This is an optimization exercise on Yosys and OpenROAD, whose aim is small area, not a production implementation. RTL that was checked went through simulation tests only; none was proved equivalent to the original. The series may have gaps, and a smaller design here may also do less where the tests do not look. Only the layout flow was run in run 2; the RTL was not checked for function there.

[flow/config.mk]
export PLATFORM = sky130hd
export DESIGN_NAME = top
export DESIGN_NICKNAME = top
export VERILOG_FILES = /design/flow/design.v
export SDC_FILE = /design/flow/constraint.sdc
export NUM_CORES = 4
export LEC_CHECK = 0
export CAP_MARGIN = 20
export CORE_MARGIN = 2
export CORE_UTILIZATION = 40
export SLEW_MARGIN = 20
[flow/constraint.sdc]
create_clock -name core_clock -period 10.0 [get_ports {clk}]
set_input_delay 2.0000 -clock core_clock [delete_from_list [all_inputs] [get_ports {clk}]]
set_output_delay 2.0000 -clock core_clock [all_outputs]
set_load 0.01 [all_outputs]
[flow/design.v]
`timescale 1ns / 1ps
module counter #(
    parameter END = 15,
    parameter WIDTH = 4
)(
    input clk, 
    input reset, 
    input cnt_inc, 
    output cnt_end
);
reg [WIDTH - 1:0] cnt;
assign cnt_end = (cnt == END);
always @(posedge clk, posedge reset) begin
	if (reset) cnt <= 0;
	else if (cnt_end) cnt <= 0;
	else if (cnt_inc) cnt <= cnt + 1;
end
endmodule
`timescale 1ns / 1ps
module keyboard #(
    parameter CNT_THRESHOLD=1000-1
)(
    input  wire       clk,
    input  wire       reset,
    input  wire [3:0] row,            
    output reg  [3:0] col,            
    output reg  [3:0] keyboard_num   
);
wire cnt_end;
counter #(CNT_THRESHOLD, 24)u_counter(
    .clk(clk), 
    .reset(reset), 
    .cnt_inc(1),
    .cnt_end(cnt_end)
);
reg[15:0] key;
reg[15:0] key_r;
wire[15:0] key_posedge = (~key_r) & key;  
always @(posedge clk, posedge reset) begin
    if (reset == 1) begin
        keyboard_num <= 0;   
    end else if (key_posedge) begin
		if (key_posedge[0]) keyboard_num <= 'hd;
		else if (key_posedge[1]) keyboard_num <= 'hc;
		else if (key_posedge[2]) keyboard_num <= 'hb;
		else if (key_posedge[3]) keyboard_num <= 'ha;
		else if (key_posedge[4]) keyboard_num <= 'hf;
		else if (key_posedge[5]) keyboard_num <= 'h9;
		else if (key_posedge[6]) keyboard_num <= 'h6;
		else if (key_posedge[7]) keyboard_num <= 'h3;
		else if (key_posedge[8]) keyboard_num <= 'h0;
		else if (key_posedge[9]) keyboard_num <= 'h8;
		else if (key_posedge[10]) keyboard_num <= 'h5;
		else if (key_posedge[11]) keyboard_num <= 'h2;
		else if (key_posedge[12]) keyboard_num <= 'he;
		else if (key_posedge[13]) keyboard_num <= 'h7;
		else if (key_posedge[14]) keyboard_num <= 'h4;
		else if (key_posedge[15]) keyboard_num <= 'h1;
	end else begin
		keyboard_num <= 0;
	end
end
always @(posedge clk, posedge reset) begin
    if (reset == 1)           col <= 4'b1111;
    else if (col ==  4'b1111) col <= 4'b1110;
    else if (cnt_end)         col <= {col[2:0], col[3]};
end
always @(posedge clk, posedge reset) begin
    if (reset == 1) key_r <= 0;
    else key_r <= key;
end
always @(posedge clk, posedge reset) begin
    if (reset == 1) key <= 0;
    else if (cnt_end) begin
        if (col[0] == 0) key[3:0]   <= ~row;
        if (col[1] == 0) key[7:4]   <= ~row;
        if (col[2] == 0) key[11:8]  <= ~row;
        if (col[3] == 0) key[15:12] <= ~row;
    end
end
endmodule
`timescale 1ns / 1ps
module set_num(
    input wire clk,
    input wire rst,
    input wire set_password,
    input wire test,
    input wire [3:0] num,
    input wire [4:0] current_state,
    output reg [1:0] num7,
    output reg [1:0] num6,
    output reg [1:0] num5
);
always @ (posedge clk or posedge rst) begin
    if(rst) begin
        num7 <= 2'd0;
        num6 <= 2'd0;
        num5 <= 2'd0;
    end
    else if(set_password || test) begin
        num7 <= 1'b0;
        num6 <= 1'b0;
        num5 <= 1'b0;
    end
    else if(current_state == 5'd1 || current_state == 5'd3) begin
        if(num7 == 1'b0 && (num == 2'd1 || num == 2'd2 || num == 2'd3))
            num7 <= num;
        else if(num7 != 1'b0 && num6 == 1'b0 &&(num == 2'd1 || num == 2'd2 || num == 2'd3))
            num6 <= num;
        else if(num6 != 1'b0 && num5 == 1'b0 &&(num == 2'd1 || num == 2'd2 || num == 2'd3))
            num5 <= num;
    end
end
endmodule
`timescale 1ns / 1ps
module big_sequence(
    input wire clk,
    input wire rst, 
    input wire set_password, 
    input wire enter, 
    input wire test, 
    input wire gled1,
    input wire rled2,
    output reg flag0,
    output reg flagf,
    output reg gled0,
    output reg [4:0] current_state
);
parameter IDLE = 5'd7;
parameter S0 = 5'd0; 
parameter S1 = 5'd1; 
parameter S2 = 5'd2; 
parameter S3 = 5'd3; 
parameter S4 = 5'd4; 
parameter S5 = 5'd5; 
parameter S6 = 5'd6; 
reg [4:0]next_state;
always @ (posedge clk or posedge rst) begin
    if(rst)
        current_state <= IDLE;
    else
        current_state <= next_state;
end
always @ (posedge clk or posedge rst) begin
    if(rst)
        next_state <= S0;
    else
        case(current_state)
            S0: if(set_password == 1'b1)
                    next_state <= S1;
                else ;
            S1: if(enter == 1'b1)
                    next_state <= S2;
                else ;
            S2: if(test == 1'b1)
                    next_state <= S3;
                else ;
            S3: if(enter == 1'b1)
                    next_state <= S4;
                else ;
            S4: if(gled1 == 1'b1)
                    next_state <= S5;
                else if(rled2 == 1'b1)
                    next_state <= S6;
                else if(test == 1'b1)
                    next_state <= S3;
            S5: if(set_password == 1'b1)
                    next_state <= S1;
                else ;
            S6: ;
            default: ;
        endcase
end
always @ (posedge clk) begin
        case(current_state)
            S0: begin
                flag0 <= 1'b1;
                flagf <= 1'b0;
                gled0 <= 1'b0;
                end
            S1: begin
                flag0 <= 1'b0;
                gled0 <= 1'b0;
                end
            S2: begin
                flag0 <= 1'b1;
                gled0 <= 1'b1;
                end
            S3: begin
                flag0 <= 1'b0;
                end
            S4: begin
                flag0 <= 1'b1;
                end
            S5: begin
                flag0 <= 1'b1;
                end
            S6: begin
                flag0 <= 1'b0;
                flagf <= 1'b1;
                end
            default ;
        endcase
end
endmodule
`timescale 1ns / 1ps
module small_sequence(
    input wire clk,
    input wire rst,
    input wire [4:0]big_current_state,
    input wire [1:0]num7,
    input wire [1:0]num6,
    input wire [1:0]num5,
    input wire test,
    output reg gled1,
    output reg rled0,
    output reg rled1,
    output reg rled2
);
reg[1:0] num_7;
reg[1:0] num_6;
reg[1:0] num_5; 
reg[3:0] cnt;
reg [4:0]current_state;
reg [4:0]next_state;
reg flag;
parameter S1 = 5'd1; 
parameter S2 = 5'd2; 
parameter S3 = 5'd3; 
parameter S4 = 5'd4; 
parameter IDLE = 5'd4;
parameter s0 = 5'd0;
parameter s1 = 5'd1;
parameter s2 = 5'd2;
parameter s3 = 5'd3;
always @ (posedge clk or posedge rst) begin
    if(rst) begin
        gled1 <= 1'b0;
        rled0 <= 1'b0;
        rled1 <= 1'b0;
        rled2 <= 1'b0;
        flag <= 1'b0;
        end
    else if(big_current_state == S1) begin
        gled1 <= 1'b0;
        rled0 <= 1'b0;
        rled1 <= 1'b0;
        rled2 <= 1'b0;
        end
    else if(big_current_state == S3) begin
        flag <= 1'b0;
    end
    else if(current_state == s3) begin
        gled1 <= 1'b1;
        rled0 <= 1'b0;
        rled1 <= 1'b0;
        rled2 <= 1'b0;
    end
    else if(cnt == 4'd10 && current_state != s3 && rled0 == 1'b0 && flag == 1'b0) begin
        rled0 <= 1'b1;
        flag <= 1'b1;
    end
    else if(cnt == 4'd10 && current_state != s3 && rled0 == 1'b1 && rled1 == 1'b0 && flag == 1'b0) begin
        rled1 <= 1'b1;
        flag <= 1'b1;
    end
    else if(cnt == 4'd10 && current_state != s3 && rled0 == 1'b1 && rled1 == 1'b1 && rled2 == 1'b0 && flag == 1'b0) begin
        rled2 <= 1'b1;
        flag <= 1'b1;
    end
end
always @ (posedge clk or posedge rst) begin
    if(rst) begin
        num_7 <= 1'b0;
        num_6 <= 1'b0;
        num_5 <= 1'b0;
        end
    else if(big_current_state == S2 && test == 1'b0) begin
        num_7 <= num7;
        num_6 <= num6;
        num_5 <= num5;
        end
end
always @ (posedge clk or posedge rst) begin
    if(rst)
        current_state <= IDLE;
    else
        current_state <= next_state;
end
always @ (posedge clk or posedge rst) begin
    if(rst)
        next_state <= s0;
    else if(big_current_state == S1 || big_current_state == S3)
        next_state <= s0;
    else if(big_current_state == S4)
        case(current_state)
            s0: if(num7 == num_7)
                    next_state <= s1;
                else ;
            s1: if(num6 == num_6)
                    next_state <= s2;
                else ;
            s2: if(num5 == num_5)
                    next_state <= s3;
                else ;
            default: ;
        endcase
end
always @ (posedge clk or posedge rst) begin
    if(rst)
        cnt <= 1'b0;
    else if(big_current_state == S3)
        cnt <= 1'b0;
    else if(big_current_state == S4 && cnt < 4'd10)
        cnt <= cnt + 1'b1;
end
endmodule
`timescale 1ns / 1ps
module timer(
	input wire clk,
    input wire rst,
    output reg [7:0]led_en
);
reg [25:0]cnt_2ms;
wire flag_2ms;
parameter cnt2ms_Max = 26'd200;
assign flag_2ms = (cnt_2ms == cnt2ms_Max - 26'd1);
always @ (posedge clk or posedge rst) begin
    if(rst) begin
        cnt_2ms <= 26'd0;
    end
    else begin
        if(flag_2ms)
            cnt_2ms <= 26'd0;
        else
            cnt_2ms <= cnt_2ms + 26'd1;
    end
end
always @ (posedge clk or posedge rst) begin
    if(rst) led_en <= 8'b11111110;
    else begin
        if(flag_2ms)
            led_en <= {led_en[6:0], led_en[7]};
        else
            led_en <= led_en;
    end
end
endmodule
`timescale 1ns / 1ps
module tub_show(
    input wire clk,
    input wire rst,
    input wire [1:0] num7,
    input wire [1:0] num6,
    input wire [1:0] num5,
    input wire flag0,
    input wire flagf,
    output wire [7:0] led_en,
    output reg led_ca,
    output reg led_cb,
    output reg led_cc,
    output reg led_cd,
    output reg led_ce,
    output reg led_cf,
    output reg led_cg,
    output reg led_dp
);
always @ (posedge clk) begin
    if(flag0 == 1'b1) begin
        led_ca <= 0;led_cb <= 0;led_cc <= 0;led_cd <= 0;led_ce <= 0;led_cf <= 0;led_cg <= 1;led_dp <= 1;
    end
    else if(flagf == 1'b1) begin
        led_ca <= 0;led_cb <= 1;led_cc <= 1;led_cd <= 1;led_ce <= 0;led_cf <= 0;led_cg <= 0;led_dp <= 1;
    end
    else begin
        if(~led_en[7]) begin
            if(num7 == 2'd0) begin
                led_ca <= 1;led_cb <= 1;led_cc <= 1;led_cd <= 1;led_ce <= 1;led_cf <= 1;led_cg <= 1;led_dp <= 1;
            end
            else if(num7 == 2'd1) begin
                led_ca <= 1;led_cb <= 0;led_cc <= 0;led_cd <= 1;led_ce <= 1;led_cf <= 1;led_cg <= 1;led_dp <= 1;
            end
            else if(num7 == 2'd2) begin
                led_ca <= 0;led_cb <= 0;led_cc <= 1;led_cd <= 0;led_ce <= 0;led_cf <= 1;led_cg <= 0;led_dp <= 1;
            end
            else if(num7 == 2'd3) begin
                led_ca <= 0;led_cb <= 0;led_cc <= 0;led_cd <= 0;led_ce <= 1;led_cf <= 1;led_cg <= 0;led_dp <= 1;
            end
        end
        else if(~led_en[6]) begin
            if(num6 == 2'd0) begin
                led_ca <= 1;led_cb <= 1;led_cc <= 1;led_cd <= 1;led_ce <= 1;led_cf <= 1;led_cg <= 1;led_dp <= 1;
            end
            else if(num6 == 2'd1) begin
                led_ca <= 1;led_cb <= 0;led_cc <= 0;led_cd <= 1;led_ce <= 1;led_cf <= 1;led_cg <= 1;led_dp <= 1;
            end
            else if(num6 == 2'd2) begin
                led_ca <= 0;led_cb <= 0;led_cc <= 1;led_cd <= 0;led_ce <= 0;led_cf <= 1;led_cg <= 0;led_dp <= 1;
            end
            else if(num6 == 2'd3) begin
                led_ca <= 0;led_cb <= 0;led_cc <= 0;led_cd <= 0;led_ce <= 1;led_cf <= 1;led_cg <= 0;led_dp <= 1;
            end
        end
        else if(~led_en[5]) begin
            if(num5 == 2'd0) begin
                led_ca <= 1;led_cb <= 1;led_cc <= 1;led_cd <= 1;led_ce <= 1;led_cf <= 1;led_cg <= 1;led_dp <= 1;
            end
            else if(num5 == 2'd1) begin
                led_ca <= 1;led_cb <= 0;led_cc <= 0;led_cd <= 1;led_ce <= 1;led_cf <= 1;led_cg <= 1;led_dp <= 1;
            end
            else if(num5 == 2'd2) begin
                led_ca <= 0;led_cb <= 0;led_cc <= 1;led_cd <= 0;led_ce <= 0;led_cf <= 1;led_cg <= 0;led_dp <= 1;
            end
            else if(num5 == 2'd3) begin
                led_ca <= 0;led_cb <= 0;led_cc <= 0;led_cd <= 0;led_ce <= 1;led_cf <= 1;led_cg <= 0;led_dp <= 1;
            end
        end
        else begin
            led_ca <= 1;led_cb <= 1;led_cc <= 1;led_cd <= 1;led_ce <= 1;led_cf <= 1;led_cg <= 1;led_dp <= 1;
        end
    end
end
timer u_timer(
    .clk(clk),
    .rst(rst),
    .led_en(led_en)
);
endmodule
`timescale 1ns / 1ps
module top(
    input wire clk,
    input wire rst, 
    input wire set_password, 
    input wire enter, 
    input wire test, 
    input wire [3:0] row,
    output wire [3:0] col,
    output wire [7:0] led_en,
    output wire led_ca,
    output wire led_cb,
    output wire led_cc,
    output wire led_cd,
    output wire led_ce,
    output wire led_cf,
    output wire led_cg,
    output wire led_dp,
    output wire gled0, 
    output wire gled1, 
    output wire rled0, 
    output wire rled1, 
    output wire rled2 
);
wire flag0;
wire flagf;
wire [3:0] num;
wire [1:0] num7;
wire [1:0] num6;
wire [1:0] num5;
wire [4:0] current_state;
keyboard u_keyboard(
    .clk(clk), 
    .reset(rst), 
    .row(row), 
    .col(col), 
    .keyboard_num(num)
);
set_num u_set_num(
    .clk(clk),
    .rst(rst),
    .set_password(set_password),
    .test(test),
    .num(num),
    .current_state(current_state),
    .num7(num7),
    .num6(num6),
    .num5(num5)
);
big_sequence u_big_sequence(
    .clk(clk), 
    .rst(rst),  
    .set_password(set_password),
    .enter(enter),
    .test(test),
    .gled1(gled1),
    .rled2(rled2),
    .flag0(flag0), 
    .flagf(flagf), 
    .gled0(gled0),
    .current_state(current_state)
);
small_sequence u_small_sequence( 
    .clk(clk),
    .rst(rst),
    .big_current_state(current_state),
    .num7(num7),
    .num6(num6),
    .num5(num5),
    .test(test),
    .gled1(gled1),
    .rled0(rled0),
    .rled1(rled1),
    .rled2(rled2)
);
tub_show u_tub_show(
    .clk(clk),
    .rst(rst),
    .num7(num7),
    .num6(num6),
    .num5(num5),
    .flag0(flag0),
    .flagf(flagf),
    .led_en(led_en),
    .led_ca(led_ca),
    .led_cb(led_cb),
    .led_cc(led_cc),
    .led_cd(led_cd),
    .led_ce(led_ce),
    .led_cf(led_cf),
    .led_cg(led_cg),
    .led_dp(led_dp)
);
endmodule
[flow/run.sh]
#!/bin/bash
# synth_recipe.tcl (not shown) runs the flow's synth.tcl, then flattens the netlist and writes it again
# the make line also repeats each setting of config.mk as NAME=value (left out here)
make -C /OpenROAD-flow-scripts/flow DESIGN_CONFIG=/design/flow/config.mk WORK_HOME=/design/flow/orfs CLKGATE_MAP_FILE= SYNTH_SCRIPT=/design/flow/synth_recipe.tcl finish
run_1/closeup.png
Region (46, 46) to (86, 86) µm. Cells in grey, sequential cells in the stronger grey; small squares are vias.
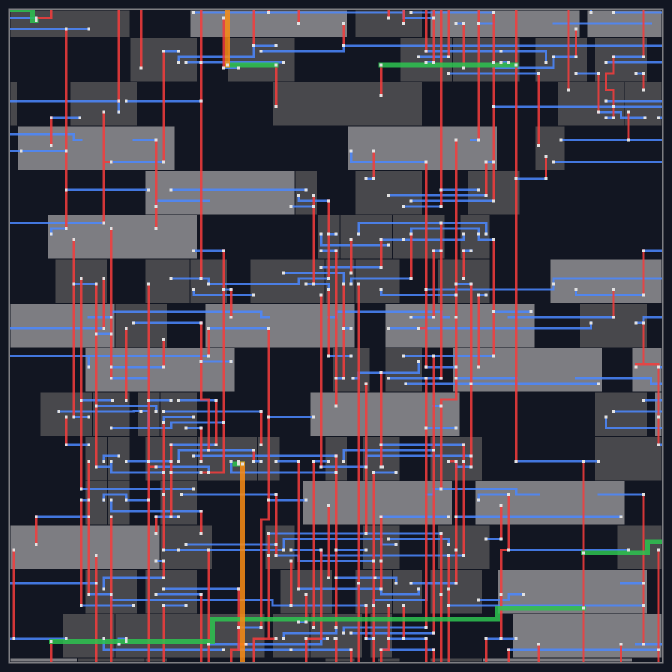
| colour | layer |
|---|---|
| green | M3 |
| blue | M1 |
| red | M2 |
| orange | M4 |
netlist names of flops here include: u_tub_show.u_timer.cnt_2ms (13), u_tub_show.u_timer.led_en (2)
most frequent: dfrtp_1 (16), xor2_1 (9)
sequential cells in the window: 18
cells with their middle in the window: 81

run_1/gates.png
(3 px per µm)
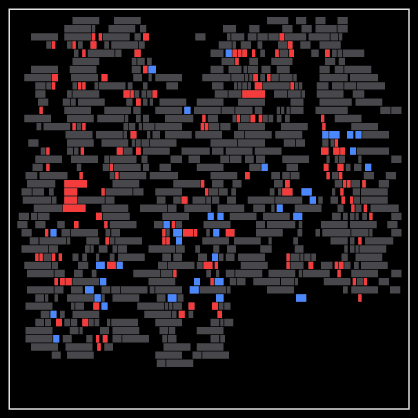
| colour | family | cells |
|---|---|---|
| blue | and/or cells | 36 |
| red | nor cells | 125 |

run_1/top_view.png
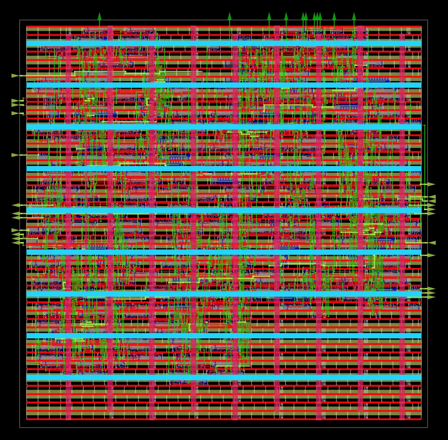
Rows: 47
Detailed Route WL: 12,900 µm

-- run 1: placed cells by master, fill, tap and decap left out, types with 15 or more instances in the layout --
| master | count |
|---|---|
| mux2_2 | 18 |
| dfstp_2 | 15 |
| nand2_1 | 36 |
| and3_1 | 16 |
| xor2_1 | 21 |
| xnor2_1 | 30 |
| a21oi_1 | 32 |
| ha_1 | 21 |
| dfrtp_1 | 119 |
| clkdlybuf4s50_1 | 32 |
| nor3_1 | 22 |
| nor2_1 | 72 |
| nand2b_1 | 16 |
| nand3_1 | 29 |
| clkbuf_16 | 17 |
| inv_1 | 20 |
-- run 1: worst min path at each step --
stage / start / endpoint / slack (ns)
finish: u_small_sequence.next_state[1] / u_small_sequence.current_state[1] / 0.38
floorplan: u_big_sequence.next_state[3] / u_big_sequence.current_state[3] / 0.35
CTS: u_small_sequence.next_state[1] / u_small_sequence.current_state[1] / 0.38
global placement: u_small_sequence.next_state[0] / u_small_sequence.current_state[0] / 0.36
detailed placement: u_big_sequence.next_state[4] / u_big_sequence.current_state[4] / 0.37
global route: u_small_sequence.next_state[1] / u_small_sequence.current_state[1] / 0.39
==> summary.md, run 1 <==
| Metric | Value |
|---|---|
| Status | `complete, no violations` |
| Vias in the first global route | `4,586` |
| Avg WL per Cell | `14.6 µm` |
| Initial Utilization | `0.404` |
| Gr busiest metal | `met2` |
| Placement Setup Slack | `6.01 ns` |
| Clock root buffer | `clkbuf_16` |
| Compound-Gate Fraction of Synth Area | `0.0732` |
| Skew final | `0.0141 ns` |
| WP data arrival | `1.66 ns` |
| Largest cell class by area | `flip-flops and latches` |
| Final-report setup violation count | `0` |
| Levels on crit path | `1` |
| Post-route cell area | `7770 µm²` |
| Area grow syn2layout | `17.3%` |
| Tmin final | `3.66 ns` |
| I/O pin cnt | `34` |
| Mux share of post-synthesis cell area | `0.0457` |
| Synth area leader | `dfrtp_1` |
| Period utilization | `0.366` |
| Worst Path Buf+Inv | `1` |
| WHS | `0.377 ns` |
| Initial antenna violation count | `0` |
| Core Box Area | `16,400 µm²` |
| Inserted Clock Buffers | `17` |
| Critical path cell sequence | `clkdlybuf4s50_1` |
| M1 wire length | `6010 µm` |
| Dpl cells | `856` |
| Count leader, synth | `dfrtp_1` |
| CTS Buffer Depth | `2` |
| Top FF cell, synth | `dfrtp_1` |
| Final Util | `0.474` |
| Simple-gate share of the synthesized area | `0.208` |
| CP max stage delay | `0.66 ns` |
| Slew Viols, Final | `0` |
| Max_cap viols | `0` |
| Sequential share of cell area | `0.463` |
| Routing usage on met3 | `0.0456` |
| Hold Fails Final Rpt | `0` |
| Detailed placement HPWL | `9160 µm` |
| Most flops, register | `u_tub_show.u_timer.cnt_2ms` |
| Remaining DRCs | `0` |
| GR met1 Demand/Resource | `0.202` |
| Syn avg cell area | `10.8 µm²` |
| Synthesized area | `6630 µm²` |
| Met3 WL | `510 µm` |
| Gr ovfl total | `0` |
| Synth top area cells | `dfrtp_1 (45%), dfstp_2 (5.9%), nor2_1 (4.1%)` |
| Share of cells above drive strength 1 | `0.117` |
| Crit path capture | `led_en[7]` |
| Fillers | `1,506` |
| Metal2 WL | `6240 µm` |
| Num sequential | `144` |
| Hold buffer count at CTS | `0` |
| Synth top area share | `0.449` |
| Post_cts resized | `0` |
| Post-synth EDFFs | `3` |
| Fraction of area in multi-input gates | `0.371` |
| Synthesized flop and latch total | `144` |
| Crit. End Element | `primary output` |
| PnR worst setup slack | `6.34 ns` |
| Nets | `685` |
| Sequential share of the synthesized area | `0.544` |
| Reg2Reg Launch Point | `u_keyboard.u_counter.cnt[20]` |
| Clk latency of the worst-skew pair | `0.43 ns` |
| Clock transition at the registers of the reported paths | `0.06 ns` |
| RSZ-0062 raised after global routing | `no` |
| Setup repair bufs after CTS | `0` |
| GRT Util Overall | `0.157` |
| Count of multi-input gates | `436` |
| FFs w/ async S/R, synth | `0.931` |
| Syn nets | `645` |
| Synth cell count leaders | `dfrtp_1 (119), nor2_1 (72), nand2_1 (36)` |
| Post-Synth Adder-Cell Area | `0.0396` |
| Worst Reg-to-Reg Cells | `5` |
| Max FO, Critical Path | `13` |
| FF+latch area | `3600 µm²` |
| Multi-input gate area | `2890 µm²` |
| WP data required | `8.00 ns` |
| Routability cong. | `0.808` |
| Sum of negative setup slack | `0 ns` |
| GRT met2 Usage | `0.254` |
| Gate count of the mapped netlist | `615` |
| CTS tree | `done` |
| Port bufs | `32` |
| Largest net degree at the start of global routing | `75` |
| Starting DRT DRC Count | `237` |
| Inverters | `21` |
| Top sig layer | `met4` |
| Chip width | `133 µm` |
| Die height | `133 µm` |
run_1/util_map.png
(3 px per µm) The die is cut into 13 by 13 equal tiles; dark purple is low, yellow is high, 0 to 100% covered.
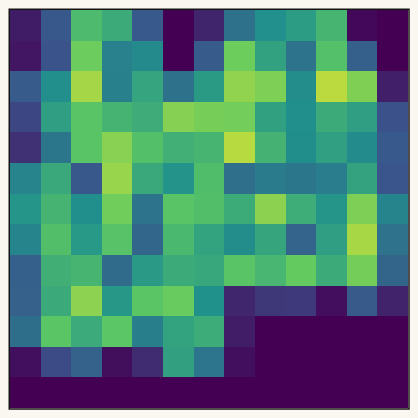

==> run 2: a larger rewrite; changed files in full <==
==> flow/design.v <==
`timescale 1ns / 1ps
module lock_ctrl(
    input wire clk,
    input wire rst,
    input wire set_password,
    input wire enter,
    input wire test,
    input wire f2,             
    input wire [1:0] d,        
    input wire [2:0] dig,      
    output wire idle,          
    output wire [6:0] segs,    
    output reg  gled0,
    output reg  gled1,
    output reg  rled0,
    output reg  rled1,
    output reg  rled2
);
localparam S0 = 3'd0, S1 = 3'd1, S2 = 3'd2, S3 = 3'd3, S4 = 3'd4, S5 = 3'd5, S6 = 3'd6, IDLE = 3'd7;
reg [2:0] cur;
reg [2:0] nxt;
assign idle = (cur == IDLE);
reg [1:0] num7, num6, num5;
always @(posedge clk or posedge rst) begin
    if (rst) begin
        num7 <= 2'd0;
        num6 <= 2'd0;
        num5 <= 2'd0;
    end else if (set_password || test) begin
        num7 <= 2'd0;
        num6 <= 2'd0;
        num5 <= 2'd0;
    end else if ((cur == S1 || cur == S3) && f2) begin
        if (num7 == 2'd0)      num7 <= d;
        else if (num6 == 2'd0) num6 <= d;
        else if (num5 == 2'd0) num5 <= d;
    end
end
always @(posedge clk or posedge rst) begin
    if (rst) begin
        cur <= IDLE;
        nxt <= S0;
    end else begin
        cur <= nxt;
        case (cur)
            S0: if (set_password) nxt <= S1;
            S1: if (enter) nxt <= S2;
            S2: if (test) nxt <= S3;
            S3: if (enter) nxt <= S4;
            S4: if (gled1) nxt <= S5;
                else if (rled2) nxt <= S6;
                else if (test) nxt <= S3;
            S5: if (set_password) nxt <= S1;
            default: ;
        endcase
    end
end
reg flag0, flagf;
always @(posedge clk) begin
    case (cur)
        S0: begin flag0 <= 1'b1; flagf <= 1'b0; gled0 <= 1'b0; end
        S1: begin flag0 <= 1'b0; gled0 <= 1'b0; end
        S2: begin flag0 <= 1'b1; gled0 <= 1'b1; end
        S3: flag0 <= 1'b0;
        S4: flag0 <= 1'b1;
        S5: flag0 <= 1'b1;
        S6: begin flag0 <= 1'b0; flagf <= 1'b1; end
        default: ;
    endcase
end
reg [1:0] pw7, pw6, pw5;
reg [1:0] scur, snxt;
reg [3:0] cnt;
reg flag;
always @(posedge clk or posedge rst) begin
    if (rst) begin
        gled1 <= 1'b0;
        rled0 <= 1'b0;
        rled1 <= 1'b0;
        rled2 <= 1'b0;
        flag  <= 1'b0;
    end else if (cur == S1) begin
        gled1 <= 1'b0;
        rled0 <= 1'b0;
        rled1 <= 1'b0;
        rled2 <= 1'b0;
    end else if (cur == S3) begin
        flag <= 1'b0;
    end else if (scur == 2'd3) begin
        gled1 <= 1'b1;
        rled0 <= 1'b0;
        rled1 <= 1'b0;
        rled2 <= 1'b0;
    end else if (cnt == 4'd10 && !flag) begin
        if (!rled0) begin
            rled0 <= 1'b1;
            flag  <= 1'b1;
        end else if (!rled1) begin
            rled1 <= 1'b1;
            flag  <= 1'b1;
        end else if (!rled2) begin
            rled2 <= 1'b1;
            flag  <= 1'b1;
        end
    end
end
always @(posedge clk or posedge rst) begin
    if (rst) begin
        pw7 <= 2'd0;
        pw6 <= 2'd0;
        pw5 <= 2'd0;
    end else if (cur == S2 && !test) begin
        pw7 <= num7;
        pw6 <= num6;
        pw5 <= num5;
    end
end
always @(posedge clk or posedge rst) begin
    if (rst) begin
        scur <= 2'd0;
        snxt <= 2'd0;
    end else begin
        scur <= snxt;
        if (cur == S1 || cur == S3)
            snxt <= 2'd0;
        else if (cur == S4)
            case (scur)
                2'd0: if (num7 == pw7) snxt <= 2'd1;
                2'd1: if (num6 == pw6) snxt <= 2'd2;
                2'd2: if (num5 == pw5) snxt <= 2'd3;
                default: ;
            endcase
    end
end
always @(posedge clk or posedge rst) begin
    if (rst)
        cnt <= 4'd0;
    else if (cur == S3)
        cnt <= 4'd0;
    else if (cur == S4 && cnt != 4'd10)
        cnt <= cnt + 4'd1;
end
reg [6:0] seg;    
reg [1:0] shown;
always @(*) begin
    if (dig == 3'd7)      shown = num7;
    else if (dig == 3'd6) shown = num6;
    else if (dig == 3'd5) shown = num5;
    else                  shown = 2'd0;
end
always @(posedge clk) begin
    if (flag0)
        seg <= 7'b1000000;
    else if (flagf)
        seg <= 7'b0001110;
    else
        case (shown)
            2'd0: seg <= 7'b1111111;
            2'd1: seg <= 7'b1111001;
            2'd2: seg <= 7'b0100100;
            default: seg <= 7'b0110000;
        endcase
end
assign segs = seg;
endmodule
`timescale 1ns / 1ps
module top(
    input wire clk,
    input wire rst,
    input wire set_password,
    input wire enter,
    input wire test,
    input wire [3:0] row,
    output wire [3:0] col,
    output wire [7:0] led_en,
    output wire led_ca,
    output wire led_cb,
    output wire led_cc,
    output wire led_cd,
    output wire led_ce,
    output wire led_cf,
    output wire led_cg,
    output wire led_dp,
    output wire gled0,
    output wire gled1,
    output wire rled0,
    output wire rled1,
    output wire rled2
);
reg [7:0] c200;
reg [2:0] r5;
reg [2:0] dig;
reg [1:0] q;
wire f200 = c200[7] & c200[6] & c200[2] & c200[1] & c200[0];    
wire cnt_end = f200 & r5[2];                                     
always @(posedge clk or posedge rst) begin
    if (rst) begin
        c200 <= 8'd0;
        r5   <= 3'd0;
        dig  <= 3'd0;
        q    <= 2'd0;
    end else begin
        c200 <= f200 ? 8'd0 : c200 + 8'd1;
        if (f200) begin
            dig <= dig + 3'd1;
            r5  <= r5[2] ? 3'd0 : r5 + 3'd1;
        end
        if (cnt_end) q <= q + 2'd1;
    end
end
assign led_en = ~(8'd1 << dig);
wire idle;
assign col = idle ? 4'b1111 : ~(4'd1 << q);
reg [3:0] kh, km, kt;
reg f1, f2;
wire [3:0] pe = ~row & ~kh;                     
wire shift = cnt_end & (q != 2'd0);
wire fire = shift & pe[3] & ~pe[2] & ~pe[1] & ~pe[0];
always @(posedge clk or posedge rst) begin
    if (rst) begin
        kh <= 4'd0;
        km <= 4'd0;
        kt <= 4'd0;
        f1 <= 1'b0;
        f2 <= 1'b0;
    end else begin
        if (shift) begin
            kh <= km;
            km <= kt;
            kt <= ~row;
        end
        f1 <= fire;
        f2 <= f1;
    end
end
wire [1:0] d = {q[1], ~q[0]};
wire [6:0] segs;
lock_ctrl u_ctrl(
    .clk(clk), .rst(rst),
    .set_password(set_password), .enter(enter), .test(test),
    .f2(f2), .d(d), .dig(dig),
    .idle(idle), .segs(segs),
    .gled0(gled0), .gled1(gled1), .rled0(rled0), .rled1(rled1), .rled2(rled2)
);
assign {led_cg, led_cf, led_ce, led_cd, led_cc, led_cb, led_ca} = segs;
assign led_dp = 1'b1;
endmodule
==> flow/config.mk <==
export PLATFORM = sky130hd
export DESIGN_NAME = top
export DESIGN_NICKNAME = top
export VERILOG_FILES = /design/flow/design.v
export SDC_FILE = /design/flow/constraint.sdc
export NUM_CORES = 4
export LEC_CHECK = 0
export CAP_MARGIN = 20
export CORE_MARGIN = 2
export CORE_UTILIZATION = 40
export CTS_BUF_LIST = sky130_fd_sc_hd__clkbuf_4
export CTS_CLUSTER_SIZE = 20
export SLEW_MARGIN = 20
run_2/util_map.png
(4 px per µm) The die is cut into 10 by 10 equal tiles; dark purple is low, yellow is high, 0 to 100% covered.
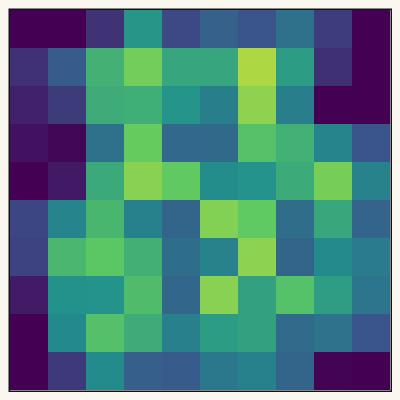
nearly empty tiles: 12%
densest ninth of the die: centre
fullest tile: 88%
tiles over 75% full: 11%
mean over tiles: 41%

run_2/top_view.png
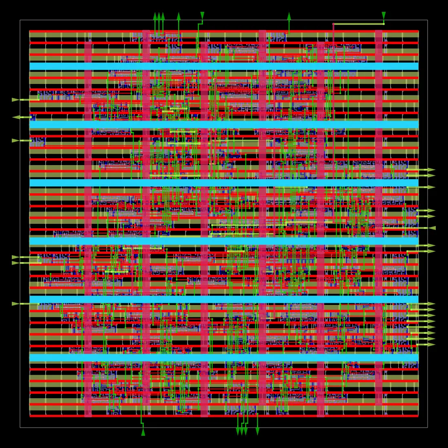
die area: 9050 µm²
Rows: 33
non-filler cells, final: 471

==> summary.md, run 2 <==
| Metric | Value |
|---|---|
| Share of cells above drive strength 1 | `0.0956` |
| I/O pin cnt | `34` |
| Tmin final | `4.05 ns` |
| Worst Reg-to-Reg Cells | `5` |
| Setup repair bufs after CTS | `0` |
| Area grow syn2layout | `16.4%` |
| Avg WL per Cell | `12.4 µm` |
| Hold_sp | `f1` |
| Nets | `389` |
| Post-route cell area | `3870 µm²` |
| Hold buffer count at CTS | `0` |
| Slew headroom | `0.489` |
| Synthesized area | `3320 µm²` |
| Clock transition at the registers of the reported paths | `0.11 ns` |
| Crit. Startpoint | `u_ctrl.cur[2]` |
| Inserted Clock Buffers | `9` |
| Inverters | `18` |
| Synth area leader | `dfrtp_1` |
| Sink Count | `71` |
| Clock H-tree levels | `3` |
| Hold Path End | `f2` |
| Crit path capture | `col[2]` |
| Synth cell count leaders | `dfrtp_1 (58), nand2_1 (57), nor2_1 (23)` |
| PnR worst setup slack | `5.95 ns` |
| Gate count of the mapped netlist | `326` |
| Placed Area | `3730 µm²` |
| Sequential share of cell area | `0.455` |
| Hold path depth | `0` |
| Crit. End Element | `primary output` |
| Total number of vias | `2,313` |
| Initial antenna violation count | `0` |
| Period utilization | `0.405` |
| Sequential share of the synthesized area | `0.530` |
| Count leader, synth | `dfrtp_1` |
| WP data required | `8.00 ns` |
| Count of multi-input gates | `228` |
| Num sequential | `71` |
| Fraction of area in multi-input gates | `0.374` |
| Clk latency of the worst-skew pair | `0.41 ns` |
| Syn nets | `354` |
| Leading cell type in the layout, fill and taps excluded | `dfrtp_1` |
| 1st-pass router iterations | `4` |
| CP max-delay cell | `dfstp_2` |
| Reg-to-reg endpoint | `kt[1]` |
| Synthesized flop and latch total | `71` |
| FFs w/ async S/R, synth | `0.859` |
| Fillers | `768` |
| Syn avg cell area | `10.2 µm²` |
| ANT cells | `0` |
| Starting DRT DRC Count | `87` |
| Status | `complete, no violations` |
| WP data arrival | `2.05 ns` |
| Max FO, Critical Path | `20` |
| # clk buffers | `11` |
| Port bufs | `32` |
| Dpl cells | `455` |
| Routability cong. | `0.779` |
| RSZ-0062 raised after global routing | `no` |
| Hold Fails Final Rpt | `0` |
| Worst Path Buf+Inv | `1` |
| Placement Setup Slack | `6.37 ns` |
| Remaining DRCs | `0` |
| Hold Crit Class | `reg -> reg` |
| Final Util | `0.475` |
| Gr ovfl total | `0` |
| Max_cap viols | `0` |
| Post-synth EDFFs | `3` |
| Core Box Area | `8130 µm²` |
| CP startpoint kind | `flip-flop` |
| Chip width | `95.1 µm` |
| Yosys warns | `2` |
| Final-report setup violation count | `0` |
| Vias in the first global route | `2,135` |
| Least-Margin Pin Slew | `0.767 ns` |
| Non-clock buffering overhead | `0.0848` |
| Synth top area share | `0.437` |
| CTS tree | `done` |
| CP max stage delay | `0.72 ns` |
| FF+latch area | `1760 µm²` |
| Antenna Violating Nets Remaining | `0` |
| Largest net degree at the start of global routing | `62` |
| Clk tree area frac | `0.0343` |
| Cell family with most CP delay | `flip-flops` |
| Number of flip-flops in the largest register | `8` |
| Sum of negative setup slack | `0 ns` |
| Detailed placement HPWL | `4180 µm` |
| Detailed Route WL | `5850 µm` |
| Top FF cell, synth | `dfrtp_1` |
| Slew Viols, Final | `0` |
| Levels on crit path | `3` |
| Synth top area cells | `dfrtp_1 (44%), ha_1 (7.2%), nand2_1 (6.4%)` |
| CTS Buffer Depth | `2` |
| First-pass GRT wire length | `10,100 µm` |
| Regs by FF count | `c200 (8), u_ctrl.seg (7)` |
| Skew final | `0.0125 ns` |
| Critical path cell sequence | `nand3_1 -> nand2_1 -> clkdlybuf4s50_1` |
| N_taps | `105` |
| WS Path Type | `reg -> out` |
| Vias per cell | `4.91` |
| Largest cell class by area | `flip-flops and latches` |
| Distinct cells, synth | `50` |
| Initial Utilization | `0.408` |
| Post_cts resized | `0` |
| Fmax | `247 MHz` |
| Non-clock buffers | `33` |
| GRT Util Overall | `0.145` |
| Clock root buffer | `clkbuf_4` |
| WHS | `0.360 ns` |
| Most frequent cells in the layout | `dfrtp_1 (58), nand2_1 (57), clkdlybuf4s50_1 (32), nor2_1 (23), a21oi_1 (20)` |
| R2r setup slk | `8.11 ns` |
| Most flops, register | `c200` |
| Die height | `95.1 µm` |
| Multi-input gate area | `1450 µm²` |
| Reg2Reg Launch Point | `c200[2]` |
run 2: cell types whose count changed after synthesis, moves of 15 or more:
cell | before | now
xor2_1 | 21 | 6
dfrtp_1 | 119 | 58
nand2_1 | 36 | 57
nor2_1 | 72 | 23
xnor2_1 | 30 | 6
nand3_1 | 29 | 7
run 2: routing by layer:
metal  vias to the layer above  GRT usage  wire length, µm
met5                         -          0                0
met4                         0     0.0676              148
met3                        14     0.0372              237
met2                        49      0.208             2540
met1                      1072      0.204             2920
li1                       1178          -                -
run 2: logic make-up after synthesis:
kind of cell	Yosys count	share of synthesized area
DFF	71	0.530
xor gates and xnor gates	12	0.0317
muxes	12	0.0392
buffers and inverters	27	0.0343
and+or+nand+nor	124	0.176
AOI/OAI and AO/OA	60	0.116
other	1	0.00113
adders and majority gates	19	0.0716
run 2: worst register-to-register path, delay by kind of cell (launching register included):
| kind | cells | cell delay (ns) |
|---|---|---|
| AOI/OAI and AO/OA | 1 | 0.08 |
| and+or+nand+nor | 4 | 1.29 |
| DFF | 1 | 0.39 |
run_2/closeup.png
Region (28, 28) to (68, 68) µm. Cells in grey, sequential cells in the stronger grey; small squares are vias.
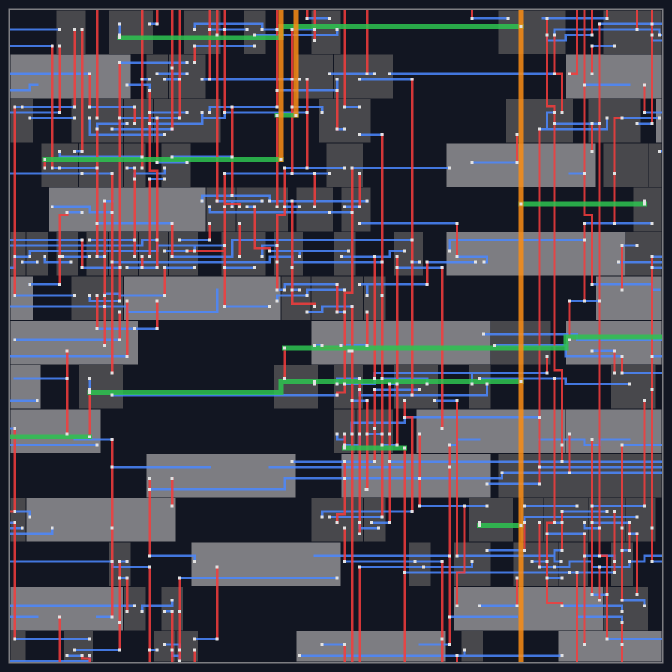

--- run 3 (diff from run 2) ---
--- a/flow/design.v
+++ b/flow/design.v
@@ -57,14 +57,12 @@
 end
 reg flag0, flagf;
 always @(posedge clk) begin
+    flag0 <= (cur == S0) || (cur == S2) || (cur == S4) || (cur == S5);
     case (cur)
-        S0: begin flag0 <= 1'b1; flagf <= 1'b0; gled0 <= 1'b0; end
-        S1: begin flag0 <= 1'b0; gled0 <= 1'b0; end
-        S2: begin flag0 <= 1'b1; gled0 <= 1'b1; end
-        S3: flag0 <= 1'b0;
-        S4: flag0 <= 1'b1;
-        S5: flag0 <= 1'b1;
-        S6: begin flag0 <= 1'b0; flagf <= 1'b1; end
+        S0: begin flagf <= 1'b0; gled0 <= 1'b0; end
+        S1: gled0 <= 1'b0;
+        S2: gled0 <= 1'b1;
+        S6: flagf <= 1'b1;
         default: ;
     endcase
 end
@@ -140,7 +138,6 @@
     else if (cur == S4 && cnt != 4'd10)
         cnt <= cnt + 4'd1;
 end
-reg [6:0] seg;    
 reg [1:0] shown;
 always @(*) begin
     if (dig == 3'd7)      shown = num7;
@@ -148,20 +145,25 @@
     else if (dig == 3'd5) shown = num5;
     else                  shown = 2'd0;
 end
+reg cc, cd, ce;
 always @(posedge clk) begin
     if (flag0)
-        seg <= 7'b1000000;
+        {cc, cd, ce} <= 3'b000;
     else if (flagf)
-        seg <= 7'b0001110;
+        {cc, cd, ce} <= 3'b110;
     else
         case (shown)
-            2'd0: seg <= 7'b1111111;
-            2'd1: seg <= 7'b1111001;
-            2'd2: seg <= 7'b0100100;
-            default: seg <= 7'b0110000;
+            2'd0: {cc, cd, ce} <= 3'b111;
+            2'd1: {cc, cd, ce} <= 3'b011;
+            2'd2: {cc, cd, ce} <= 3'b100;
+            default: {cc, cd, ce} <= 3'b001;
         endcase
 end
-assign segs = seg;
+wire ca = cd & ce;
+wire cb = cc & cd;
+wire cf = (cc ^ cd) | ce;
+wire cg = ~(cd ^ ce) & ~(cc & ~cd);
+assign segs = {cg, cf, ce, cd, cc, cb, ca};
 endmodule
 `timescale 1ns / 1ps
 module top(
@@ -190,7 +192,6 @@
 reg [7:0] c200;
 reg [2:0] r5;
 reg [2:0] dig;
-reg [1:0] q;
 wire f200 = c200[7] & c200[6] & c200[2] & c200[1] & c200[0];    
 wire cnt_end = f200 & r5[2];                                     
 always @(posedge clk or posedge rst) begin
@@ -198,16 +199,15 @@
         c200 <= 8'd0;
         r5   <= 3'd0;
         dig  <= 3'd0;
-        q    <= 2'd0;
     end else begin
         c200 <= f200 ? 8'd0 : c200 + 8'd1;
         if (f200) begin
             dig <= dig + 3'd1;
             r5  <= r5[2] ? 3'd0 : r5 + 3'd1;
         end
-        if (cnt_end) q <= q + 2'd1;
-    end
-end
+    end
+end
+wire [1:0] q = dig[1:0] - r5[1:0];
 assign led_en = ~(8'd1 << dig);
 wire idle;
 assign col = idle ? 4'b1111 : ~(4'd1 << q);
==> flow/flow/run.sh (new file) <==
#!/bin/bash
# Standard layout, with small port buffers and a clock tree without dummy loads.
set -euo pipefail
bash standard.sh \
  BUFFER_PORTS_ARGS="-buffer_cell sky130_fd_sc_hd__buf_1" \
  CTS_ARGS="-sink_clustering_enable -repair_clock_nets -dont_use_dummy_load -sink_clustering_size 30 -sink_clustering_max_diameter 100 -buf_list sky130_fd_sc_hd__clkbuf_4" \
  finish > make_finish.log 2>&1
==> flow/standard.sh (new file) <==
#!/bin/bash
# synth_recipe.tcl (not shown) runs the flow's synth.tcl, then flattens the netlist and writes it again
# the make line also repeats each setting of config.mk as NAME=value (left out here)
make -C /OpenROAD-flow-scripts/flow DESIGN_CONFIG=/design/flow/config.mk WORK_HOME=/design/flow/orfs CLKGATE_MAP_FILE= SYNTH_SCRIPT=/design/flow/synth_recipe.tcl "${@:-finish}"
==> flow/config.mk (replaced) <==
export PLATFORM = sky130hd
export DESIGN_NAME = top
export DESIGN_NICKNAME = top
export VERILOG_FILES = /design/flow/design.v
export SDC_FILE = /design/flow/constraint.sdc
export NUM_CORES = 4
export LEC_CHECK = 0
export ABC_AREA = 1
export CAP_MARGIN = 20
export CORE_MARGIN = 2
export CORE_UTILIZATION = 40
export SLEW_MARGIN = 20
removed: flow/run.sh
run_3/closeup.png
Region (27, 27) to (67, 67) µm. Cells in grey, sequential cells in the stronger grey; small squares are vias.
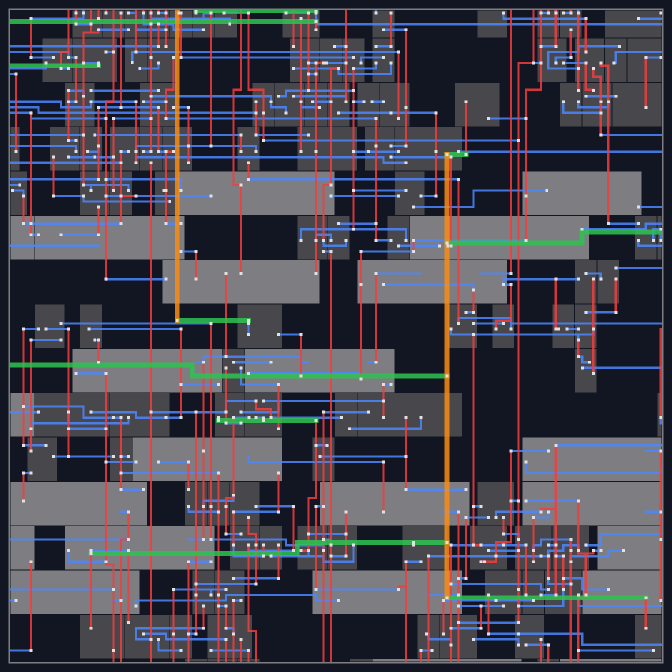

==> summary.md, run 3 <==
| Metric | Value |
|---|---|
| Status | `complete, no violations` |
| Remaining DRCs | `0` |
| Number of flip-flops in the largest register | `8` |
| Vias in the first global route | `2,353` |
| PnR worst setup slack | `5.99 ns` |
| Chip width | `93.4 µm` |
| Initial Utilization | `0.414` |
| Post-synth EDFFs | `2` |
| Port bufs | `32` |
| Reg-to-reg endpoint | `f1` |
| Vias per cell | `4.74` |
| Synth top area cells | `dfrtp_1 (44%), nand2_1 (9.2%), ha_1 (7.4%)` |
| Largest family of logic cells by synthesized area | `simple AND/OR/NAND/NOR gates` |
| Hold_sp | `f1` |
| Max FO, Critical Path | `4` |
| Skew final | `0.0289 ns` |
| Distinct cells, synth | `35` |
| Detailed Route WL | `6080 µm` |
| I/O pin cnt | `34` |
| Routability cong. | `0.783` |
| FFs w/ async S/R, synth | `0.908` |
| Syn avg cell area | `8.74 µm²` |
| Least-Margin Pin Slew | `0.749 ns` |
| M1 wire length | `2930 µm` |
| Most frequent cells in the layout | `nand2_1 (78), dfrtp_1 (56), inv_1 (55), o21ai_0 (39), buf_1 (32)` |
| Dpl cells | `497` |
| Fmax | `250 MHz` |
| Clk latency of the worst-skew pair | `0.42 ns` |
| WHS | `0.373 ns` |
| Gr ovfl total | `0` |
| Slew Viols, Final | `0` |
| Detailed placement HPWL | `4470 µm` |
| Post_cts resized | `0` |
| Core Box Area | `7730 µm²` |
| Total number of vias | `2,397` |
| Hold Fails Final Rpt | `0` |
| Antenna Violating Nets Remaining | `0` |
| ANT cells | `0` |
| Synth top area share | `0.438` |
| Count leader, synth | `nand2_1` |
| Placed Area | `3420 µm²` |
| Sink Count | `65` |
| Synth cell count leaders | `nand2_1 (78), dfrtp_1 (56), inv_1 (56)` |
| Clock transition at the registers of the reported paths | `0.08 ns` |
| Leading cell type in the layout, fill and taps excluded | `nand2_1` |
| RSZ-0062 raised after global routing | `no` |
| Mux share of post-synthesis cell area | `0` |
| Die area | `8730 µm²` |
| WP data required | `8.00 ns` |
| Sum of negative setup slack | `0 ns` |
| Avg WL per Cell | `12.0 µm` |
| WP data arrival | `2.01 ns` |
| Rows | `32` |
| Hold buffer count at CTS | `0` |
| Nets | `434` |
| Compound-Gate Fraction of Synth Area | `0.112` |
| Synth area leader | `dfrtp_1` |
| Period utilization | `0.401` |
| Max_cap viols | `0` |
| Sequential share of the synthesized area | `0.507` |
| First-pass GRT wire length | `10,700 µm` |
| Worst Reg-to-Reg Cells | `7` |
| Post-route cell area | `3490 µm²` |
| WS Path Type | `reg -> out` |
| Placement Setup Slack | `6.41 ns` |
| CP startpoint kind | `flip-flop` |
| Yosys warns | `2` |
| Metal2 WL | `2740 µm` |
| Initial antenna violation count | `0` |
| Synthesized flop and latch total | `65` |
| Clock H-tree levels | `3` |
| Top sig layer | `met4` |
| Reg2Reg Launch Point | `dig[0]` |
| Synthesized area | `3200 µm²` |
| Post-synthesis xor/xnor area fraction | `0.0133` |
| Largest net degree at the start of global routing | `60` |
| 1st-pass router iterations | `4` |
| Slew headroom | `0.501` |
| Area grow syn2layout | `9.12%` |
| Die height | `93.4 µm` |
| Hold path depth | `0` |
| Inserted Clock Buffers | `9` |
| Clock root buffer | `clkbuf_4` |
| Starting DRT DRC Count | `119` |
| Gate count of the mapped netlist | `366` |
| Final-report setup violation count | `0` |
| Non-filler cells, final | `506` |
| Simple-gate share of the synthesized area | `0.216` |
| GRT Util Overall | `0.158` |
| Hold Path End | `f2` |
| Most flops, register | `c200` |
| Met3 WL | `330 µm` |
| Final Util | `0.452` |
| Setup repair bufs after CTS | `0` |
| R2r setup slk | `8.25 ns` |
| Post-Synth Adder-Cell Area | `0.0743` |
| CTS tree | `done` |
| Syn nets | `394` |
| Hold Crit Class | `reg -> reg` |
| Crit. End Element | `primary output` |
| Share of cells above drive strength 1 | `0.0594` |
run_3/sizing.png
(4 px per µm)
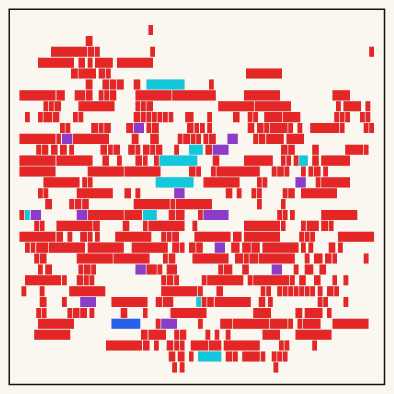
| colour | size | cells | share |
|---|---|---|---|
| red | x1 and smaller | 380 | 94% |
| purple | x3 and x4 | 14 | 3.5% |
| blue | x6 and larger | 1 | 0.25% |
| cyan | x2 | 9 | 2.2% |

-- run 3: cell types whose count changed after synthesis, sizes merged, moves of 5 or more --
cell / previous run / this run
nand2: 57 / 80
xnor2: 6 / 1
nand3b: 5 / 0
nand3: 8 / 31
mux2: 8 / 0
nor3: 12 / 7
inv: 18 / 57
a21o: 6 / 0
o21ai: 15 / 40
-- run 3: area by class of cell --
type | instances | area [µm²]
well taps | 102 | 128
flip-flops and latches | 65 | 1620
repair buffers | 33 | 128
fillers | 750 | 4240
inverters | 57 | 214
clock buffers | 9 | 67.6
multi-input cells | 240 | 1330
-- run 3: worst max-delay path by stage --
stage	depth (start not counted)	to	from
after floorplan	1	c200[0]	rst
after global placement	7	col[2]	dig[0]
after detailed placement	7	col[3]	dig[0]
after CTS	7	col[3]	dig[0]
after global routing	7	col[3]	dig[0]
final	7	col[3]	dig[0]
-- run 3: critical path, stage by stage, from the launching register on --
cell	delay (ns)
dfrtp_1	0.40
inv_1	0.15
ha_1	0.18
xor2_1	0.23
xor2_2	0.27
inv_1	0.13
nand3_1	0.08
buf_1	0.17
-- run 3: per-layer routing --
layer,GRT usage,vias up
met5,0,-
met4,0.0478,0
met3,0.0564,11
met2,0.251,44
met1,0.201,1073
li1,-,1269
--- run 4 (diff from run 3) ---
==> flow/flow/run.sh (replaced) <==
#!/bin/bash
# Standard layout, with small port buffers and a clock tree without dummy loads.
set -euo pipefail
bash standard.sh \
  BUFFER_PORTS_ARGS="-buffer_cell sky130_fd_sc_hd__buf_1" \
  CTS_ARGS="-sink_clustering_enable -repair_clock_nets -dont_use_dummy_load -buf_list sky130_fd_sc_hd__clkbuf_4" \
  finish > make_finish.log 2>&1
run_4/top_view.png
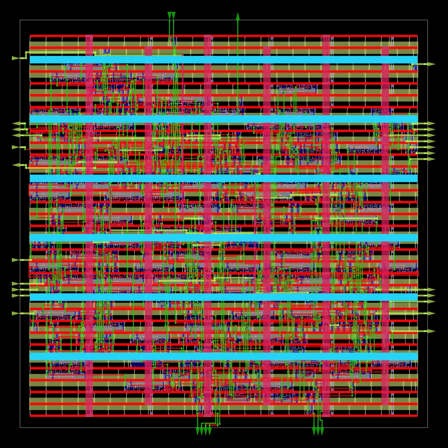
Rows: 32
non-filler cells, final: 506
die height: 93.4 µm

run_4/util_map.png
(4 px per µm) The die is cut into 9 by 9 equal tiles; dark purple is low, yellow is high, 0 to 100% covered.
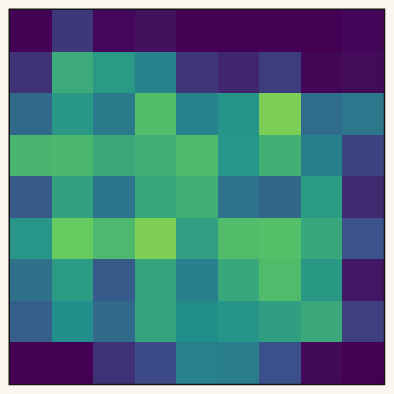
Initial Utilization: 0.414
Final Util: 0.452

==> summary.md, run 4 <==
| Metric | Value |
|---|---|
| Post-route cell area | `3490 µm²` |
| CP startpoint kind | `flip-flop` |
| Synth top area share | `0.438` |
| Core Box Area | `7730 µm²` |
| Placement Setup Slack | `6.41 ns` |
| Most flops, register | `c200` |
| Gr ovfl total | `0` |
| Hold buffer count at CTS | `0` |
| Hold Crit Class | `reg -> reg` |
| Least-Margin Pin Slew | `0.749 ns` |
| Inserted Clock Buffers | `9` |
| Clk latency of the worst-skew pair | `0.42 ns` |
| Avg WL per Cell | `12.0 µm` |
| Period utilization | `0.401` |
| Tmin final | `4.01 ns` |
| Most frequent cells in the layout | `nand2_1 (78), dfrtp_1 (56), inv_1 (55), o21ai_0 (39), buf_1 (32)` |
| Total number of vias | `2,397` |
| Routability cong. | `0.783` |
| GRT Util Overall | `0.158` |
| Largest net degree at the start of global routing | `60` |
| Initial antenna violation count | `0` |
| Share of cells above drive strength 1 | `0.0594` |
| I/O pin cnt | `34` |
| Slew Viols, Final | `0` |
| FFs w/ async S/R, synth | `0.908` |
| Detailed Route WL | `6080 µm` |
| Synthesized flop and latch total | `65` |
| Cell family with most CP delay | `XOR/XNOR gates` |
| Leading cell type in the layout, fill and taps excluded | `nand2_1` |
| Final-report setup violation count | `0` |
| Dpl cells | `497` |
| Detailed placement HPWL | `4470 µm` |
| Hold path depth | `0` |
| Sequential share of the synthesized area | `0.507` |
| Worst Path Buf+Inv | `3` |
| R2r setup slk | `8.25 ns` |
| Area grow syn2layout | `9.12%` |
| Syn nets | `394` |
| Slew headroom | `0.501` |
| Hold_sp | `f1` |
| WS Path Type | `reg -> out` |
| ANT cells | `0` |
| WHS | `0.373 ns` |
| Vias per cell | `4.74` |
| First-pass GRT wire length | `10,700 µm` |
| 1st-pass router iterations | `4` |
| Skew final | `0.0289 ns` |
| Fmax | `250 MHz` |
| Max_cap viols | `0` |
| Antenna Violating Nets Remaining | `0` |
| Starting DRT DRC Count | `119` |
| Reg2Reg Launch Point | `dig[0]` |
| WP data arrival | `2.01 ns` |
| Clock root buffer | `clkbuf_4` |
| Clock H-tree levels | `3` |
| Post-synth EDFFs | `2` |
| Levels on crit path | `7` |
| Number of flip-flops in the largest register | `8` |
| RSZ-0062 raised after global routing | `no` |
| Sink Count | `65` |
| Port bufs | `32` |
| Distinct cells, synth | `35` |
| Clock transition at the registers of the reported paths | `0.08 ns` |
| Vias in the first global route | `2,353` |
| CTS Buffer Depth | `2` |
| Worst Reg-to-Reg Cells | `7` |
| WP data required | `8.00 ns` |
| Hold Fails Final Rpt | `0` |
| Chip width | `93.4 µm` |
| Max FO, Critical Path | `4` |
| CP max-delay cell | `dfrtp_1` |
| Sum of negative setup slack | `0 ns` |
| Crit path capture | `col[3]` |
| CTS tree | `done` |
| Post_cts resized | `0` |
| Most frequent cell on the critical path | `inv_1` |
| Remaining DRCs | `0` |
| Top FF cell, synth | `dfrtp_1` |
| Reg-to-reg endpoint | `f1` |
| Count leader, synth | `nand2_1` |
| Nets | `434` |
| Placed Area | `3420 µm²` |
| Synth area leader | `dfrtp_1` |
| Crit. End Element | `primary output` |
| Crit. Startpoint | `dig[0]` |
| Critical path cell sequence | `inv_1 -> ha_1 -> xor2_1 -> xor2_2 -> inv_1 -> nand3_1 -> buf_1` |
| Die area | `8730 µm²` |
| PnR worst setup slack | `5.99 ns` |
| Yosys warns | `2` |
| Syn avg cell area | `8.74 µm²` |
| CP max stage delay | `0.40 ns` |
| Gate count of the mapped netlist | `366` |
| Status | `complete, no violations` |
| Synthesized area | `3200 µm²` |
| Hold Path End | `f2` |
| Synth top area cells | `dfrtp_1 (44%), nand2_1 (9.2%), ha_1 (7.4%)` |
| Synth cell count leaders | `nand2_1 (78), dfrtp_1 (56), inv_1 (56)` |
| Setup repair bufs after CTS | `0` |
-- run 4: per-layer routing --
layer / track usage / vias up / wire length (µm)
met4: 0.0478 / 0 / 87
met5: 0 / - / 0
met2: 0.251 / 44 / 2740
li1: - / 1269 / -
met3: 0.0564 / 11 / 330
met1: 0.201 / 1073 / 2930
-- run 4: final cells by class --
class                           instances  area, µm²
Multi-Input combinational cell        240       1330
Fill cell                             750       4240
Tap cell                              102        128
Sequential cell                        65       1620
Inverter                               57        214
Timing Repair Buffer                   33        128
Clock buffer                            9       67.6
-- run 4: logic make-up (layout without fill, tap and decap cells) --
| kind of cell | Yosys count | count (layout) | share of synthesized area |
|---|---|---|---|
| XOR/XNOR | 4 | 4 | 0.0133 |
| adder cells (fa/ha/maj) | 19 | 19 | 0.0743 |
| flip-flops | 65 | 65 | 0.507 |
| other | 1 | 1 | 0.00117 |
| AO/OA/AOI/OAI | 68 | 68 | 0.112 |
| buffers and inverters | 61 | 99 | 0.0767 |
| AND/OR/NAND/NOR | 148 | 148 | 0.216 |
run_4/gates.png
(4 px per µm)
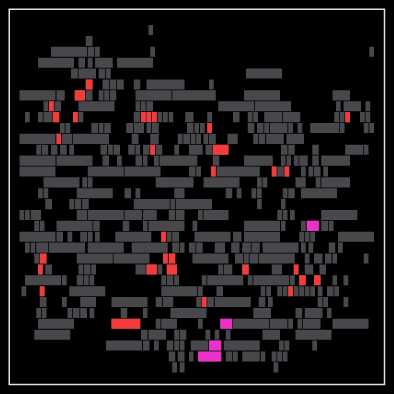

--- run 5 (diff from run 4) ---
--- a/flow/design.v
+++ b/flow/design.v
@@ -69,38 +69,38 @@
 reg [1:0] pw7, pw6, pw5;
 reg [1:0] scur, snxt;
 reg [3:0] cnt;
-reg flag;
+wire cnt10 = (cnt == 4'd10);
+wire fail = cnt10 && !(cur == S1) && !(cur == S3) && !(scur == 2'd3) && !rled2;
 always @(posedge clk or posedge rst) begin
     if (rst) begin
         gled1 <= 1'b0;
         rled0 <= 1'b0;
         rled1 <= 1'b0;
         rled2 <= 1'b0;
-        flag  <= 1'b0;
     end else if (cur == S1) begin
         gled1 <= 1'b0;
         rled0 <= 1'b0;
         rled1 <= 1'b0;
         rled2 <= 1'b0;
     end else if (cur == S3) begin
-        flag <= 1'b0;
     end else if (scur == 2'd3) begin
         gled1 <= 1'b1;
         rled0 <= 1'b0;
         rled1 <= 1'b0;
         rled2 <= 1'b0;
-    end else if (cnt == 4'd10 && !flag) begin
-        if (!rled0) begin
-            rled0 <= 1'b1;
-            flag  <= 1'b1;
-        end else if (!rled1) begin
-            rled1 <= 1'b1;
-            flag  <= 1'b1;
-        end else if (!rled2) begin
-            rled2 <= 1'b1;
-            flag  <= 1'b1;
-        end
-    end
+    end else if (fail) begin
+        rled0 <= 1'b1;
+        rled1 <= rled0;
+        rled2 <= rled1;
+    end
+end
+always @(posedge clk or posedge rst) begin
+    if (rst)
+        cnt <= 4'd0;
+    else if (cur == S3)
+        cnt <= 4'd0;
+    else if ((cur == S4 && cnt < 4'd10) || fail)
+        cnt <= cnt + 4'd1;
 end
 always @(posedge clk or posedge rst) begin
     if (rst) begin
@@ -129,14 +129,6 @@
                 default: ;
             endcase
     end
-end
-always @(posedge clk or posedge rst) begin
-    if (rst)
-        cnt <= 4'd0;
-    else if (cur == S3)
-        cnt <= 4'd0;
-    else if (cur == S4 && cnt != 4'd10)
-        cnt <= cnt + 4'd1;
 end
 reg [1:0] shown;
 always @(*) begin
@@ -189,18 +181,22 @@
     output wire rled1,
     output wire rled2
 );
-reg [7:0] c200;
+reg [2:0] c8;
+reg [4:0] c25;
 reg [2:0] r5;
 reg [2:0] dig;
-wire f200 = c200[7] & c200[6] & c200[2] & c200[1] & c200[0];    
-wire cnt_end = f200 & r5[2];                                     
-always @(posedge clk or posedge rst) begin
-    if (rst) begin
-        c200 <= 8'd0;
+wire e8 = &c8;
+wire f200 = e8 & c25[4] & c25[3];                   
+wire cnt_end = f200 & r5[2];                        
+always @(posedge clk or posedge rst) begin
+    if (rst) begin
+        c8   <= 3'd0;
+        c25  <= 5'd0;
         r5   <= 3'd0;
         dig  <= 3'd0;
     end else begin
-        c200 <= f200 ? 8'd0 : c200 + 8'd1;
+        c8 <= c8 + 3'd1;
+        if (e8) c25 <= (c25[4] & c25[3]) ? 5'd0 : c25 + 5'd1;
         if (f200) begin
             dig <= dig + 3'd1;
             r5  <= r5[2] ? 3'd0 : r5 + 3'd1;
==> flow/flow/run.sh (replaced) <==
#!/bin/bash
# Own layout flow: the standard flow (standard.sh) with
#  - the combinational logic mapped by an area-oriented ABC script (flow/area.abc);
#    everything else in synthesis, registers included, is the standard synthesis,
#  - buf_1 cells as the port buffers,
#  - a clock tree of clkbuf_4 cells without dummy loads.
# Each tool's output goes to its log under orfs/logs; make's output to make_finish.log.
set -euo pipefail
W=$(pwd)
cat > "$W/own_synth.tcl" <<EOF2
proc abc {args} {
  set i [lsearch -exact \$args -script]
  lset args [expr {\$i + 1}] $W/flow/area.abc
  set j [lsearch -exact \$args -D]
  if {\$j >= 0} { lset args [expr {\$j + 1}] 100000 }
  yosys abc {*}\$args
}
source $W/synth_recipe.tcl
EOF2
bash standard.sh \
  SYNTH_SCRIPT="$W/own_synth.tcl" \
  BUFFER_PORTS_ARGS="-buffer_cell sky130_fd_sc_hd__buf_1" \
  CTS_ARGS="-sink_clustering_enable -repair_clock_nets -dont_use_dummy_load -buf_list sky130_fd_sc_hd__clkbuf_4" \
  finish > make_finish.log 2>&1
==> flow/flow/area.abc (new file) <==
strash
balance -l
resub -K 6 -l
rewrite -l
resub -K 6 -N 2 -l
refactor -l
resub -K 8 -l
balance -l
resub -K 8 -N 2 -l
rewrite -l
resub -K 10 -l
rewrite -z -l
resub -K 10 -N 2 -l
balance -l
resub -K 12 -l
refactor -z -l
resub -K 12 -N 2 -l
rewrite -z -l
balance -l
balance -l
resub -K 6 -l
rewrite -l
resub -K 6 -N 2 -l
refactor -l
resub -K 8 -l
balance -l
resub -K 8 -N 2 -l
rewrite -l
resub -K 10 -l
rewrite -z -l
resub -K 10 -N 2 -l
balance -l
resub -K 12 -l
refactor -z -l
resub -K 12 -N 2 -l
rewrite -z -l
balance -l
&get -n
&dch -f
&nf -R 1000
&put
--- a/flow/config.mk
+++ b/flow/config.mk
@@ -5,7 +5,6 @@
 export SDC_FILE = /design/flow/constraint.sdc
 export NUM_CORES = 4
 export LEC_CHECK = 0
-export ABC_AREA = 1
 export CAP_MARGIN = 20
 export CORE_MARGIN = 2
 export CORE_UTILIZATION = 40
run_5/gates.png
(4 px per µm)
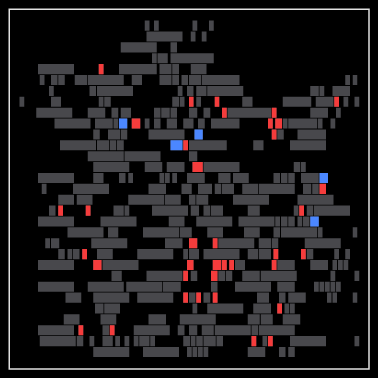
| colour | family | cells |
|---|---|---|
| red | nor cells | 37 |
| blue | and/or cells | 5 |

==> summary.md, run 5 <==
| Metric | Value |
|---|---|
| Vias in the first global route | `1,975` |
| Port bufs | `32` |
| Sink Count | `64` |
| Non-filler cells, final | `414` |
| Vias per cell | `5.00` |
| Crit path capture | `col[2]` |
| Final-report setup violation count | `0` |
| Slew headroom | `0.506` |
| Fillers | `697` |
| Dpl cells | `405` |
| Setup repair bufs after CTS | `0` |
| Detailed placement HPWL | `3930 µm` |
| Antenna Violating Nets Remaining | `0` |
| Reg-to-reg endpoint | `km[2]` |
| Nets | `347` |
| Max FO, Critical Path | `5` |
| Largest family of logic cells by synthesized area | `compound AO/OA/AOI/OAI gates` |
| WP data arrival | `2.03 ns` |
| 1st-pass router iterations | `4` |
| Sequential share of the synthesized area | `0.544` |
| WS Path Type | `reg -> out` |
| R2r setup slk | `7.68 ns` |
| I/O pin cnt | `34` |
| Placed Area | `3180 µm²` |
| Synthesized area | `2930 µm²` |
| CP startpoint kind | `flip-flop` |
| Most frequent cells in the layout | `dfrtp_1 (55), a21oi_1 (34), buf_1 (32), nor2_1 (28), ha_1 (21)` |
| Most flops, register | `c25` |
| Worst Reg-to-Reg Cells | `7` |
| Clock root buffer | `clkbuf_4` |
| Post-Synth Adder-Cell Area | `0.0897` |
| Rows | `31` |
| Mux share of post-synthesis cell area | `0.0500` |
| Chip width | `89.6 µm` |
| Simple-gate share of the synthesized area | `0.115` |
| Compound-Gate Fraction of Synth Area | `0.141` |
| Sum of negative setup slack | `0 ns` |
| Gr ovfl total | `0` |
| Gate count of the mapped netlist | `273` |
| FFs w/ async S/R, synth | `0.906` |
| Fmax | `248 MHz` |
| Synth area leader | `dfrtp_1` |
| Syn nets | `303` |
| Crit. Startpoint | `dig[0]` |
| Post-synthesis xor/xnor area fraction | `0.0329` |
| Max_cap viols | `0` |
| Starting DRT DRC Count | `92` |
| Number of flip-flops in the largest register | `5` |
| Hold Crit Class | `reg -> reg` |
| Routability cong. | `0.874` |
| Reg2Reg Launch Point | `c8[0]` |
| Clk latency of the worst-skew pair | `0.40 ns` |
| Avg WL per Cell | `13.1 µm` |
| Crit. End Element | `primary output` |
| Total number of vias | `2,072` |
| Hold_sp | `f1` |
| Area grow syn2layout | `10.9%` |
| WHS | `0.356 ns` |
| Distinct cells, synth | `40` |
| Remaining DRCs | `0` |
| Synthesized flop and latch total | `64` |
| Hold buffer count at CTS | `0` |
| Hold Fails Final Rpt | `0` |
| Inserted Clock Buffers | `9` |
| Status | `complete, no violations` |
| RSZ-0062 raised after global routing | `no` |
| Post-synth EDFFs | `2` |
| Largest net degree at the start of global routing | `59` |
| Top FF cell, synth | `dfrtp_1` |
| WP data required | `8.00 ns` |
| Hold path depth | `0` |
| Die height | `89.6 µm` |
| Count leader, synth | `dfrtp_1` |
| GRT Util Overall | `0.148` |
| Final Util | `0.453` |
| Tmin final | `4.03 ns` |
| Placement Setup Slack | `6.39 ns` |
| Detailed Route WL | `5410 µm` |
| Clock H-tree levels | `3` |
| CTS tree | `done` |
| Initial antenna violation count | `0` |
| Period utilization | `0.403` |
| Syn avg cell area | `10.7 µm²` |
| Initial Utilization | `0.408` |
| Post_cts resized | `0` |
| CTS Buffer Depth | `2` |
| Skew final | `0.0369 ns` |
| Core Box Area | `7180 µm²` |
| Leading cell type in the layout, fill and taps excluded | `dfrtp_1` |
| Synth top area cells | `dfrtp_1 (47%), ha_1 (9.0%), a21oi_1 (5.8%)` |
| Least-Margin Pin Slew | `0.739 ns` |
| Hold Path End | `f2` |
| Clock transition at the registers of the reported paths | `0.09 ns` |
| ANT cells | `0` |
| First-pass GRT wire length | `9020 µm` |
| Synth top area share | `0.470` |
| Synth cell count leaders | `dfrtp_1 (55), a21oi_1 (34), nor2_1 (28)` |
| Share of cells above drive strength 1 | `0.0476` |
| Die area | `8030 µm²` |
| Yosys warns | `2` |
| Slew Viols, Final | `0` |
run_5/sizing.png
(6 px per µm)
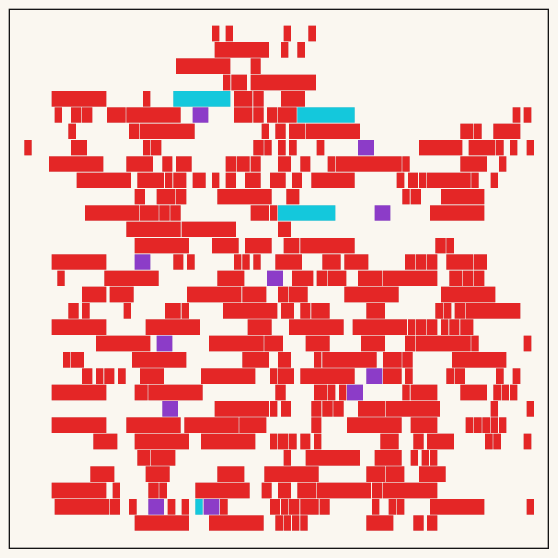
PnR worst setup slack: 5.97 ns
post-route cell area: 3250 µm²

-- run 5: layout make-up --
class | count | area, µm² | area share
clock buffer | 9 | 67.6 | 0.0208
inverter | 18 | 67.6 | 0.0208
multi-input combinational | 190 | 1260 | 0.388
sequential | 64 | 1600 | 0.491
tap | 99 | 124 | 0.0381
timing repair buffer | 34 | 135 | 0.0416
-- run 5: critical path, cell delays in order (launching register included) --
cell      delay, ns
dfrtp_1        0.39
clkinv_1       0.16
ha_1           0.23
xor2_1         0.25
xor2_1         0.36
nand3_1        0.12
buf_1          0.14
-- run 5: layer usage --
layer / wire length, µm / up-vias / global-route usage
met5: 0 / - / 0
met4: 131 / 0 / 0.0841
met3: 160 / 13 / 0.0283
met2: 2460 / 41 / 0.236
met1: 2650 / 975 / 0.187
li1: - / 1043 / -
run_5/util_map.png
(4 px per µm) The die is cut into 9 by 9 equal tiles; dark purple is low, yellow is high, 0 to 100% covered.
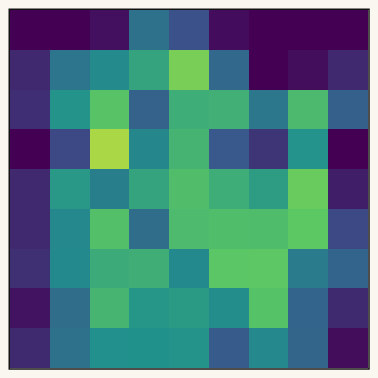

--- run 6 (diff from run 5) ---
--- a/flow/design.v
+++ b/flow/design.v
@@ -16,17 +16,13 @@
     output reg  rled1,
     output reg  rled2
 );
-localparam S0 = 3'd0, S1 = 3'd1, S2 = 3'd2, S3 = 3'd3, S4 = 3'd4, S5 = 3'd5, S6 = 3'd6, IDLE = 3'd7;
+localparam S0 = 3'd4, S1 = 3'd2, S2 = 3'd3, S3 = 3'd5, S4 = 3'd7, S5 = 3'd1, S6 = 3'd0, IDLE = 3'd6;
 reg [2:0] cur;
 reg [2:0] nxt;
 assign idle = (cur == IDLE);
 reg [1:0] num7, num6, num5;
-always @(posedge clk or posedge rst) begin
-    if (rst) begin
-        num7 <= 2'd0;
-        num6 <= 2'd0;
-        num5 <= 2'd0;
-    end else if (set_password || test) begin
+always @(posedge clk) begin
+    if (rst || set_password || test) begin
         num7 <= 2'd0;
         num6 <= 2'd0;
         num5 <= 2'd0;
@@ -37,11 +33,15 @@
     end
 end
 always @(posedge clk or posedge rst) begin
-    if (rst) begin
+    if (rst)
         cur <= IDLE;
+    else
+        cur <= nxt;
+end
+always @(posedge clk or posedge rst) begin
+    if (rst)
         nxt <= S0;
-    end else begin
-        cur <= nxt;
+    else begin
         case (cur)
             S0: if (set_password) nxt <= S1;
             S1: if (enter) nxt <= S2;
@@ -94,10 +94,8 @@
         rled2 <= rled1;
     end
 end
-always @(posedge clk or posedge rst) begin
-    if (rst)
-        cnt <= 4'd0;
-    else if (cur == S3)
+always @(posedge clk) begin
+    if (rst || cur == S3)
         cnt <= 4'd0;
     else if ((cur == S4 && cnt < 4'd10) || fail)
         cnt <= cnt + 4'd1;
@@ -114,11 +112,13 @@
     end
 end
 always @(posedge clk or posedge rst) begin
-    if (rst) begin
-        scur <= 2'd0;
+    if (rst) scur <= 2'd0;
+    else scur <= snxt;
+end
+always @(posedge clk) begin
+    if (rst) begin
         snxt <= 2'd0;
     end else begin
-        scur <= snxt;
         if (cur == S1 || cur == S3)
             snxt <= 2'd0;
         else if (cur == S4)
@@ -188,19 +188,22 @@
 wire e8 = &c8;
 wire f200 = e8 & c25[4] & c25[3];                   
 wire cnt_end = f200 & r5[2];                        
-always @(posedge clk or posedge rst) begin
-    if (rst) begin
-        c8   <= 3'd0;
-        c25  <= 5'd0;
+always @(posedge clk) begin
+    if (rst) begin
+        c8  <= 3'd0;
+        c25 <= 5'd0;
+    end else begin
+        c8 <= c8 + 3'd1;
+        c25 <= (c25[4] & c25[3]) ? 5'd0 : c25 + 5'd1;
+    end
+end
+always @(posedge clk or posedge rst) begin
+    if (rst) begin
         r5   <= 3'd0;
         dig  <= 3'd0;
-    end else begin
-        c8 <= c8 + 3'd1;
-        if (e8) c25 <= (c25[4] & c25[3]) ? 5'd0 : c25 + 5'd1;
-        if (f200) begin
-            dig <= dig + 3'd1;
-            r5  <= r5[2] ? 3'd0 : r5 + 3'd1;
-        end
+    end else if (f200) begin
+        dig <= dig + 3'd1;
+        r5  <= r5[2] ? 3'd0 : r5 + 3'd1;
     end
 end
 wire [1:0] q = dig[1:0] - r5[1:0];
@@ -208,26 +211,30 @@
 wire idle;
 assign col = idle ? 4'b1111 : ~(4'd1 << q);
 reg [3:0] kh, km, kt;
+reg lap;
 reg f1, f2;
-wire [3:0] pe = ~row & ~kh;                     
+wire [3:0] pe = ~row & ~(kh & {4{lap}});        
 wire shift = cnt_end & (q != 2'd0);
 wire fire = shift & pe[3] & ~pe[2] & ~pe[1] & ~pe[0];
-always @(posedge clk or posedge rst) begin
-    if (rst) begin
-        kh <= 4'd0;
-        km <= 4'd0;
-        kt <= 4'd0;
-        f1 <= 1'b0;
-        f2 <= 1'b0;
-    end else begin
-        if (shift) begin
-            kh <= km;
-            km <= kt;
-            kt <= ~row;
-        end
-        f1 <= fire;
-        f2 <= f1;
-    end
+always @(posedge clk) begin
+    if (shift) begin
+        kh <= km;
+        km <= kt;
+        kt <= ~row;
+    end
+end
+always @(posedge clk) begin
+    if (rst)
+        lap <= 1'b0;
+    else if (cnt_end && q == 2'd3)
+        lap <= 1'b1;
+end
+always @(posedge clk) begin
+    f1 <= fire & ~rst;
+end
+always @(posedge clk or posedge rst) begin
+    if (rst) f2 <= 1'b0;
+    else f2 <= f1;
 end
 wire [1:0] d = {q[1], ~q[0]};
 wire [6:0] segs;
run_6/util_map.png
(4 px per µm) The die is cut into 9 by 9 equal tiles; dark purple is low, yellow is high, 0 to 100% covered.
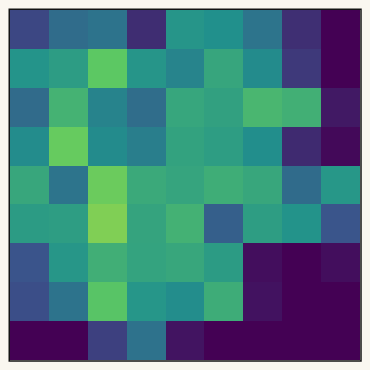
nearly empty tiles: 14%
fullest tile: 80%
mean over tiles: 39%
tiles over 75% full: 3.7%
emptiest ninth of the die: lower right

==> summary.md, run 6 <==
| Metric | Value |
|---|---|
| Critical path cell sequence | `clkinv_1 -> ha_1 -> xor2_1 -> xor2_1 -> nor2_1 -> nand2_1 -> buf_1` |
| Number of flip-flops in the largest register | `5` |
| Max FO, Critical Path | `5` |
| Gate count of the mapped netlist | `261` |
| Clock transition at the registers of the reported paths | `0.10 ns` |
| Syn nets | `291` |
| Detailed Route WL | `4970 µm` |
| FF+latch area | `1570 µm²` |
| Avg WL per Cell | `12.5 µm` |
| Core Box Area | `6790 µm²` |
| CTS tree | `done` |
| 1st-pass router iterations | `4` |
| Count leader, synth | `nor2_1` |
| Remaining DRCs | `0` |
| WP data required | `8.00 ns` |
| Cell family with most CP delay | `XOR/XNOR gates` |
| Synthesized area | `2790 µm²` |
| Inserted Clock Buffers | `9` |
| Chip width | `87.6 µm` |
| Top FF cell, synth | `dfxtp_1` |
| Skew final | `0.0242 ns` |
| Die area | `7670 µm²` |
| Compound-Gate Fraction of Synth Area | `0.108` |
| Crit. End Element | `primary output` |
| First-pass GRT wire length | `7980 µm` |
| Clk latency of the worst-skew pair | `0.41 ns` |
| Rows | `30` |
| Top sig layer | `met4` |
| Leading cell type in the layout, fill and taps excluded | `nor2_1` |
| WP data arrival | `2.07 ns` |
| CTS Buffer Depth | `2` |
| Post-Synth Adder-Cell Area | `0.0940` |
| Post-synth EDFFs | `14` |
| Synth cell count leaders | `nor2_1 (37), dfxtp_1 (26), a21oi_1 (24)` |
| Largest net degree at the start of global routing | `16` |
| Yosys warns | `2` |
| M1 wire length | `2440 µm` |
| Period utilization | `0.407` |
| WS Path Type | `reg -> out` |
| Largest family of logic cells by synthesized area | `simple AND/OR/NAND/NOR gates` |
| GRT Util Overall | `0.140` |
| Tmin final | `4.07 ns` |
| Hold Fails Final Rpt | `0` |
| Dpl cells | `389` |
| ANT cells | `0` |
| Worst Path Buf+Inv | `2` |
| Most flops, register | `c25` |
| Status | `complete, no violations` |
| Met3 WL | `164 µm` |
| Syn avg cell area | `10.7 µm²` |
| Setup repair bufs after CTS | `0` |
| Synth top area share | `0.197` |
| Sink Count | `65` |
| Vias per cell | `4.89` |
| Clock root buffer | `clkbuf_4` |
| Non-filler cells, final | `398` |
| Final Util | `0.457` |
| CP max stage delay | `0.39 ns` |
| Synthesized flop and latch total | `65` |
| CP max-delay cell | `dfrtp_1` |
| Slew headroom | `0.442` |
| Metal2 WL | `2280 µm` |
| Most frequent cells in the layout | `nor2_1 (37), buf_1 (32), dfxtp_1 (26), a21oi_1 (23), dfrtp_1 (22)` |
| Clock H-tree levels | `3` |
| Die height | `87.6 µm` |
| Fmax | `246 MHz` |
| Slew Viols, Final | `0` |
| Initial antenna violation count | `0` |
| Routability cong. | `0.786` |
| Distinct cells, synth | `37` |
| Synth top area cells | `dfrtp_1 (20%), dfxtp_1 (19%), edfxtp_1 (15%)` |
| Port bufs | `32` |
| Mux share of post-synthesis cell area | `0.0278` |
| Multi-input gate area | `1160 µm²` |
| Hold Crit Class | `reg -> reg` |
| WHS | `0.331 ns` |
| Gr ovfl total | `0` |
| Post_cts resized | `0` |
| Antenna Violating Nets Remaining | `0` |
| Hold buffer count at CTS | `0` |
| Detailed placement HPWL | `3650 µm` |
| Fillers | `664` |
| Post-route cell area | `3110 µm²` |
| Area grow syn2layout | `11.2%` |
| Most frequent cell on the critical path | `xor2_1` |
| Share of cells above drive strength 1 | `0.0464` |
| Placement Setup Slack | `6.32 ns` |
| Final-report setup violation count | `0` |
| CP startpoint kind | `flip-flop` |
| RSZ-0062 raised after global routing | `no` |
| Nets | `334` |
| Sequential share of the synthesized area | `0.562` |
| Post-synthesis xor/xnor area fraction | `0.0408` |
| Vias in the first global route | `1,705` |
| Max_cap viols | `0` |
| Synth area leader | `dfrtp_1` |
| Starting DRT DRC Count | `68` |
| PnR worst setup slack | `5.93 ns` |
| I/O pin cnt | `34` |
| Initial Utilization | `0.411` |
| Placed Area | `3030 µm²` |
| Least-Margin Pin Slew | `0.830 ns` |
| FFs w/ async S/R, synth | `0.385` |
| Total number of vias | `1,947` |
| Sum of negative setup slack | `0 ns` |
| Simple-gate share of the synthesized area | `0.143` |
run_6/closeup.png
Region (24, 24) to (64, 64) µm. Cells in grey, sequential cells in the stronger grey; small squares are vias.
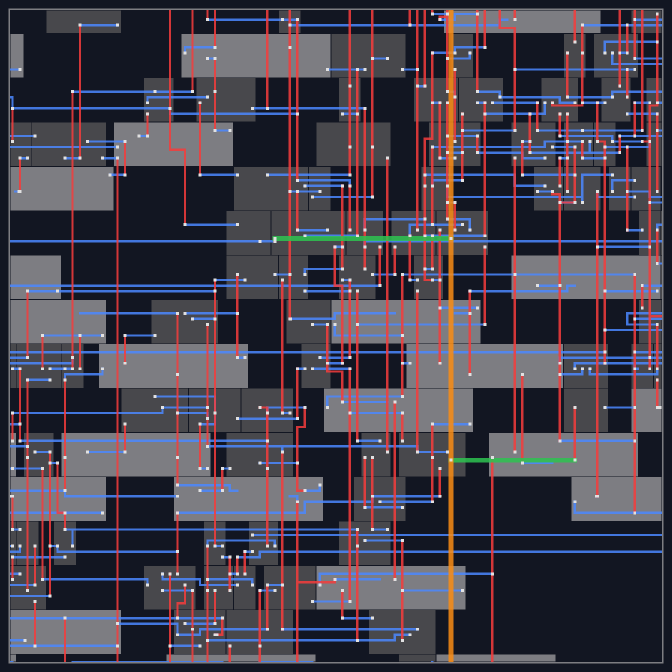

[run 6: path summary, 6_finish.rpt]
kind / startpoint / to / slack, ns / cells after the start
worst min-delay path: u_ctrl.snxt[1] / u_ctrl.scur[1] / 0.33 / 0
worst min register to register: u_ctrl.snxt[1] / u_ctrl.scur[1] / 0.33 / 0
worst max-delay path: dig[0] / col[1] / 5.93 / 7
worst max register to register: u_ctrl.cur[1] / u_ctrl.cnt[2] / 7.43 / 6
min in group asynchronous: rst / u_ctrl.scur[1] / 1.72 / 2
max in group asynchronous: rst / r5[1] / 7.73 / 3
[run 6: metal layers]
layer	vias up	track usage
li1	998	-
met1	913	0.184
met2	28	0.202
met3	8	0.0471
met4	0	0.0755
met5	-	0
[run 6: final cells by class]
cell class | instances | share of cell area
well taps | 96 | 0.0387
multi-input cells | 180 | 0.375
flip-flops and latches | 65 | 0.506
clock buffers | 9 | 0.0218
repair buffers | 33 | 0.0411
inverters | 15 | 0.0181
[run 6: worst reg2reg max path, stage by stage (launching register included)]
cell	delay [ns]
dfstp_2	0.62
nand3b_1	0.22
o21ai_0	0.32
nor4_1	0.75
a41o_1	0.30
a21oi_1	0.10
nor3_1	0.18
run_6/gates.png
(4 px per µm)
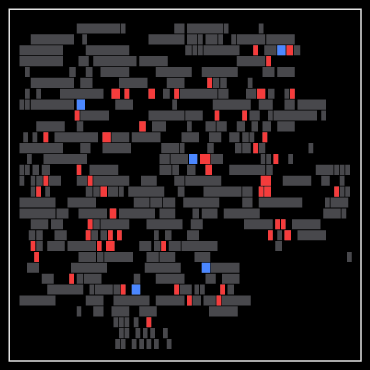

--- run 7 (diff from run 6) ---
--- a/flow/flow/run.sh
+++ b/flow/flow/run.sh
@@ -1,7 +1,9 @@
 #!/bin/bash
 # Own layout flow: the standard flow (standard.sh) with
-#  - the combinational logic mapped by an area-oriented ABC script (flow/area.abc);
-#    everything else in synthesis, registers included, is the standard synthesis,
+#  - synthesis as standard (same script, same registers), except that the
+#    combinational logic is not pre-mapped to half/full adder cells
+#    (extract_fa skipped) and is mapped by an area-oriented ABC script
+#    (flow/area.abc) instead of the speed script,
 #  - buf_1 cells as the port buffers,
 #  - a clock tree of clkbuf_4 cells without dummy loads.
 # Each tool's output goes to its log under orfs/logs; make's output to make_finish.log.
@@ -15,6 +17,7 @@
   if {\$j >= 0} { lset args [expr {\$j + 1}] 100000 }
   yosys abc {*}\$args
 }
+proc extract_fa {args} { puts "own flow: extract_fa skipped" }
 source $W/synth_recipe.tcl
 EOF2
 bash standard.sh \
run_7/gates.png
(4 px per µm)
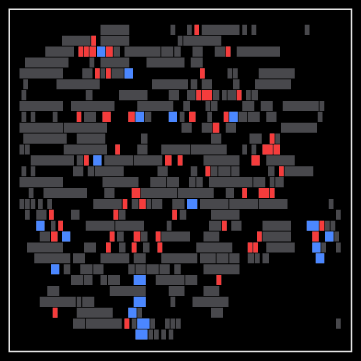
| colour | family | cells |
|---|---|---|
| red | nor cells | 55 |
| blue | and/or cells | 19 |

==> summary.md, run 7 <==
| Metric | Value |
|---|---|
| Status | `complete, no violations` |
| Least-Margin Pin Slew | `0.960 ns` |
| Sink Count | `65` |
| Largest family of logic cells by synthesized area | `simple AND/OR/NAND/NOR gates` |
| Gr ovfl total | `0` |
| Max FO, Critical Path | `15` |
| Fmax | `250 MHz` |
| Distinct cells, synth | `41` |
| Sequential share of the synthesized area | `0.595` |
| Synthesized area | `2640 µm²` |
| Compound-Gate Fraction of Synth Area | `0.118` |
| Routability cong. | `0.787` |
| Synth top area share | `0.209` |
| Setup repair bufs after CTS | `0` |
| Post-Synth Adder-Cell Area | `0` |
| Worst Path Buf+Inv | `1` |
| Total number of vias | `1,898` |
| Post-synthesis xor/xnor area fraction | `0.0531` |
| RSZ-0062 raised after global routing | `no` |
| Share of cells above drive strength 1 | `0.0445` |
| Rows | `29` |
| Placed Area | `2850 µm²` |
| Synth top area cells | `dfrtp_1 (21%), dfxtp_1 (20%), edfxtp_1 (16%)` |
| Crit. End Element | `primary output` |
| Inserted Clock Buffers | `9` |
| Period utilization | `0.400` |
| Count leader, synth | `nor2_1` |
| WP data required | `8.00 ns` |
| Core Box Area | `6350 µm²` |
| Antenna Violating Nets Remaining | `0` |
| ANT cells | `0` |
| Clock root buffer | `clkbuf_4` |
| Hold buffer count at CTS | `0` |
| Largest net degree at the start of global routing | `17` |
| Top FF cell, synth | `dfxtp_1` |
| Clock transition at the registers of the reported paths | `0.10 ns` |
| Synth area leader | `dfrtp_1` |
| Nets | `303` |
| Syn nets | `260` |
| Slew Viols, Final | `0` |
| Cell family with most CP delay | `flip-flops` |
| Clock H-tree levels | `3` |
| Leading cell type in the layout, fill and taps excluded | `nor2_1` |
| Initial Utilization | `0.415` |
| Area grow syn2layout | `10.8%` |
| Syn avg cell area | `10.5 µm²` |
| Initial antenna violation count | `0` |
| Max_cap viols | `0` |
| Fillers | `616` |
| I/O pin cnt | `34` |
| CP startpoint kind | `flip-flop` |
| Avg WL per Cell | `13.4 µm` |
| Hold Crit Class | `reg -> reg` |
| Mux share of post-synthesis cell area | `0.0213` |
| CP max-delay cell | `dfrtp_1` |
| 1st-pass router iterations | `4` |
| Non-filler cells, final | `369` |
| Vias in the first global route | `1,850` |
| Dpl cells | `360` |
| Port bufs | `32` |
| Gate count of the mapped netlist | `251` |
| Detailed placement HPWL | `3610 µm` |
| CTS tree | `done` |
| Tmin final | `4.00 ns` |
| Number of flip-flops in the largest register | `5` |
| Most frequent cells in the layout | `nor2_1 (38), buf_1 (32), dfxtp_1 (26), a21oi_1 (22), dfrtp_1 (22)` |
| Yosys warns | `2` |
| Synth cell count leaders | `nor2_1 (38), dfxtp_1 (26), a21oi_1 (22), dfrtp_1 (22), nand2_1 (17)` |
| Starting DRT DRC Count | `75` |
| WS Path Type | `reg -> out` |
| CP max stage delay | `0.54 ns` |
| Slew headroom | `0.358` |
| Most flops, register | `c25` |
| Simple-gate share of the synthesized area | `0.192` |
| First-pass GRT wire length | `8520 µm` |
| Placement Setup Slack | `6.42 ns` |
| CTS Buffer Depth | `2` |
| Post_cts resized | `0` |
| WP data arrival | `2.00 ns` |
| Detailed Route WL | `4940 µm` |
| Critical path cell sequence | `nand2b_1 -> xnor2_1 -> and2_0 -> nand2_1 -> buf_1` |
| FFs w/ async S/R, synth | `0.385` |
| Die area | `7260 µm²` |
run_7/top_view.png
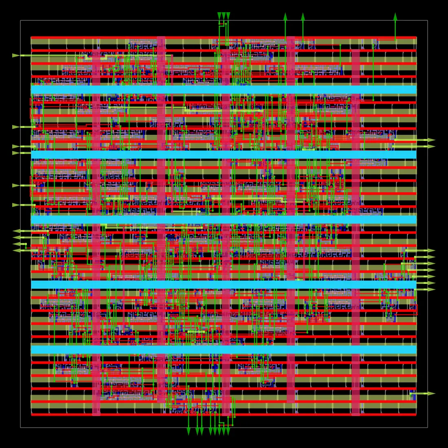
Final Util: 0.460
chip width: 85.2 µm

run 7: final cells by class:
class	instances	area [µm²]	area share
clock buffer	9	67.6	0.0231
timing repair buffer	33	128	0.0437
tap	77	96.3	0.0330
multi-input combinational	174	1020	0.349
sequential	65	1570	0.537
inverter	11	41.3	0.0141
run 7: path summary, 6_finish.rpt:
| kind | from | end | slack [ns] | depth (start not counted) |
|---|---|---|---|---|
| hold reg to reg | f1 | f2 | 0.34 | 0 |
| hold / removal | f1 | f2 | 0.34 | 0 |
| setup reg to reg | c8[0] | km[1] | 7.57 | 4 |
| min in group asynchronous | rst | u_ctrl.nxt[1] | 1.67 | 2 |
| setup / recovery | dig[0] | col[2] | 6.00 | 5 |
| max in group asynchronous | rst | u_ctrl.pw5[0] | 7.75 | 3 |
run 7: through the flow:
| stage | hold WS, ns | util |
|---|---|---|
| floorplan | 0.316 | - |
| global placement | 0.318 | 0.449 |
| detailed placement | 0.325 | 0.449 |
| CTS | 0.338 | 0.460 |
| global route | 0.347 | 0.460 |
| finish | 0.337 | 0.460 |
run 7: per-layer routing:
layer / share of wire / GRT usage
met5: 0 / 0
met4: 0.017 / 0.0678
met3: 0.040 / 0.0467
met2: 0.45 / 0.232
met1: 0.49 / 0.193
run_7/util_map.png
(4 px per µm) The die is cut into 9 by 9 equal tiles; dark purple is low, yellow is high, 0 to 100% covered.
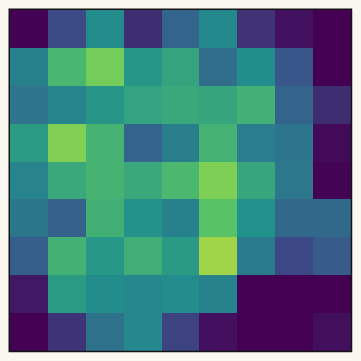

--- run 8 (diff from run 7) ---
--- a/flow/design.v
+++ b/flow/design.v
@@ -67,10 +67,10 @@
     endcase
 end
 reg [1:0] pw7, pw6, pw5;
-reg [1:0] scur, snxt;
+reg [1:0] scur, snxt;      
 reg [3:0] cnt;
 wire cnt10 = (cnt == 4'd10);
-wire fail = cnt10 && !(cur == S1) && !(cur == S3) && !(scur == 2'd3) && !rled2;
+wire fail = cnt10 && !(cur == S1) && !(cur == S3) && !(scur == 2'd2) && !rled2;
 always @(posedge clk or posedge rst) begin
     if (rst) begin
         gled1 <= 1'b0;
@@ -83,7 +83,7 @@
         rled1 <= 1'b0;
         rled2 <= 1'b0;
     end else if (cur == S3) begin
-    end else if (scur == 2'd3) begin
+    end else if (scur == 2'd2) begin
         gled1 <= 1'b1;
         rled0 <= 1'b0;
         rled1 <= 1'b0;
@@ -124,8 +124,8 @@
         else if (cur == S4)
             case (scur)
                 2'd0: if (num7 == pw7) snxt <= 2'd1;
-                2'd1: if (num6 == pw6) snxt <= 2'd2;
-                2'd2: if (num5 == pw5) snxt <= 2'd3;
+                2'd1: if (num6 == pw6) snxt <= 2'd3;
+                2'd3: if (num5 == pw5) snxt <= 2'd2;
                 default: ;
             endcase
     end
--- a/flow/flow/area.abc
+++ b/flow/flow/area.abc
@@ -39,3 +39,47 @@
 &dch -f
 &nf -R 1000
 &put
+balance -l
+resub -K 6 -l
+rewrite -l
+resub -K 6 -N 2 -l
+refactor -l
+resub -K 8 -l
+balance -l
+resub -K 8 -N 2 -l
+rewrite -l
+resub -K 10 -l
+rewrite -z -l
+resub -K 10 -N 2 -l
+balance -l
+resub -K 12 -l
+refactor -z -l
+resub -K 12 -N 2 -l
+rewrite -z -l
+balance -l
+balance -l
+resub -K 6 -l
+rewrite -l
+resub -K 6 -N 2 -l
+refactor -l
+resub -K 8 -l
+balance -l
+resub -K 8 -N 2 -l
+rewrite -l
+resub -K 10 -l
+rewrite -z -l
+resub -K 10 -N 2 -l
+balance -l
+resub -K 12 -l
+refactor -z -l
+resub -K 12 -N 2 -l
+rewrite -z -l
+balance -l
+&get -n
+&dch -f
+&nf -R 1000
+&put
+&get -n
+&dch -f
+&nf -R 1000
+&put
run_8/util_map.png
(4 px per µm) The die is cut into 8 by 8 equal tiles; dark purple is low, yellow is high, 0 to 100% covered.
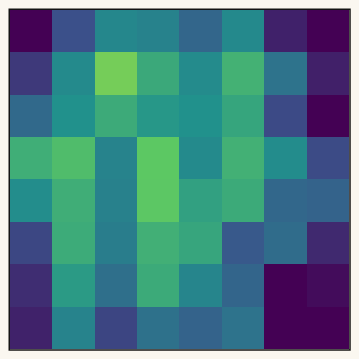
densest ninth of the die: centre
nearly empty tiles: 9.4%
tiles over 75% full: 1.6%
mean over tiles: 39%

run_8/closeup.png
Region (22, 22) to (62, 62) µm. Cells in grey, sequential cells in the stronger grey; small squares are vias.
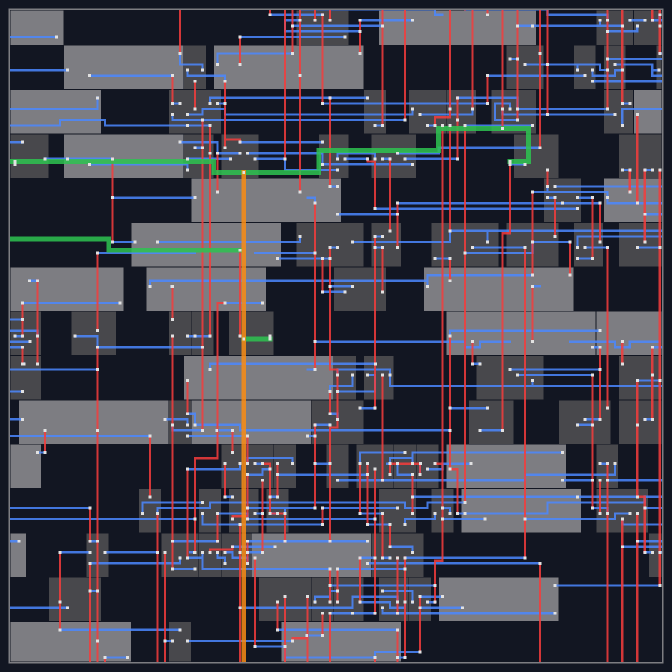
| colour | layer |
|---|---|
| blue | M1 |
| orange | M4 |
| green | M3 |
| red | M2 |
cells with their middle in the window: 90
most frequent: nor2_1 (16), dfxtp_1 (11), dfrtp_1 (8)
netlist names of flops here include: c8 (2), u_ctrl.num5 (2), u_ctrl.num6 (2)
sequential cells in the window: 20

==> summary.md, run 8 <==
| Metric | Value |
|---|---|
| Die height | `84.8 µm` |
| Reg2Reg Launch Point | `u_ctrl.cur[1]` |
| Dpl cells | `362` |
| GRT Util Overall | `0.148` |
| Syn avg cell area | `10.3 µm²` |
| Post-synth EDFFs | `14` |
| First-pass GRT wire length | `8220 µm` |
| Clock root buffer | `clkbuf_4` |
| Fmax | `249 MHz` |
| Crit. Startpoint | `dig[0]` |
| Period utilization | `0.401` |
| Synthesized area | `2610 µm²` |
| Remaining DRCs | `0` |
| Crit path capture | `col[2]` |
| Hold Fails Final Rpt | `0` |
| Clock H-tree levels | `3` |
| Simple-gate share of the synthesized area | `0.197` |
| Top FF cell, synth | `dfxtp_1` |
| Hold path depth | `0` |
| Syn nets | `262` |
| Routability cong. | `0.826` |
| Inserted Clock Buffers | `9` |
| Post-Synth Adder-Cell Area | `0` |
| Initial antenna violation count | `0` |
| Hold buffer count at CTS | `0` |
| Number of flip-flops in the largest register | `5` |
| Largest family of logic cells by synthesized area | `simple AND/OR/NAND/NOR gates` |
| Synth top area cells | `dfrtp_1 (21%), dfxtp_1 (20%), edfxtp_1 (16%)` |
| Gate count of the mapped netlist | `253` |
| Synth top area share | `0.211` |
| Yosys warns | `2` |
| Vias in the first global route | `1,725` |
| Starting DRT DRC Count | `82` |
| Synth cell count leaders | `nor2_1 (43), dfxtp_1 (26), nand2_1 (24)` |
| Synthesized flop and latch total | `65` |
| Setup repair bufs after CTS | `0` |
| CP max stage delay | `0.54 ns` |
| ANT cells | `0` |
| Chip width | `84.8 µm` |
| Mux share of post-synthesis cell area | `0.0297` |
| Slew Viols, Final | `0` |
| R2r setup slk | `7.75 ns` |
| Final Util | `0.457` |
| Worst Path Buf+Inv | `1` |
| Core Box Area | `6350 µm²` |
| Die area | `7200 µm²` |
| Hold Path End | `u_ctrl.scur[0]` |
| Post_cts resized | `0` |
| Total number of vias | `1,866` |
| Compound-Gate Fraction of Synth Area | `0.101` |
| Detailed placement HPWL | `3520 µm` |
| RSZ-0062 raised after global routing | `no` |
| Clk latency of the worst-skew pair | `0.40 ns` |
| WHS | `0.326 ns` |
| Synth area leader | `dfrtp_1` |
| Top sig layer | `met4` |
| Avg WL per Cell | `13.1 µm` |
| Clock transition at the registers of the reported paths | `0.11 ns` |
| Count leader, synth | `nor2_1` |
| Worst Reg-to-Reg Cells | `7` |
| Largest net degree at the start of global routing | `20` |
| WP data arrival | `2.01 ns` |
| Vias per cell | `5.03` |
| Antenna Violating Nets Remaining | `0` |
| Skew final | `0.0317 ns` |
| Gr ovfl total | `0` |
| Port bufs | `32` |
| CP max-delay cell | `dfrtp_1` |
| Share of cells above drive strength 1 | `0.0476` |
| Hold Crit Class | `reg -> reg` |
| Non-filler cells, final | `371` |
| Routing usage on met3 | `0.0477` |
| Max FO, Critical Path | `15` |
| Most frequent cells in the layout | `nor2_1 (43), buf_1 (32), dfxtp_1 (26), nand2_1 (24), dfrtp_1 (22)` |
| Gr busiest metal | `met1` |
| FFs w/ async S/R, synth | `0.385` |
| I/O pin cnt | `34` |
| CTS Buffer Depth | `2` |
| Reg-to-reg endpoint | `u_ctrl.num5[0]` |
| 1st-pass router iterations | `6` |
| GR met1 Demand/Resource | `0.212` |
| Rows | `29` |
| GRT met2 Usage | `0.206` |
| Most flops, register | `c25` |
| Detailed Route WL | `4870 µm` |
| Distinct cells, synth | `40` |
| Area grow syn2layout | `11.0%` |
| Post-synthesis xor/xnor area fraction | `0.0536` |
| Met3 WL | `194 µm` |
| Cell family with most CP delay | `flip-flops` |
| Sum of negative setup slack | `0 ns` |
| Sequential share of the synthesized area | `0.601` |
| Max_cap viols | `0` |
| Critical path cell sequence | `nand2b_1 -> xnor2_1 -> and2_0 -> nand2_1 -> buf_1` |
| Initial Utilization | `0.412` |
| Levels on crit path | `5` |
| Tmin final | `4.01 ns` |
| WP data required | `8.00 ns` |
| Status | `complete, no violations` |
| Metal2 WL | `2090 µm` |
| WS Path Type | `reg -> out` |
| Nets | `305` |
| Final-report setup violation count | `0` |
| CTS tree | `done` |
| M1 wire length | `2500 µm` |
| Sink Count | `65` |
| Crit. End Element | `primary output` |
| Slew headroom | `0.369` |
| Hold_sp | `u_ctrl.snxt[0]` |
| Leading cell type in the layout, fill and taps excluded | `nor2_1` |
| CP startpoint kind | `flip-flop` |
| Least-Margin Pin Slew | `0.939 ns` |
-- run 8: logic make-up after synthesis --
group	Yosys count
flip-flops	65
XOR/XNOR	16
multiplexers	7
AO/OA/AOI/OAI	42
other	1
AND/OR/NAND/NOR	111
buffers and inverters	11
-- run 8: per-stage QoR --
stage	worst slack (ns)	instance area, µm²
global placement	6.42	2830
global route	5.79	2900
floorplan	6.70	2610
finish	5.99	2900
CTS	5.96	2900
detailed placement	6.38	2830
-- run 8: final cells by class --
| type | count | area (µm²) |
|---|---|---|
| tap | 77 | 96.3 |
| inverter | 10 | 37.5 |
| timing repair buffer | 33 | 128 |
| multi-input combinational | 177 | 1000 |
| clock buffer | 9 | 67.6 |
| fill | 616 | 3450 |
| sequential | 65 | 1570 |
run_8/top_view.png
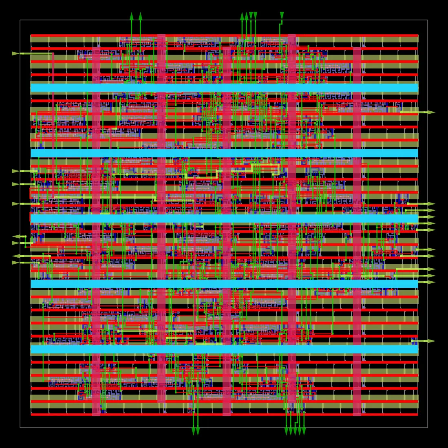

--- run 9 (diff from run 8) ---
--- a/flow/design.v
+++ b/flow/design.v
@@ -27,9 +27,9 @@
         num6 <= 2'd0;
         num5 <= 2'd0;
     end else if ((cur == S1 || cur == S3) && f2) begin
-        if (num7 == 2'd0)      num7 <= d;
-        else if (num6 == 2'd0) num6 <= d;
-        else if (num5 == 2'd0) num5 <= d;
+        if (num7 == 2'd0) num7 <= d;
+        if (num7 != 2'd0 && num6 == 2'd0) num6 <= d;
+        if (num6 != 2'd0 && num5 == 2'd0) num5 <= d;
     end
 end
 always @(posedge clk or posedge rst) begin
@@ -38,7 +38,7 @@
     else
         cur <= nxt;
 end
-always @(posedge clk or posedge rst) begin
+always @(posedge clk) begin
     if (rst)
         nxt <= S0;
     else begin
@@ -137,24 +137,24 @@
     else if (dig == 3'd5) shown = num5;
     else                  shown = 2'd0;
 end
-reg cc, cd, ce;
+reg cc, cd, cf;
 always @(posedge clk) begin
     if (flag0)
-        {cc, cd, ce} <= 3'b000;
+        {cc, cd, cf} <= 3'b000;
     else if (flagf)
-        {cc, cd, ce} <= 3'b110;
+        {cc, cd, cf} <= 3'b110;
     else
         case (shown)
-            2'd0: {cc, cd, ce} <= 3'b111;
-            2'd1: {cc, cd, ce} <= 3'b011;
-            2'd2: {cc, cd, ce} <= 3'b100;
-            default: {cc, cd, ce} <= 3'b001;
+            2'd0: {cc, cd, cf} <= 3'b111;
+            2'd1: {cc, cd, cf} <= 3'b011;
+            2'd2: {cc, cd, cf} <= 3'b101;
+            default: {cc, cd, cf} <= 3'b001;
         endcase
 end
-wire ca = cd & ce;
+wire ca = cd & cf;
 wire cb = cc & cd;
-wire cf = (cc ^ cd) | ce;
-wire cg = ~(cd ^ ce) & ~(cc & ~cd);
+wire ce = cf & (cd | ~cc);
+wire cg = (cf & cd) | ~(cf | cc | cd);
 assign segs = {cg, cf, ce, cd, cc, cb, ca};
 endmodule
 `timescale 1ns / 1ps
run_9/top_view.png
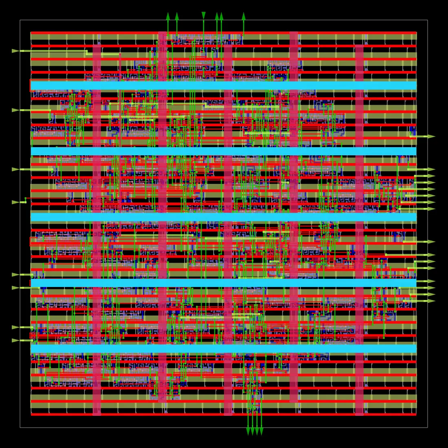
die area: 7100 µm²
Final Util: 0.455

==> summary.md, run 9 <==
| Metric | Value |
|---|---|
| Status | `complete, no violations` |
| Worst Path Buf+Inv | `1` |
| RSZ-0062 raised after global routing | `no` |
| Core Box Area | `6280 µm²` |
| Post-synth EDFFs | `14` |
| Synthesized flop and latch total | `65` |
| Chip width | `84.3 µm` |
| Non-filler cells, final | `371` |
| Largest family of logic cells by synthesized area | `simple AND/OR/NAND/NOR gates` |
| Vias in the first global route | `1,703` |
| Mux share of post-synthesis cell area | `0.0262` |
| Max FO, Critical Path | `13` |
| Clk latency of the worst-skew pair | `0.40 ns` |
| Placed Area | `2790 µm²` |
| WP data arrival | `2.03 ns` |
| Worst Reg-to-Reg Cells | `4` |
| Critical path cell sequence | `xnor2_1 -> xnor2_1 -> or3_1 -> buf_1` |
| Simple-gate share of the synthesized area | `0.182` |
| Rows | `29` |
| CP max-delay cell | `dfrtp_1` |
| Clock H-tree levels | `3` |
| Synthesized area | `2580 µm²` |
| CTS tree | `done` |
| Synth top area share | `0.225` |
| Initial Utilization | `0.410` |
| Detailed Route WL | `4640 µm` |
| Leading cell type in the layout, fill and taps excluded | `nor2_1` |
| Synth area leader | `dfxtp_1` |
| WS Path Type | `reg -> out` |
| Fillers | `611` |
| Fmax | `248 MHz` |
| CP max stage delay | `0.52 ns` |
| CP startpoint kind | `flip-flop` |
| Placement Setup Slack | `6.01 ns` |
| CTS Buffer Depth | `2` |
| Final-report setup violation count | `0` |
| Compound-Gate Fraction of Synth Area | `0.118` |
| Reg2Reg Launch Point | `c8[0]` |
| Post-synthesis xor/xnor area fraction | `0.0510` |
| Synth top area cells | `dfxtp_1 (23%), dfrtp_1 (19%), edfxtp_1 (16%)` |
| Crit. Startpoint | `dig[1]` |
| Sink Count | `65` |
| Reg-to-reg endpoint | `kh[3]` |
| ANT cells | `0` |
| Gate count of the mapped netlist | `254` |
| Slew Viols, Final | `0` |
| Share of cells above drive strength 1 | `0.0408` |
| Vias per cell | `5.03` |
| Levels on crit path | `4` |
| Setup repair bufs after CTS | `0` |
| Number of flip-flops in the largest register | `5` |
| Starting DRT DRC Count | `117` |
| Initial antenna violation count | `0` |
| Sequential share of the synthesized area | `0.603` |
| Period utilization | `0.403` |
| 1st-pass router iterations | `4` |
| Distinct cells, synth | `37` |
| Port bufs | `32` |
| Crit path capture | `col[1]` |
| Hold Crit Class | `reg -> reg` |
| Top FF cell, synth | `dfxtp_1` |
| Post-Synth Adder-Cell Area | `0` |
| Hold path depth | `0` |
| Max_cap viols | `0` |
| WHS | `0.313 ns` |
| Detailed placement HPWL | `3310 µm` |
| R2r setup slk | `7.82 ns` |
| Synth cell count leaders | `nor2_1 (44), dfxtp_1 (29), nand2_1 (23)` |
| Clock transition at the registers of the reported paths | `0.09 ns` |
| Total number of vias | `1,867` |
run_9/sizing.png
(6 px per µm)
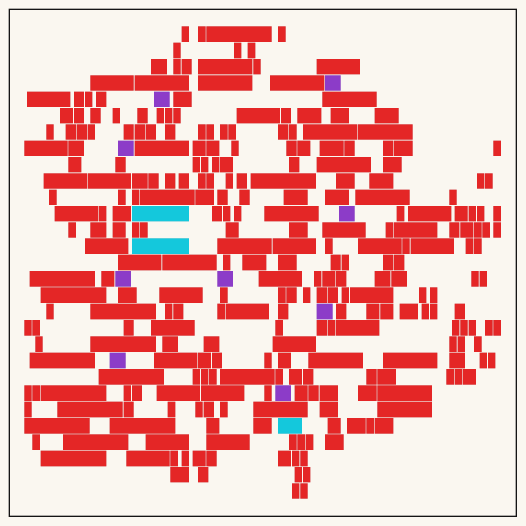
area grow syn2layout: 10.9%
post-route cell area: 2860 µm²

[run 9: changes by cell type after synthesis, moves of 3 or more]
cell     delta
dfxtp_1     +3
a21oi_1     +6
o21ai_0     +6
nor3_1      -5
xor2_1      -3
[run 9: routing by layer]
metal	vias up	track usage	share of wire
met5	-	0	0
met4	0	0.0909	0.016
met3	7	0.0393	0.054
met2	45	0.203	0.43
met1	855	0.188	0.50
li1	960	-	-
[run 9: cells by family (layout without fill, tap and decap cells)]
logic type | count (synthesis) | after routing
compound gates | 51 | 51
xor+xnor | 15 | 15
other cells | 1 | 1
flops | 65 | 65
mux | 6 | 6
simple gates | 104 | 104
buf+inv | 12 | 52
[run 9: layout make-up]
type	count	area, µm²	share of cell area
multi-input combinational	177	977	0.342
clock buffer	9	67.6	0.0237
inverter	11	41.3	0.0145
tap	77	96.3	0.0337
timing repair buffer	32	120	0.0420
sequential	65	1550	0.544
run_9/util_map.png
(4 px per µm) The die is cut into 8 by 8 equal tiles; dark purple is low, yellow is high, 0 to 100% covered.
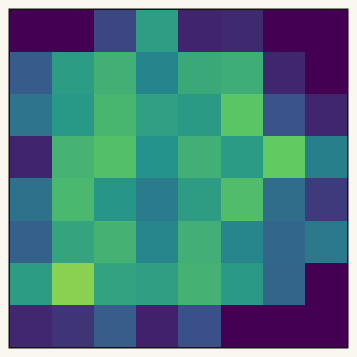

--- run 10 (diff from run 9) ---
--- a/flow/design.v
+++ b/flow/design.v
@@ -16,7 +16,7 @@
     output reg  rled1,
     output reg  rled2
 );
-localparam S0 = 3'd4, S1 = 3'd2, S2 = 3'd3, S3 = 3'd5, S4 = 3'd7, S5 = 3'd1, S6 = 3'd0, IDLE = 3'd6;
+localparam S0 = 3'd7, S1 = 3'd4, S2 = 3'd5, S3 = 3'd0, S4 = 3'd1, S5 = 3'd3, S6 = 3'd6, IDLE = 3'd2;
 reg [2:0] cur;
 reg [2:0] nxt;
 assign idle = (cur == IDLE);
@@ -198,13 +198,16 @@
     end
 end
 always @(posedge clk or posedge rst) begin
-    if (rst) begin
-        r5   <= 3'd0;
-        dig  <= 3'd0;
-    end else if (f200) begin
+    if (rst)
+        dig <= 3'd0;
+    else if (f200)
         dig <= dig + 3'd1;
-        r5  <= r5[2] ? 3'd0 : r5 + 3'd1;
-    end
+end
+always @(posedge clk) begin
+    if (rst)
+        r5 <= 3'd0;
+    else if (f200)
+        r5 <= r5[2] ? 3'd0 : r5 + 3'd1;
 end
 wire [1:0] q = dig[1:0] - r5[1:0];
 assign led_en = ~(8'd1 << dig);
run_10/util_map.png
(4 px per µm) The die is cut into 8 by 8 equal tiles; dark purple is low, yellow is high, 0 to 100% covered.
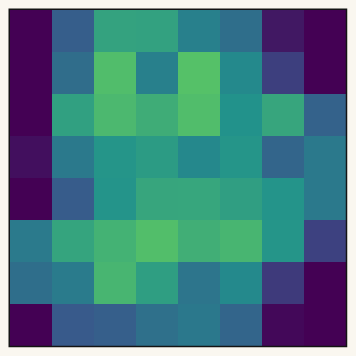
Core Box Area: 6280 µm²
Initial Utilization: 0.407
Final Util: 0.452

run_10/closeup.png
Region (22, 22) to (62, 62) µm. Cells in grey, sequential cells in the stronger grey; small squares are vias.
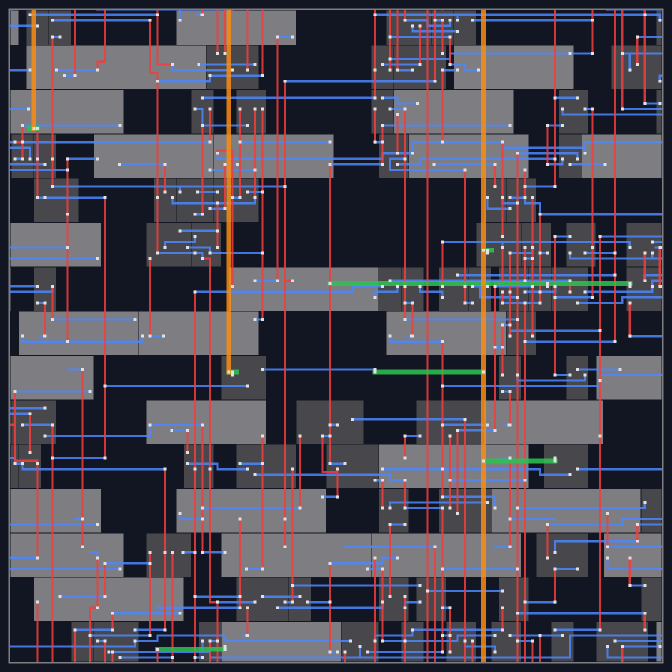

==> summary.md, run 10 <==
| Metric | Value |
|---|---|
| Status | `complete, no violations` |
| Max_cap viols | `0` |
| M1 wire length | `2390 µm` |
| Die area | `7040 µm²` |
| Synthesized area | `2550 µm²` |
| Nets | `303` |
| Period utilization | `0.398` |
| Syn nets | `261` |
| CTS tree | `done` |
| Antenna Violating Nets Remaining | `0` |
| Largest family of logic cells by synthesized area | `simple AND/OR/NAND/NOR gates` |
| Vias per cell | `4.99` |
| Fillers | `624` |
| Clock H-tree levels | `3` |
| Hold_sp | `u_ctrl.nxt[1]` |
| Synth area leader | `dfxtp_1` |
| Worst Reg-to-Reg Cells | `6` |
| Most flops, register | `c25` |
| Clock root buffer | `clkbuf_4` |
| Mux share of post-synthesis cell area | `0.0260` |
| Routing usage on met3 | `0.0455` |
| WP data required | `8.00 ns` |
| Hold buffer count at CTS | `0` |
| Met3 WL | `135 µm` |
| Chip width | `83.9 µm` |
| Die height | `83.9 µm` |
| Compound-Gate Fraction of Synth Area | `0.123` |
| Port bufs | `32` |
| Count leader, synth | `nor2_1` |
| Total number of vias | `1,843` |
| Post-synth EDFFs | `14` |
| GR met1 Demand/Resource | `0.206` |
| GRT met2 Usage | `0.199` |
| Synthesized flop and latch total | `65` |
| Hold path depth | `0` |
| GRT Util Overall | `0.146` |
| I/O pin cnt | `34` |
| RSZ-0062 raised after global routing | `no` |
| Hold Crit Class | `reg -> reg` |
| 1st-pass router iterations | `4` |
| Leading cell type in the layout, fill and taps excluded | `nor2_1` |
| Clock transition at the registers of the reported paths | `0.10 ns` |
| First-pass GRT wire length | `8030 µm` |
| Detailed Route WL | `4650 µm` |
| Metal2 WL | `2030 µm` |
| Sum of negative setup slack | `0 ns` |
| ANT cells | `0` |
| Crit. End Element | `primary output` |
| Tmin final | `3.98 ns` |
| Post-Synth Adder-Cell Area | `0` |
| Hold Fails Final Rpt | `0` |
| Share of cells above drive strength 1 | `0.0377` |
| Synth top area cells | `dfxtp_1 (25%), dfrtp_1 (18%), edfxtp_1 (16%)` |
| Top FF cell, synth | `dfxtp_1` |
| Routability cong. | `0.755` |
| Crit path capture | `col[3]` |
| Slew Viols, Final | `0` |
| Starting DRT DRC Count | `84` |
| WS Path Type | `reg -> out` |
| Distinct cells, synth | `39` |
| Simple-gate share of the synthesized area | `0.176` |
| Top sig layer | `met4` |
| CP startpoint kind | `flip-flop` |
| Max FO, Critical Path | `13` |
| Hold Path End | `u_ctrl.cur[1]` |
| Setup repair bufs after CTS | `0` |
| Post_cts resized | `0` |
| R2r setup slk | `7.97 ns` |
| Number of flip-flops in the largest register | `5` |
| Reg2Reg Launch Point | `u_ctrl.cur[0]` |
| Clk latency of the worst-skew pair | `0.39 ns` |
| Inserted Clock Buffers | `9` |
| Most frequent cells in the layout | `nor2_1 (36), dfxtp_1 (32), buf_1 (32), a21oi_1 (24), nand2_1 (22)` |
| Gr ovfl total | `0` |
| Skew final | `0.0327 ns` |
| Initial antenna violation count | `0` |
| Avg WL per Cell | `12.6 µm` |
| Remaining DRCs | `0` |
| Final-report setup violation count | `0` |
| Least-Margin Pin Slew | `0.971 ns` |
| WP data arrival | `1.98 ns` |
| Sink Count | `65` |
| Detailed placement HPWL | `3260 µm` |
| Syn avg cell area | `10.1 µm²` |
| Synth cell count leaders | `nor2_1 (36), dfxtp_1 (32), a21oi_1 (24)` |
| Rows | `29` |
| Gr busiest metal | `met1` |
| Slew headroom | `0.347` |
| Synth top area share | `0.251` |
| Largest net degree at the start of global routing | `23` |
| Vias in the first global route | `1,654` |
| Gate count of the mapped netlist | `252` |
| CTS Buffer Depth | `2` |
| Fmax | `252 MHz` |
| Post-synthesis xor/xnor area fraction | `0.0446` |
| Crit. Startpoint | `dig[1]` |
| FFs w/ async S/R, synth | `0.292` |
| Reg-to-reg endpoint | `u_ctrl.snxt[0]` |
| Yosys warns | `2` |
| Sequential share of the synthesized area | `0.602` |
| Area grow syn2layout | `11.0%` |
==> run 10: cell types whose count changed after synthesis, moves of 3 or more <==
cell	change
and2_0	+3
clkinv_1	+4
dfxtp_1	+3
nor2_1	-8
o21ai_0	-3
==> run 10: metrics by stage <==
step,cell area [µm²],std cells,worst slack (ns),hold WS (ns)
floorplan,2550,252,6.75,0.297
global placement,2760,359,6.10,0.307
detailed placement,2760,359,6.05,0.306
CTS,2830,368,5.99,0.321
global route,2840,369,5.83,0.338
finish,2840,369,6.02,0.322
==> run 10: layout make-up <==
class                   instances  area [µm²]  area share
flip-flops and latches         65        1540       0.542
repair buffers                 33         128      0.0450
multi-input cells             170         950       0.335
clock buffers                   9        67.6      0.0238
inverters                      15        56.3      0.0199
well taps                      77        96.3      0.0340
==> run 10: worst max-delay path, cell delays in order (launching register included) <==
cell and delay [ns]:
dfrtp_1 0.60, xnor2_1 0.18, xnor2_1 0.40, nor2b_1 0.24, nand2_1 0.07, buf_1 0.13

## Gallery

Logic cells by family.
(4 px per µm)
picture 1
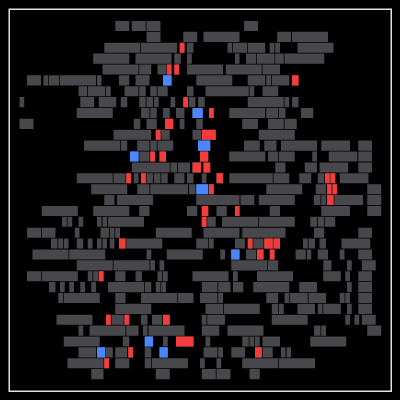
picture 2
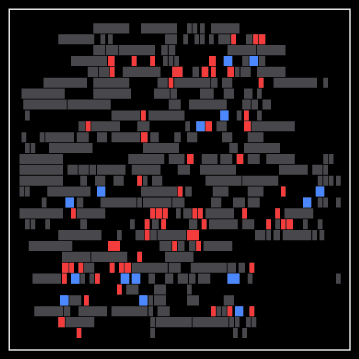
picture 3
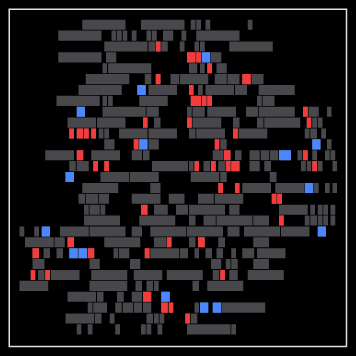
picture 4
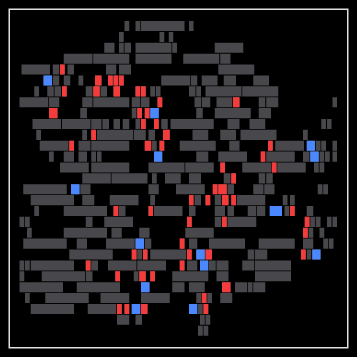
- picture 4 = run 9
- picture 1 = run 2
- picture 2 = run 8
- picture 3 = run 10
- most cells: picture 1
- largest die: picture 1

Key to picture 3:
| colour | family | cells |
|---|---|---|
| red | nor cells | 50 |
| blue | and/or cells | 15 |


==> notes/layouts.md <==
Pictures saved along the way, in no particular order.

A small window of the routed layout.
(a)
Region (22, 22) to (62, 62) µm. Cells in grey, sequential cells in the stronger grey; small squares are vias.
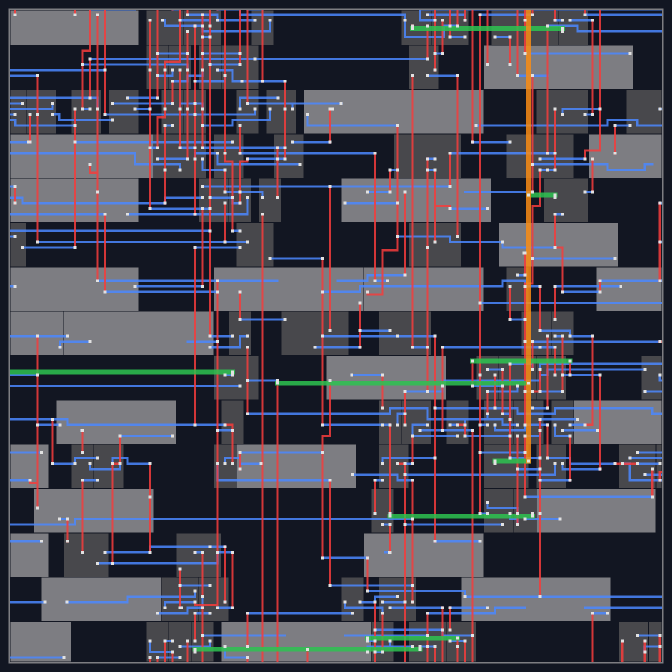
(b)
Region (25, 25) to (65, 65) µm. Cells in grey, sequential cells in the stronger grey; small squares are vias.
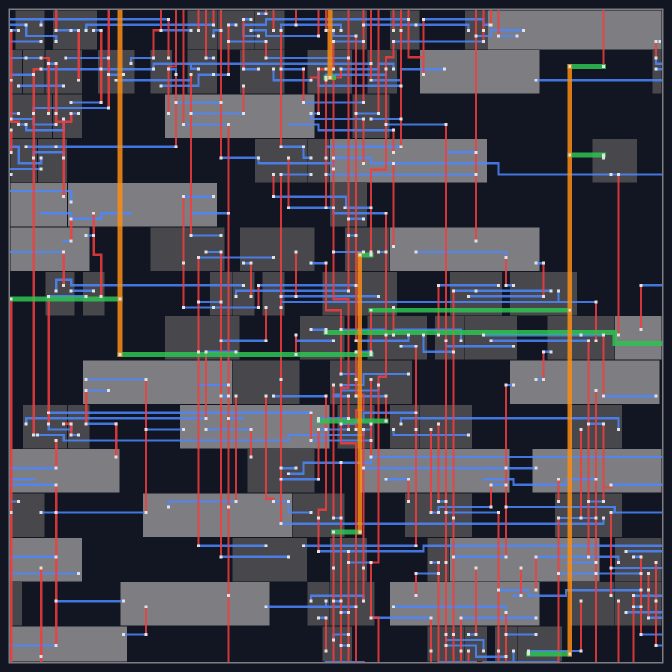
(c)
Region (23, 23) to (63, 63) µm. Cells in grey, sequential cells in the stronger grey; small squares are vias.
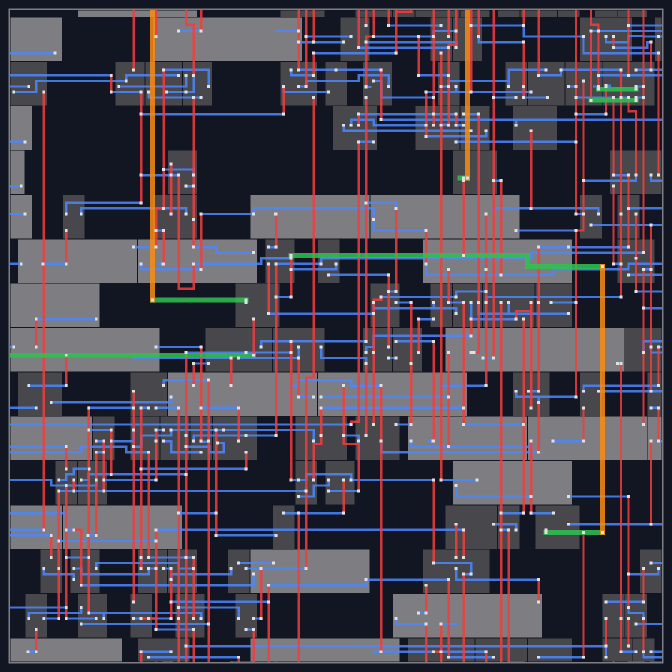
(a) -> run 9
(b) -> run 5
(c) -> run 7

Key to (c):
| colour | layer |
|---|---|
| red | M2 |
| blue | M1 |
| orange | M4 |
| green | M3 |
cells with their middle in the window: 100
sequential cells in the window: 20
netlist names of flops here include: c8 (2), u_ctrl.num7 (2), u_ctrl.pw7 (2)
most frequent: nor2_1 (17), a21oi_1 (13), dfxtp_1 (11)

==> what the ideal ports hide <==
In the flow no input, the clock included, has a driving cell. The finished layouts below were timed again as built, in two steps. Step 1 assumes that a clkbuf_16 drives the clock port and a buf_2 every other input. Step 2 also shifts input and output timing later by t, the mid clock arrival at the registers, as if the neighbouring blocks saw the same clock. a / b / c = ideal / step 1 / step 2; a / b = the first two.
run | t, ns | setup WS [ns] | latest minus earliest clock arrival (ns) | worst data-port slew with drivers (ns)
run 1 | 0.460 | 6.338 / 6.300 / 6.120 | 0.017 / 0.018 | 0.03
run 2 | 0.429 | 5.947 / 5.918 / 6.347 | 0.013 / 0.012 | 0.05
run 3 | 0.426 | 5.993 / 5.966 / 6.392 | 0.035 / 0.034 | 0.03
run 4 | 0.426 | 5.993 / 5.966 / 6.392 | 0.035 / 0.034 | 0.03
run 5 | 0.407 | 5.968 / 5.940 / 6.348 | 0.038 / 0.037 | 0.03
run 6 | 0.421 | 5.930 / 5.907 / 6.328 | 0.025 / 0.024 | 0.03
run 7 | 0.408 | 5.999 / 5.973 / 6.381 | 0.039 / 0.039 | 0.03
run 8 | 0.411 | 5.987 / 5.963 / 6.374 | 0.031 / 0.032 | 0.03
run 9 | 0.408 | 5.975 / 5.948 / 6.078 | 0.039 / 0.040 | 0.03
run 10 | 0.403 | 6.024 / 5.997 / 6.152 | 0.033 / 0.033 | 0.03
After both steps setup and hold are still met in every run listed. For run 1, which loses most, drivers alone change the setup slack by -0.038 ns; drivers and shift together by -0.218 ns.
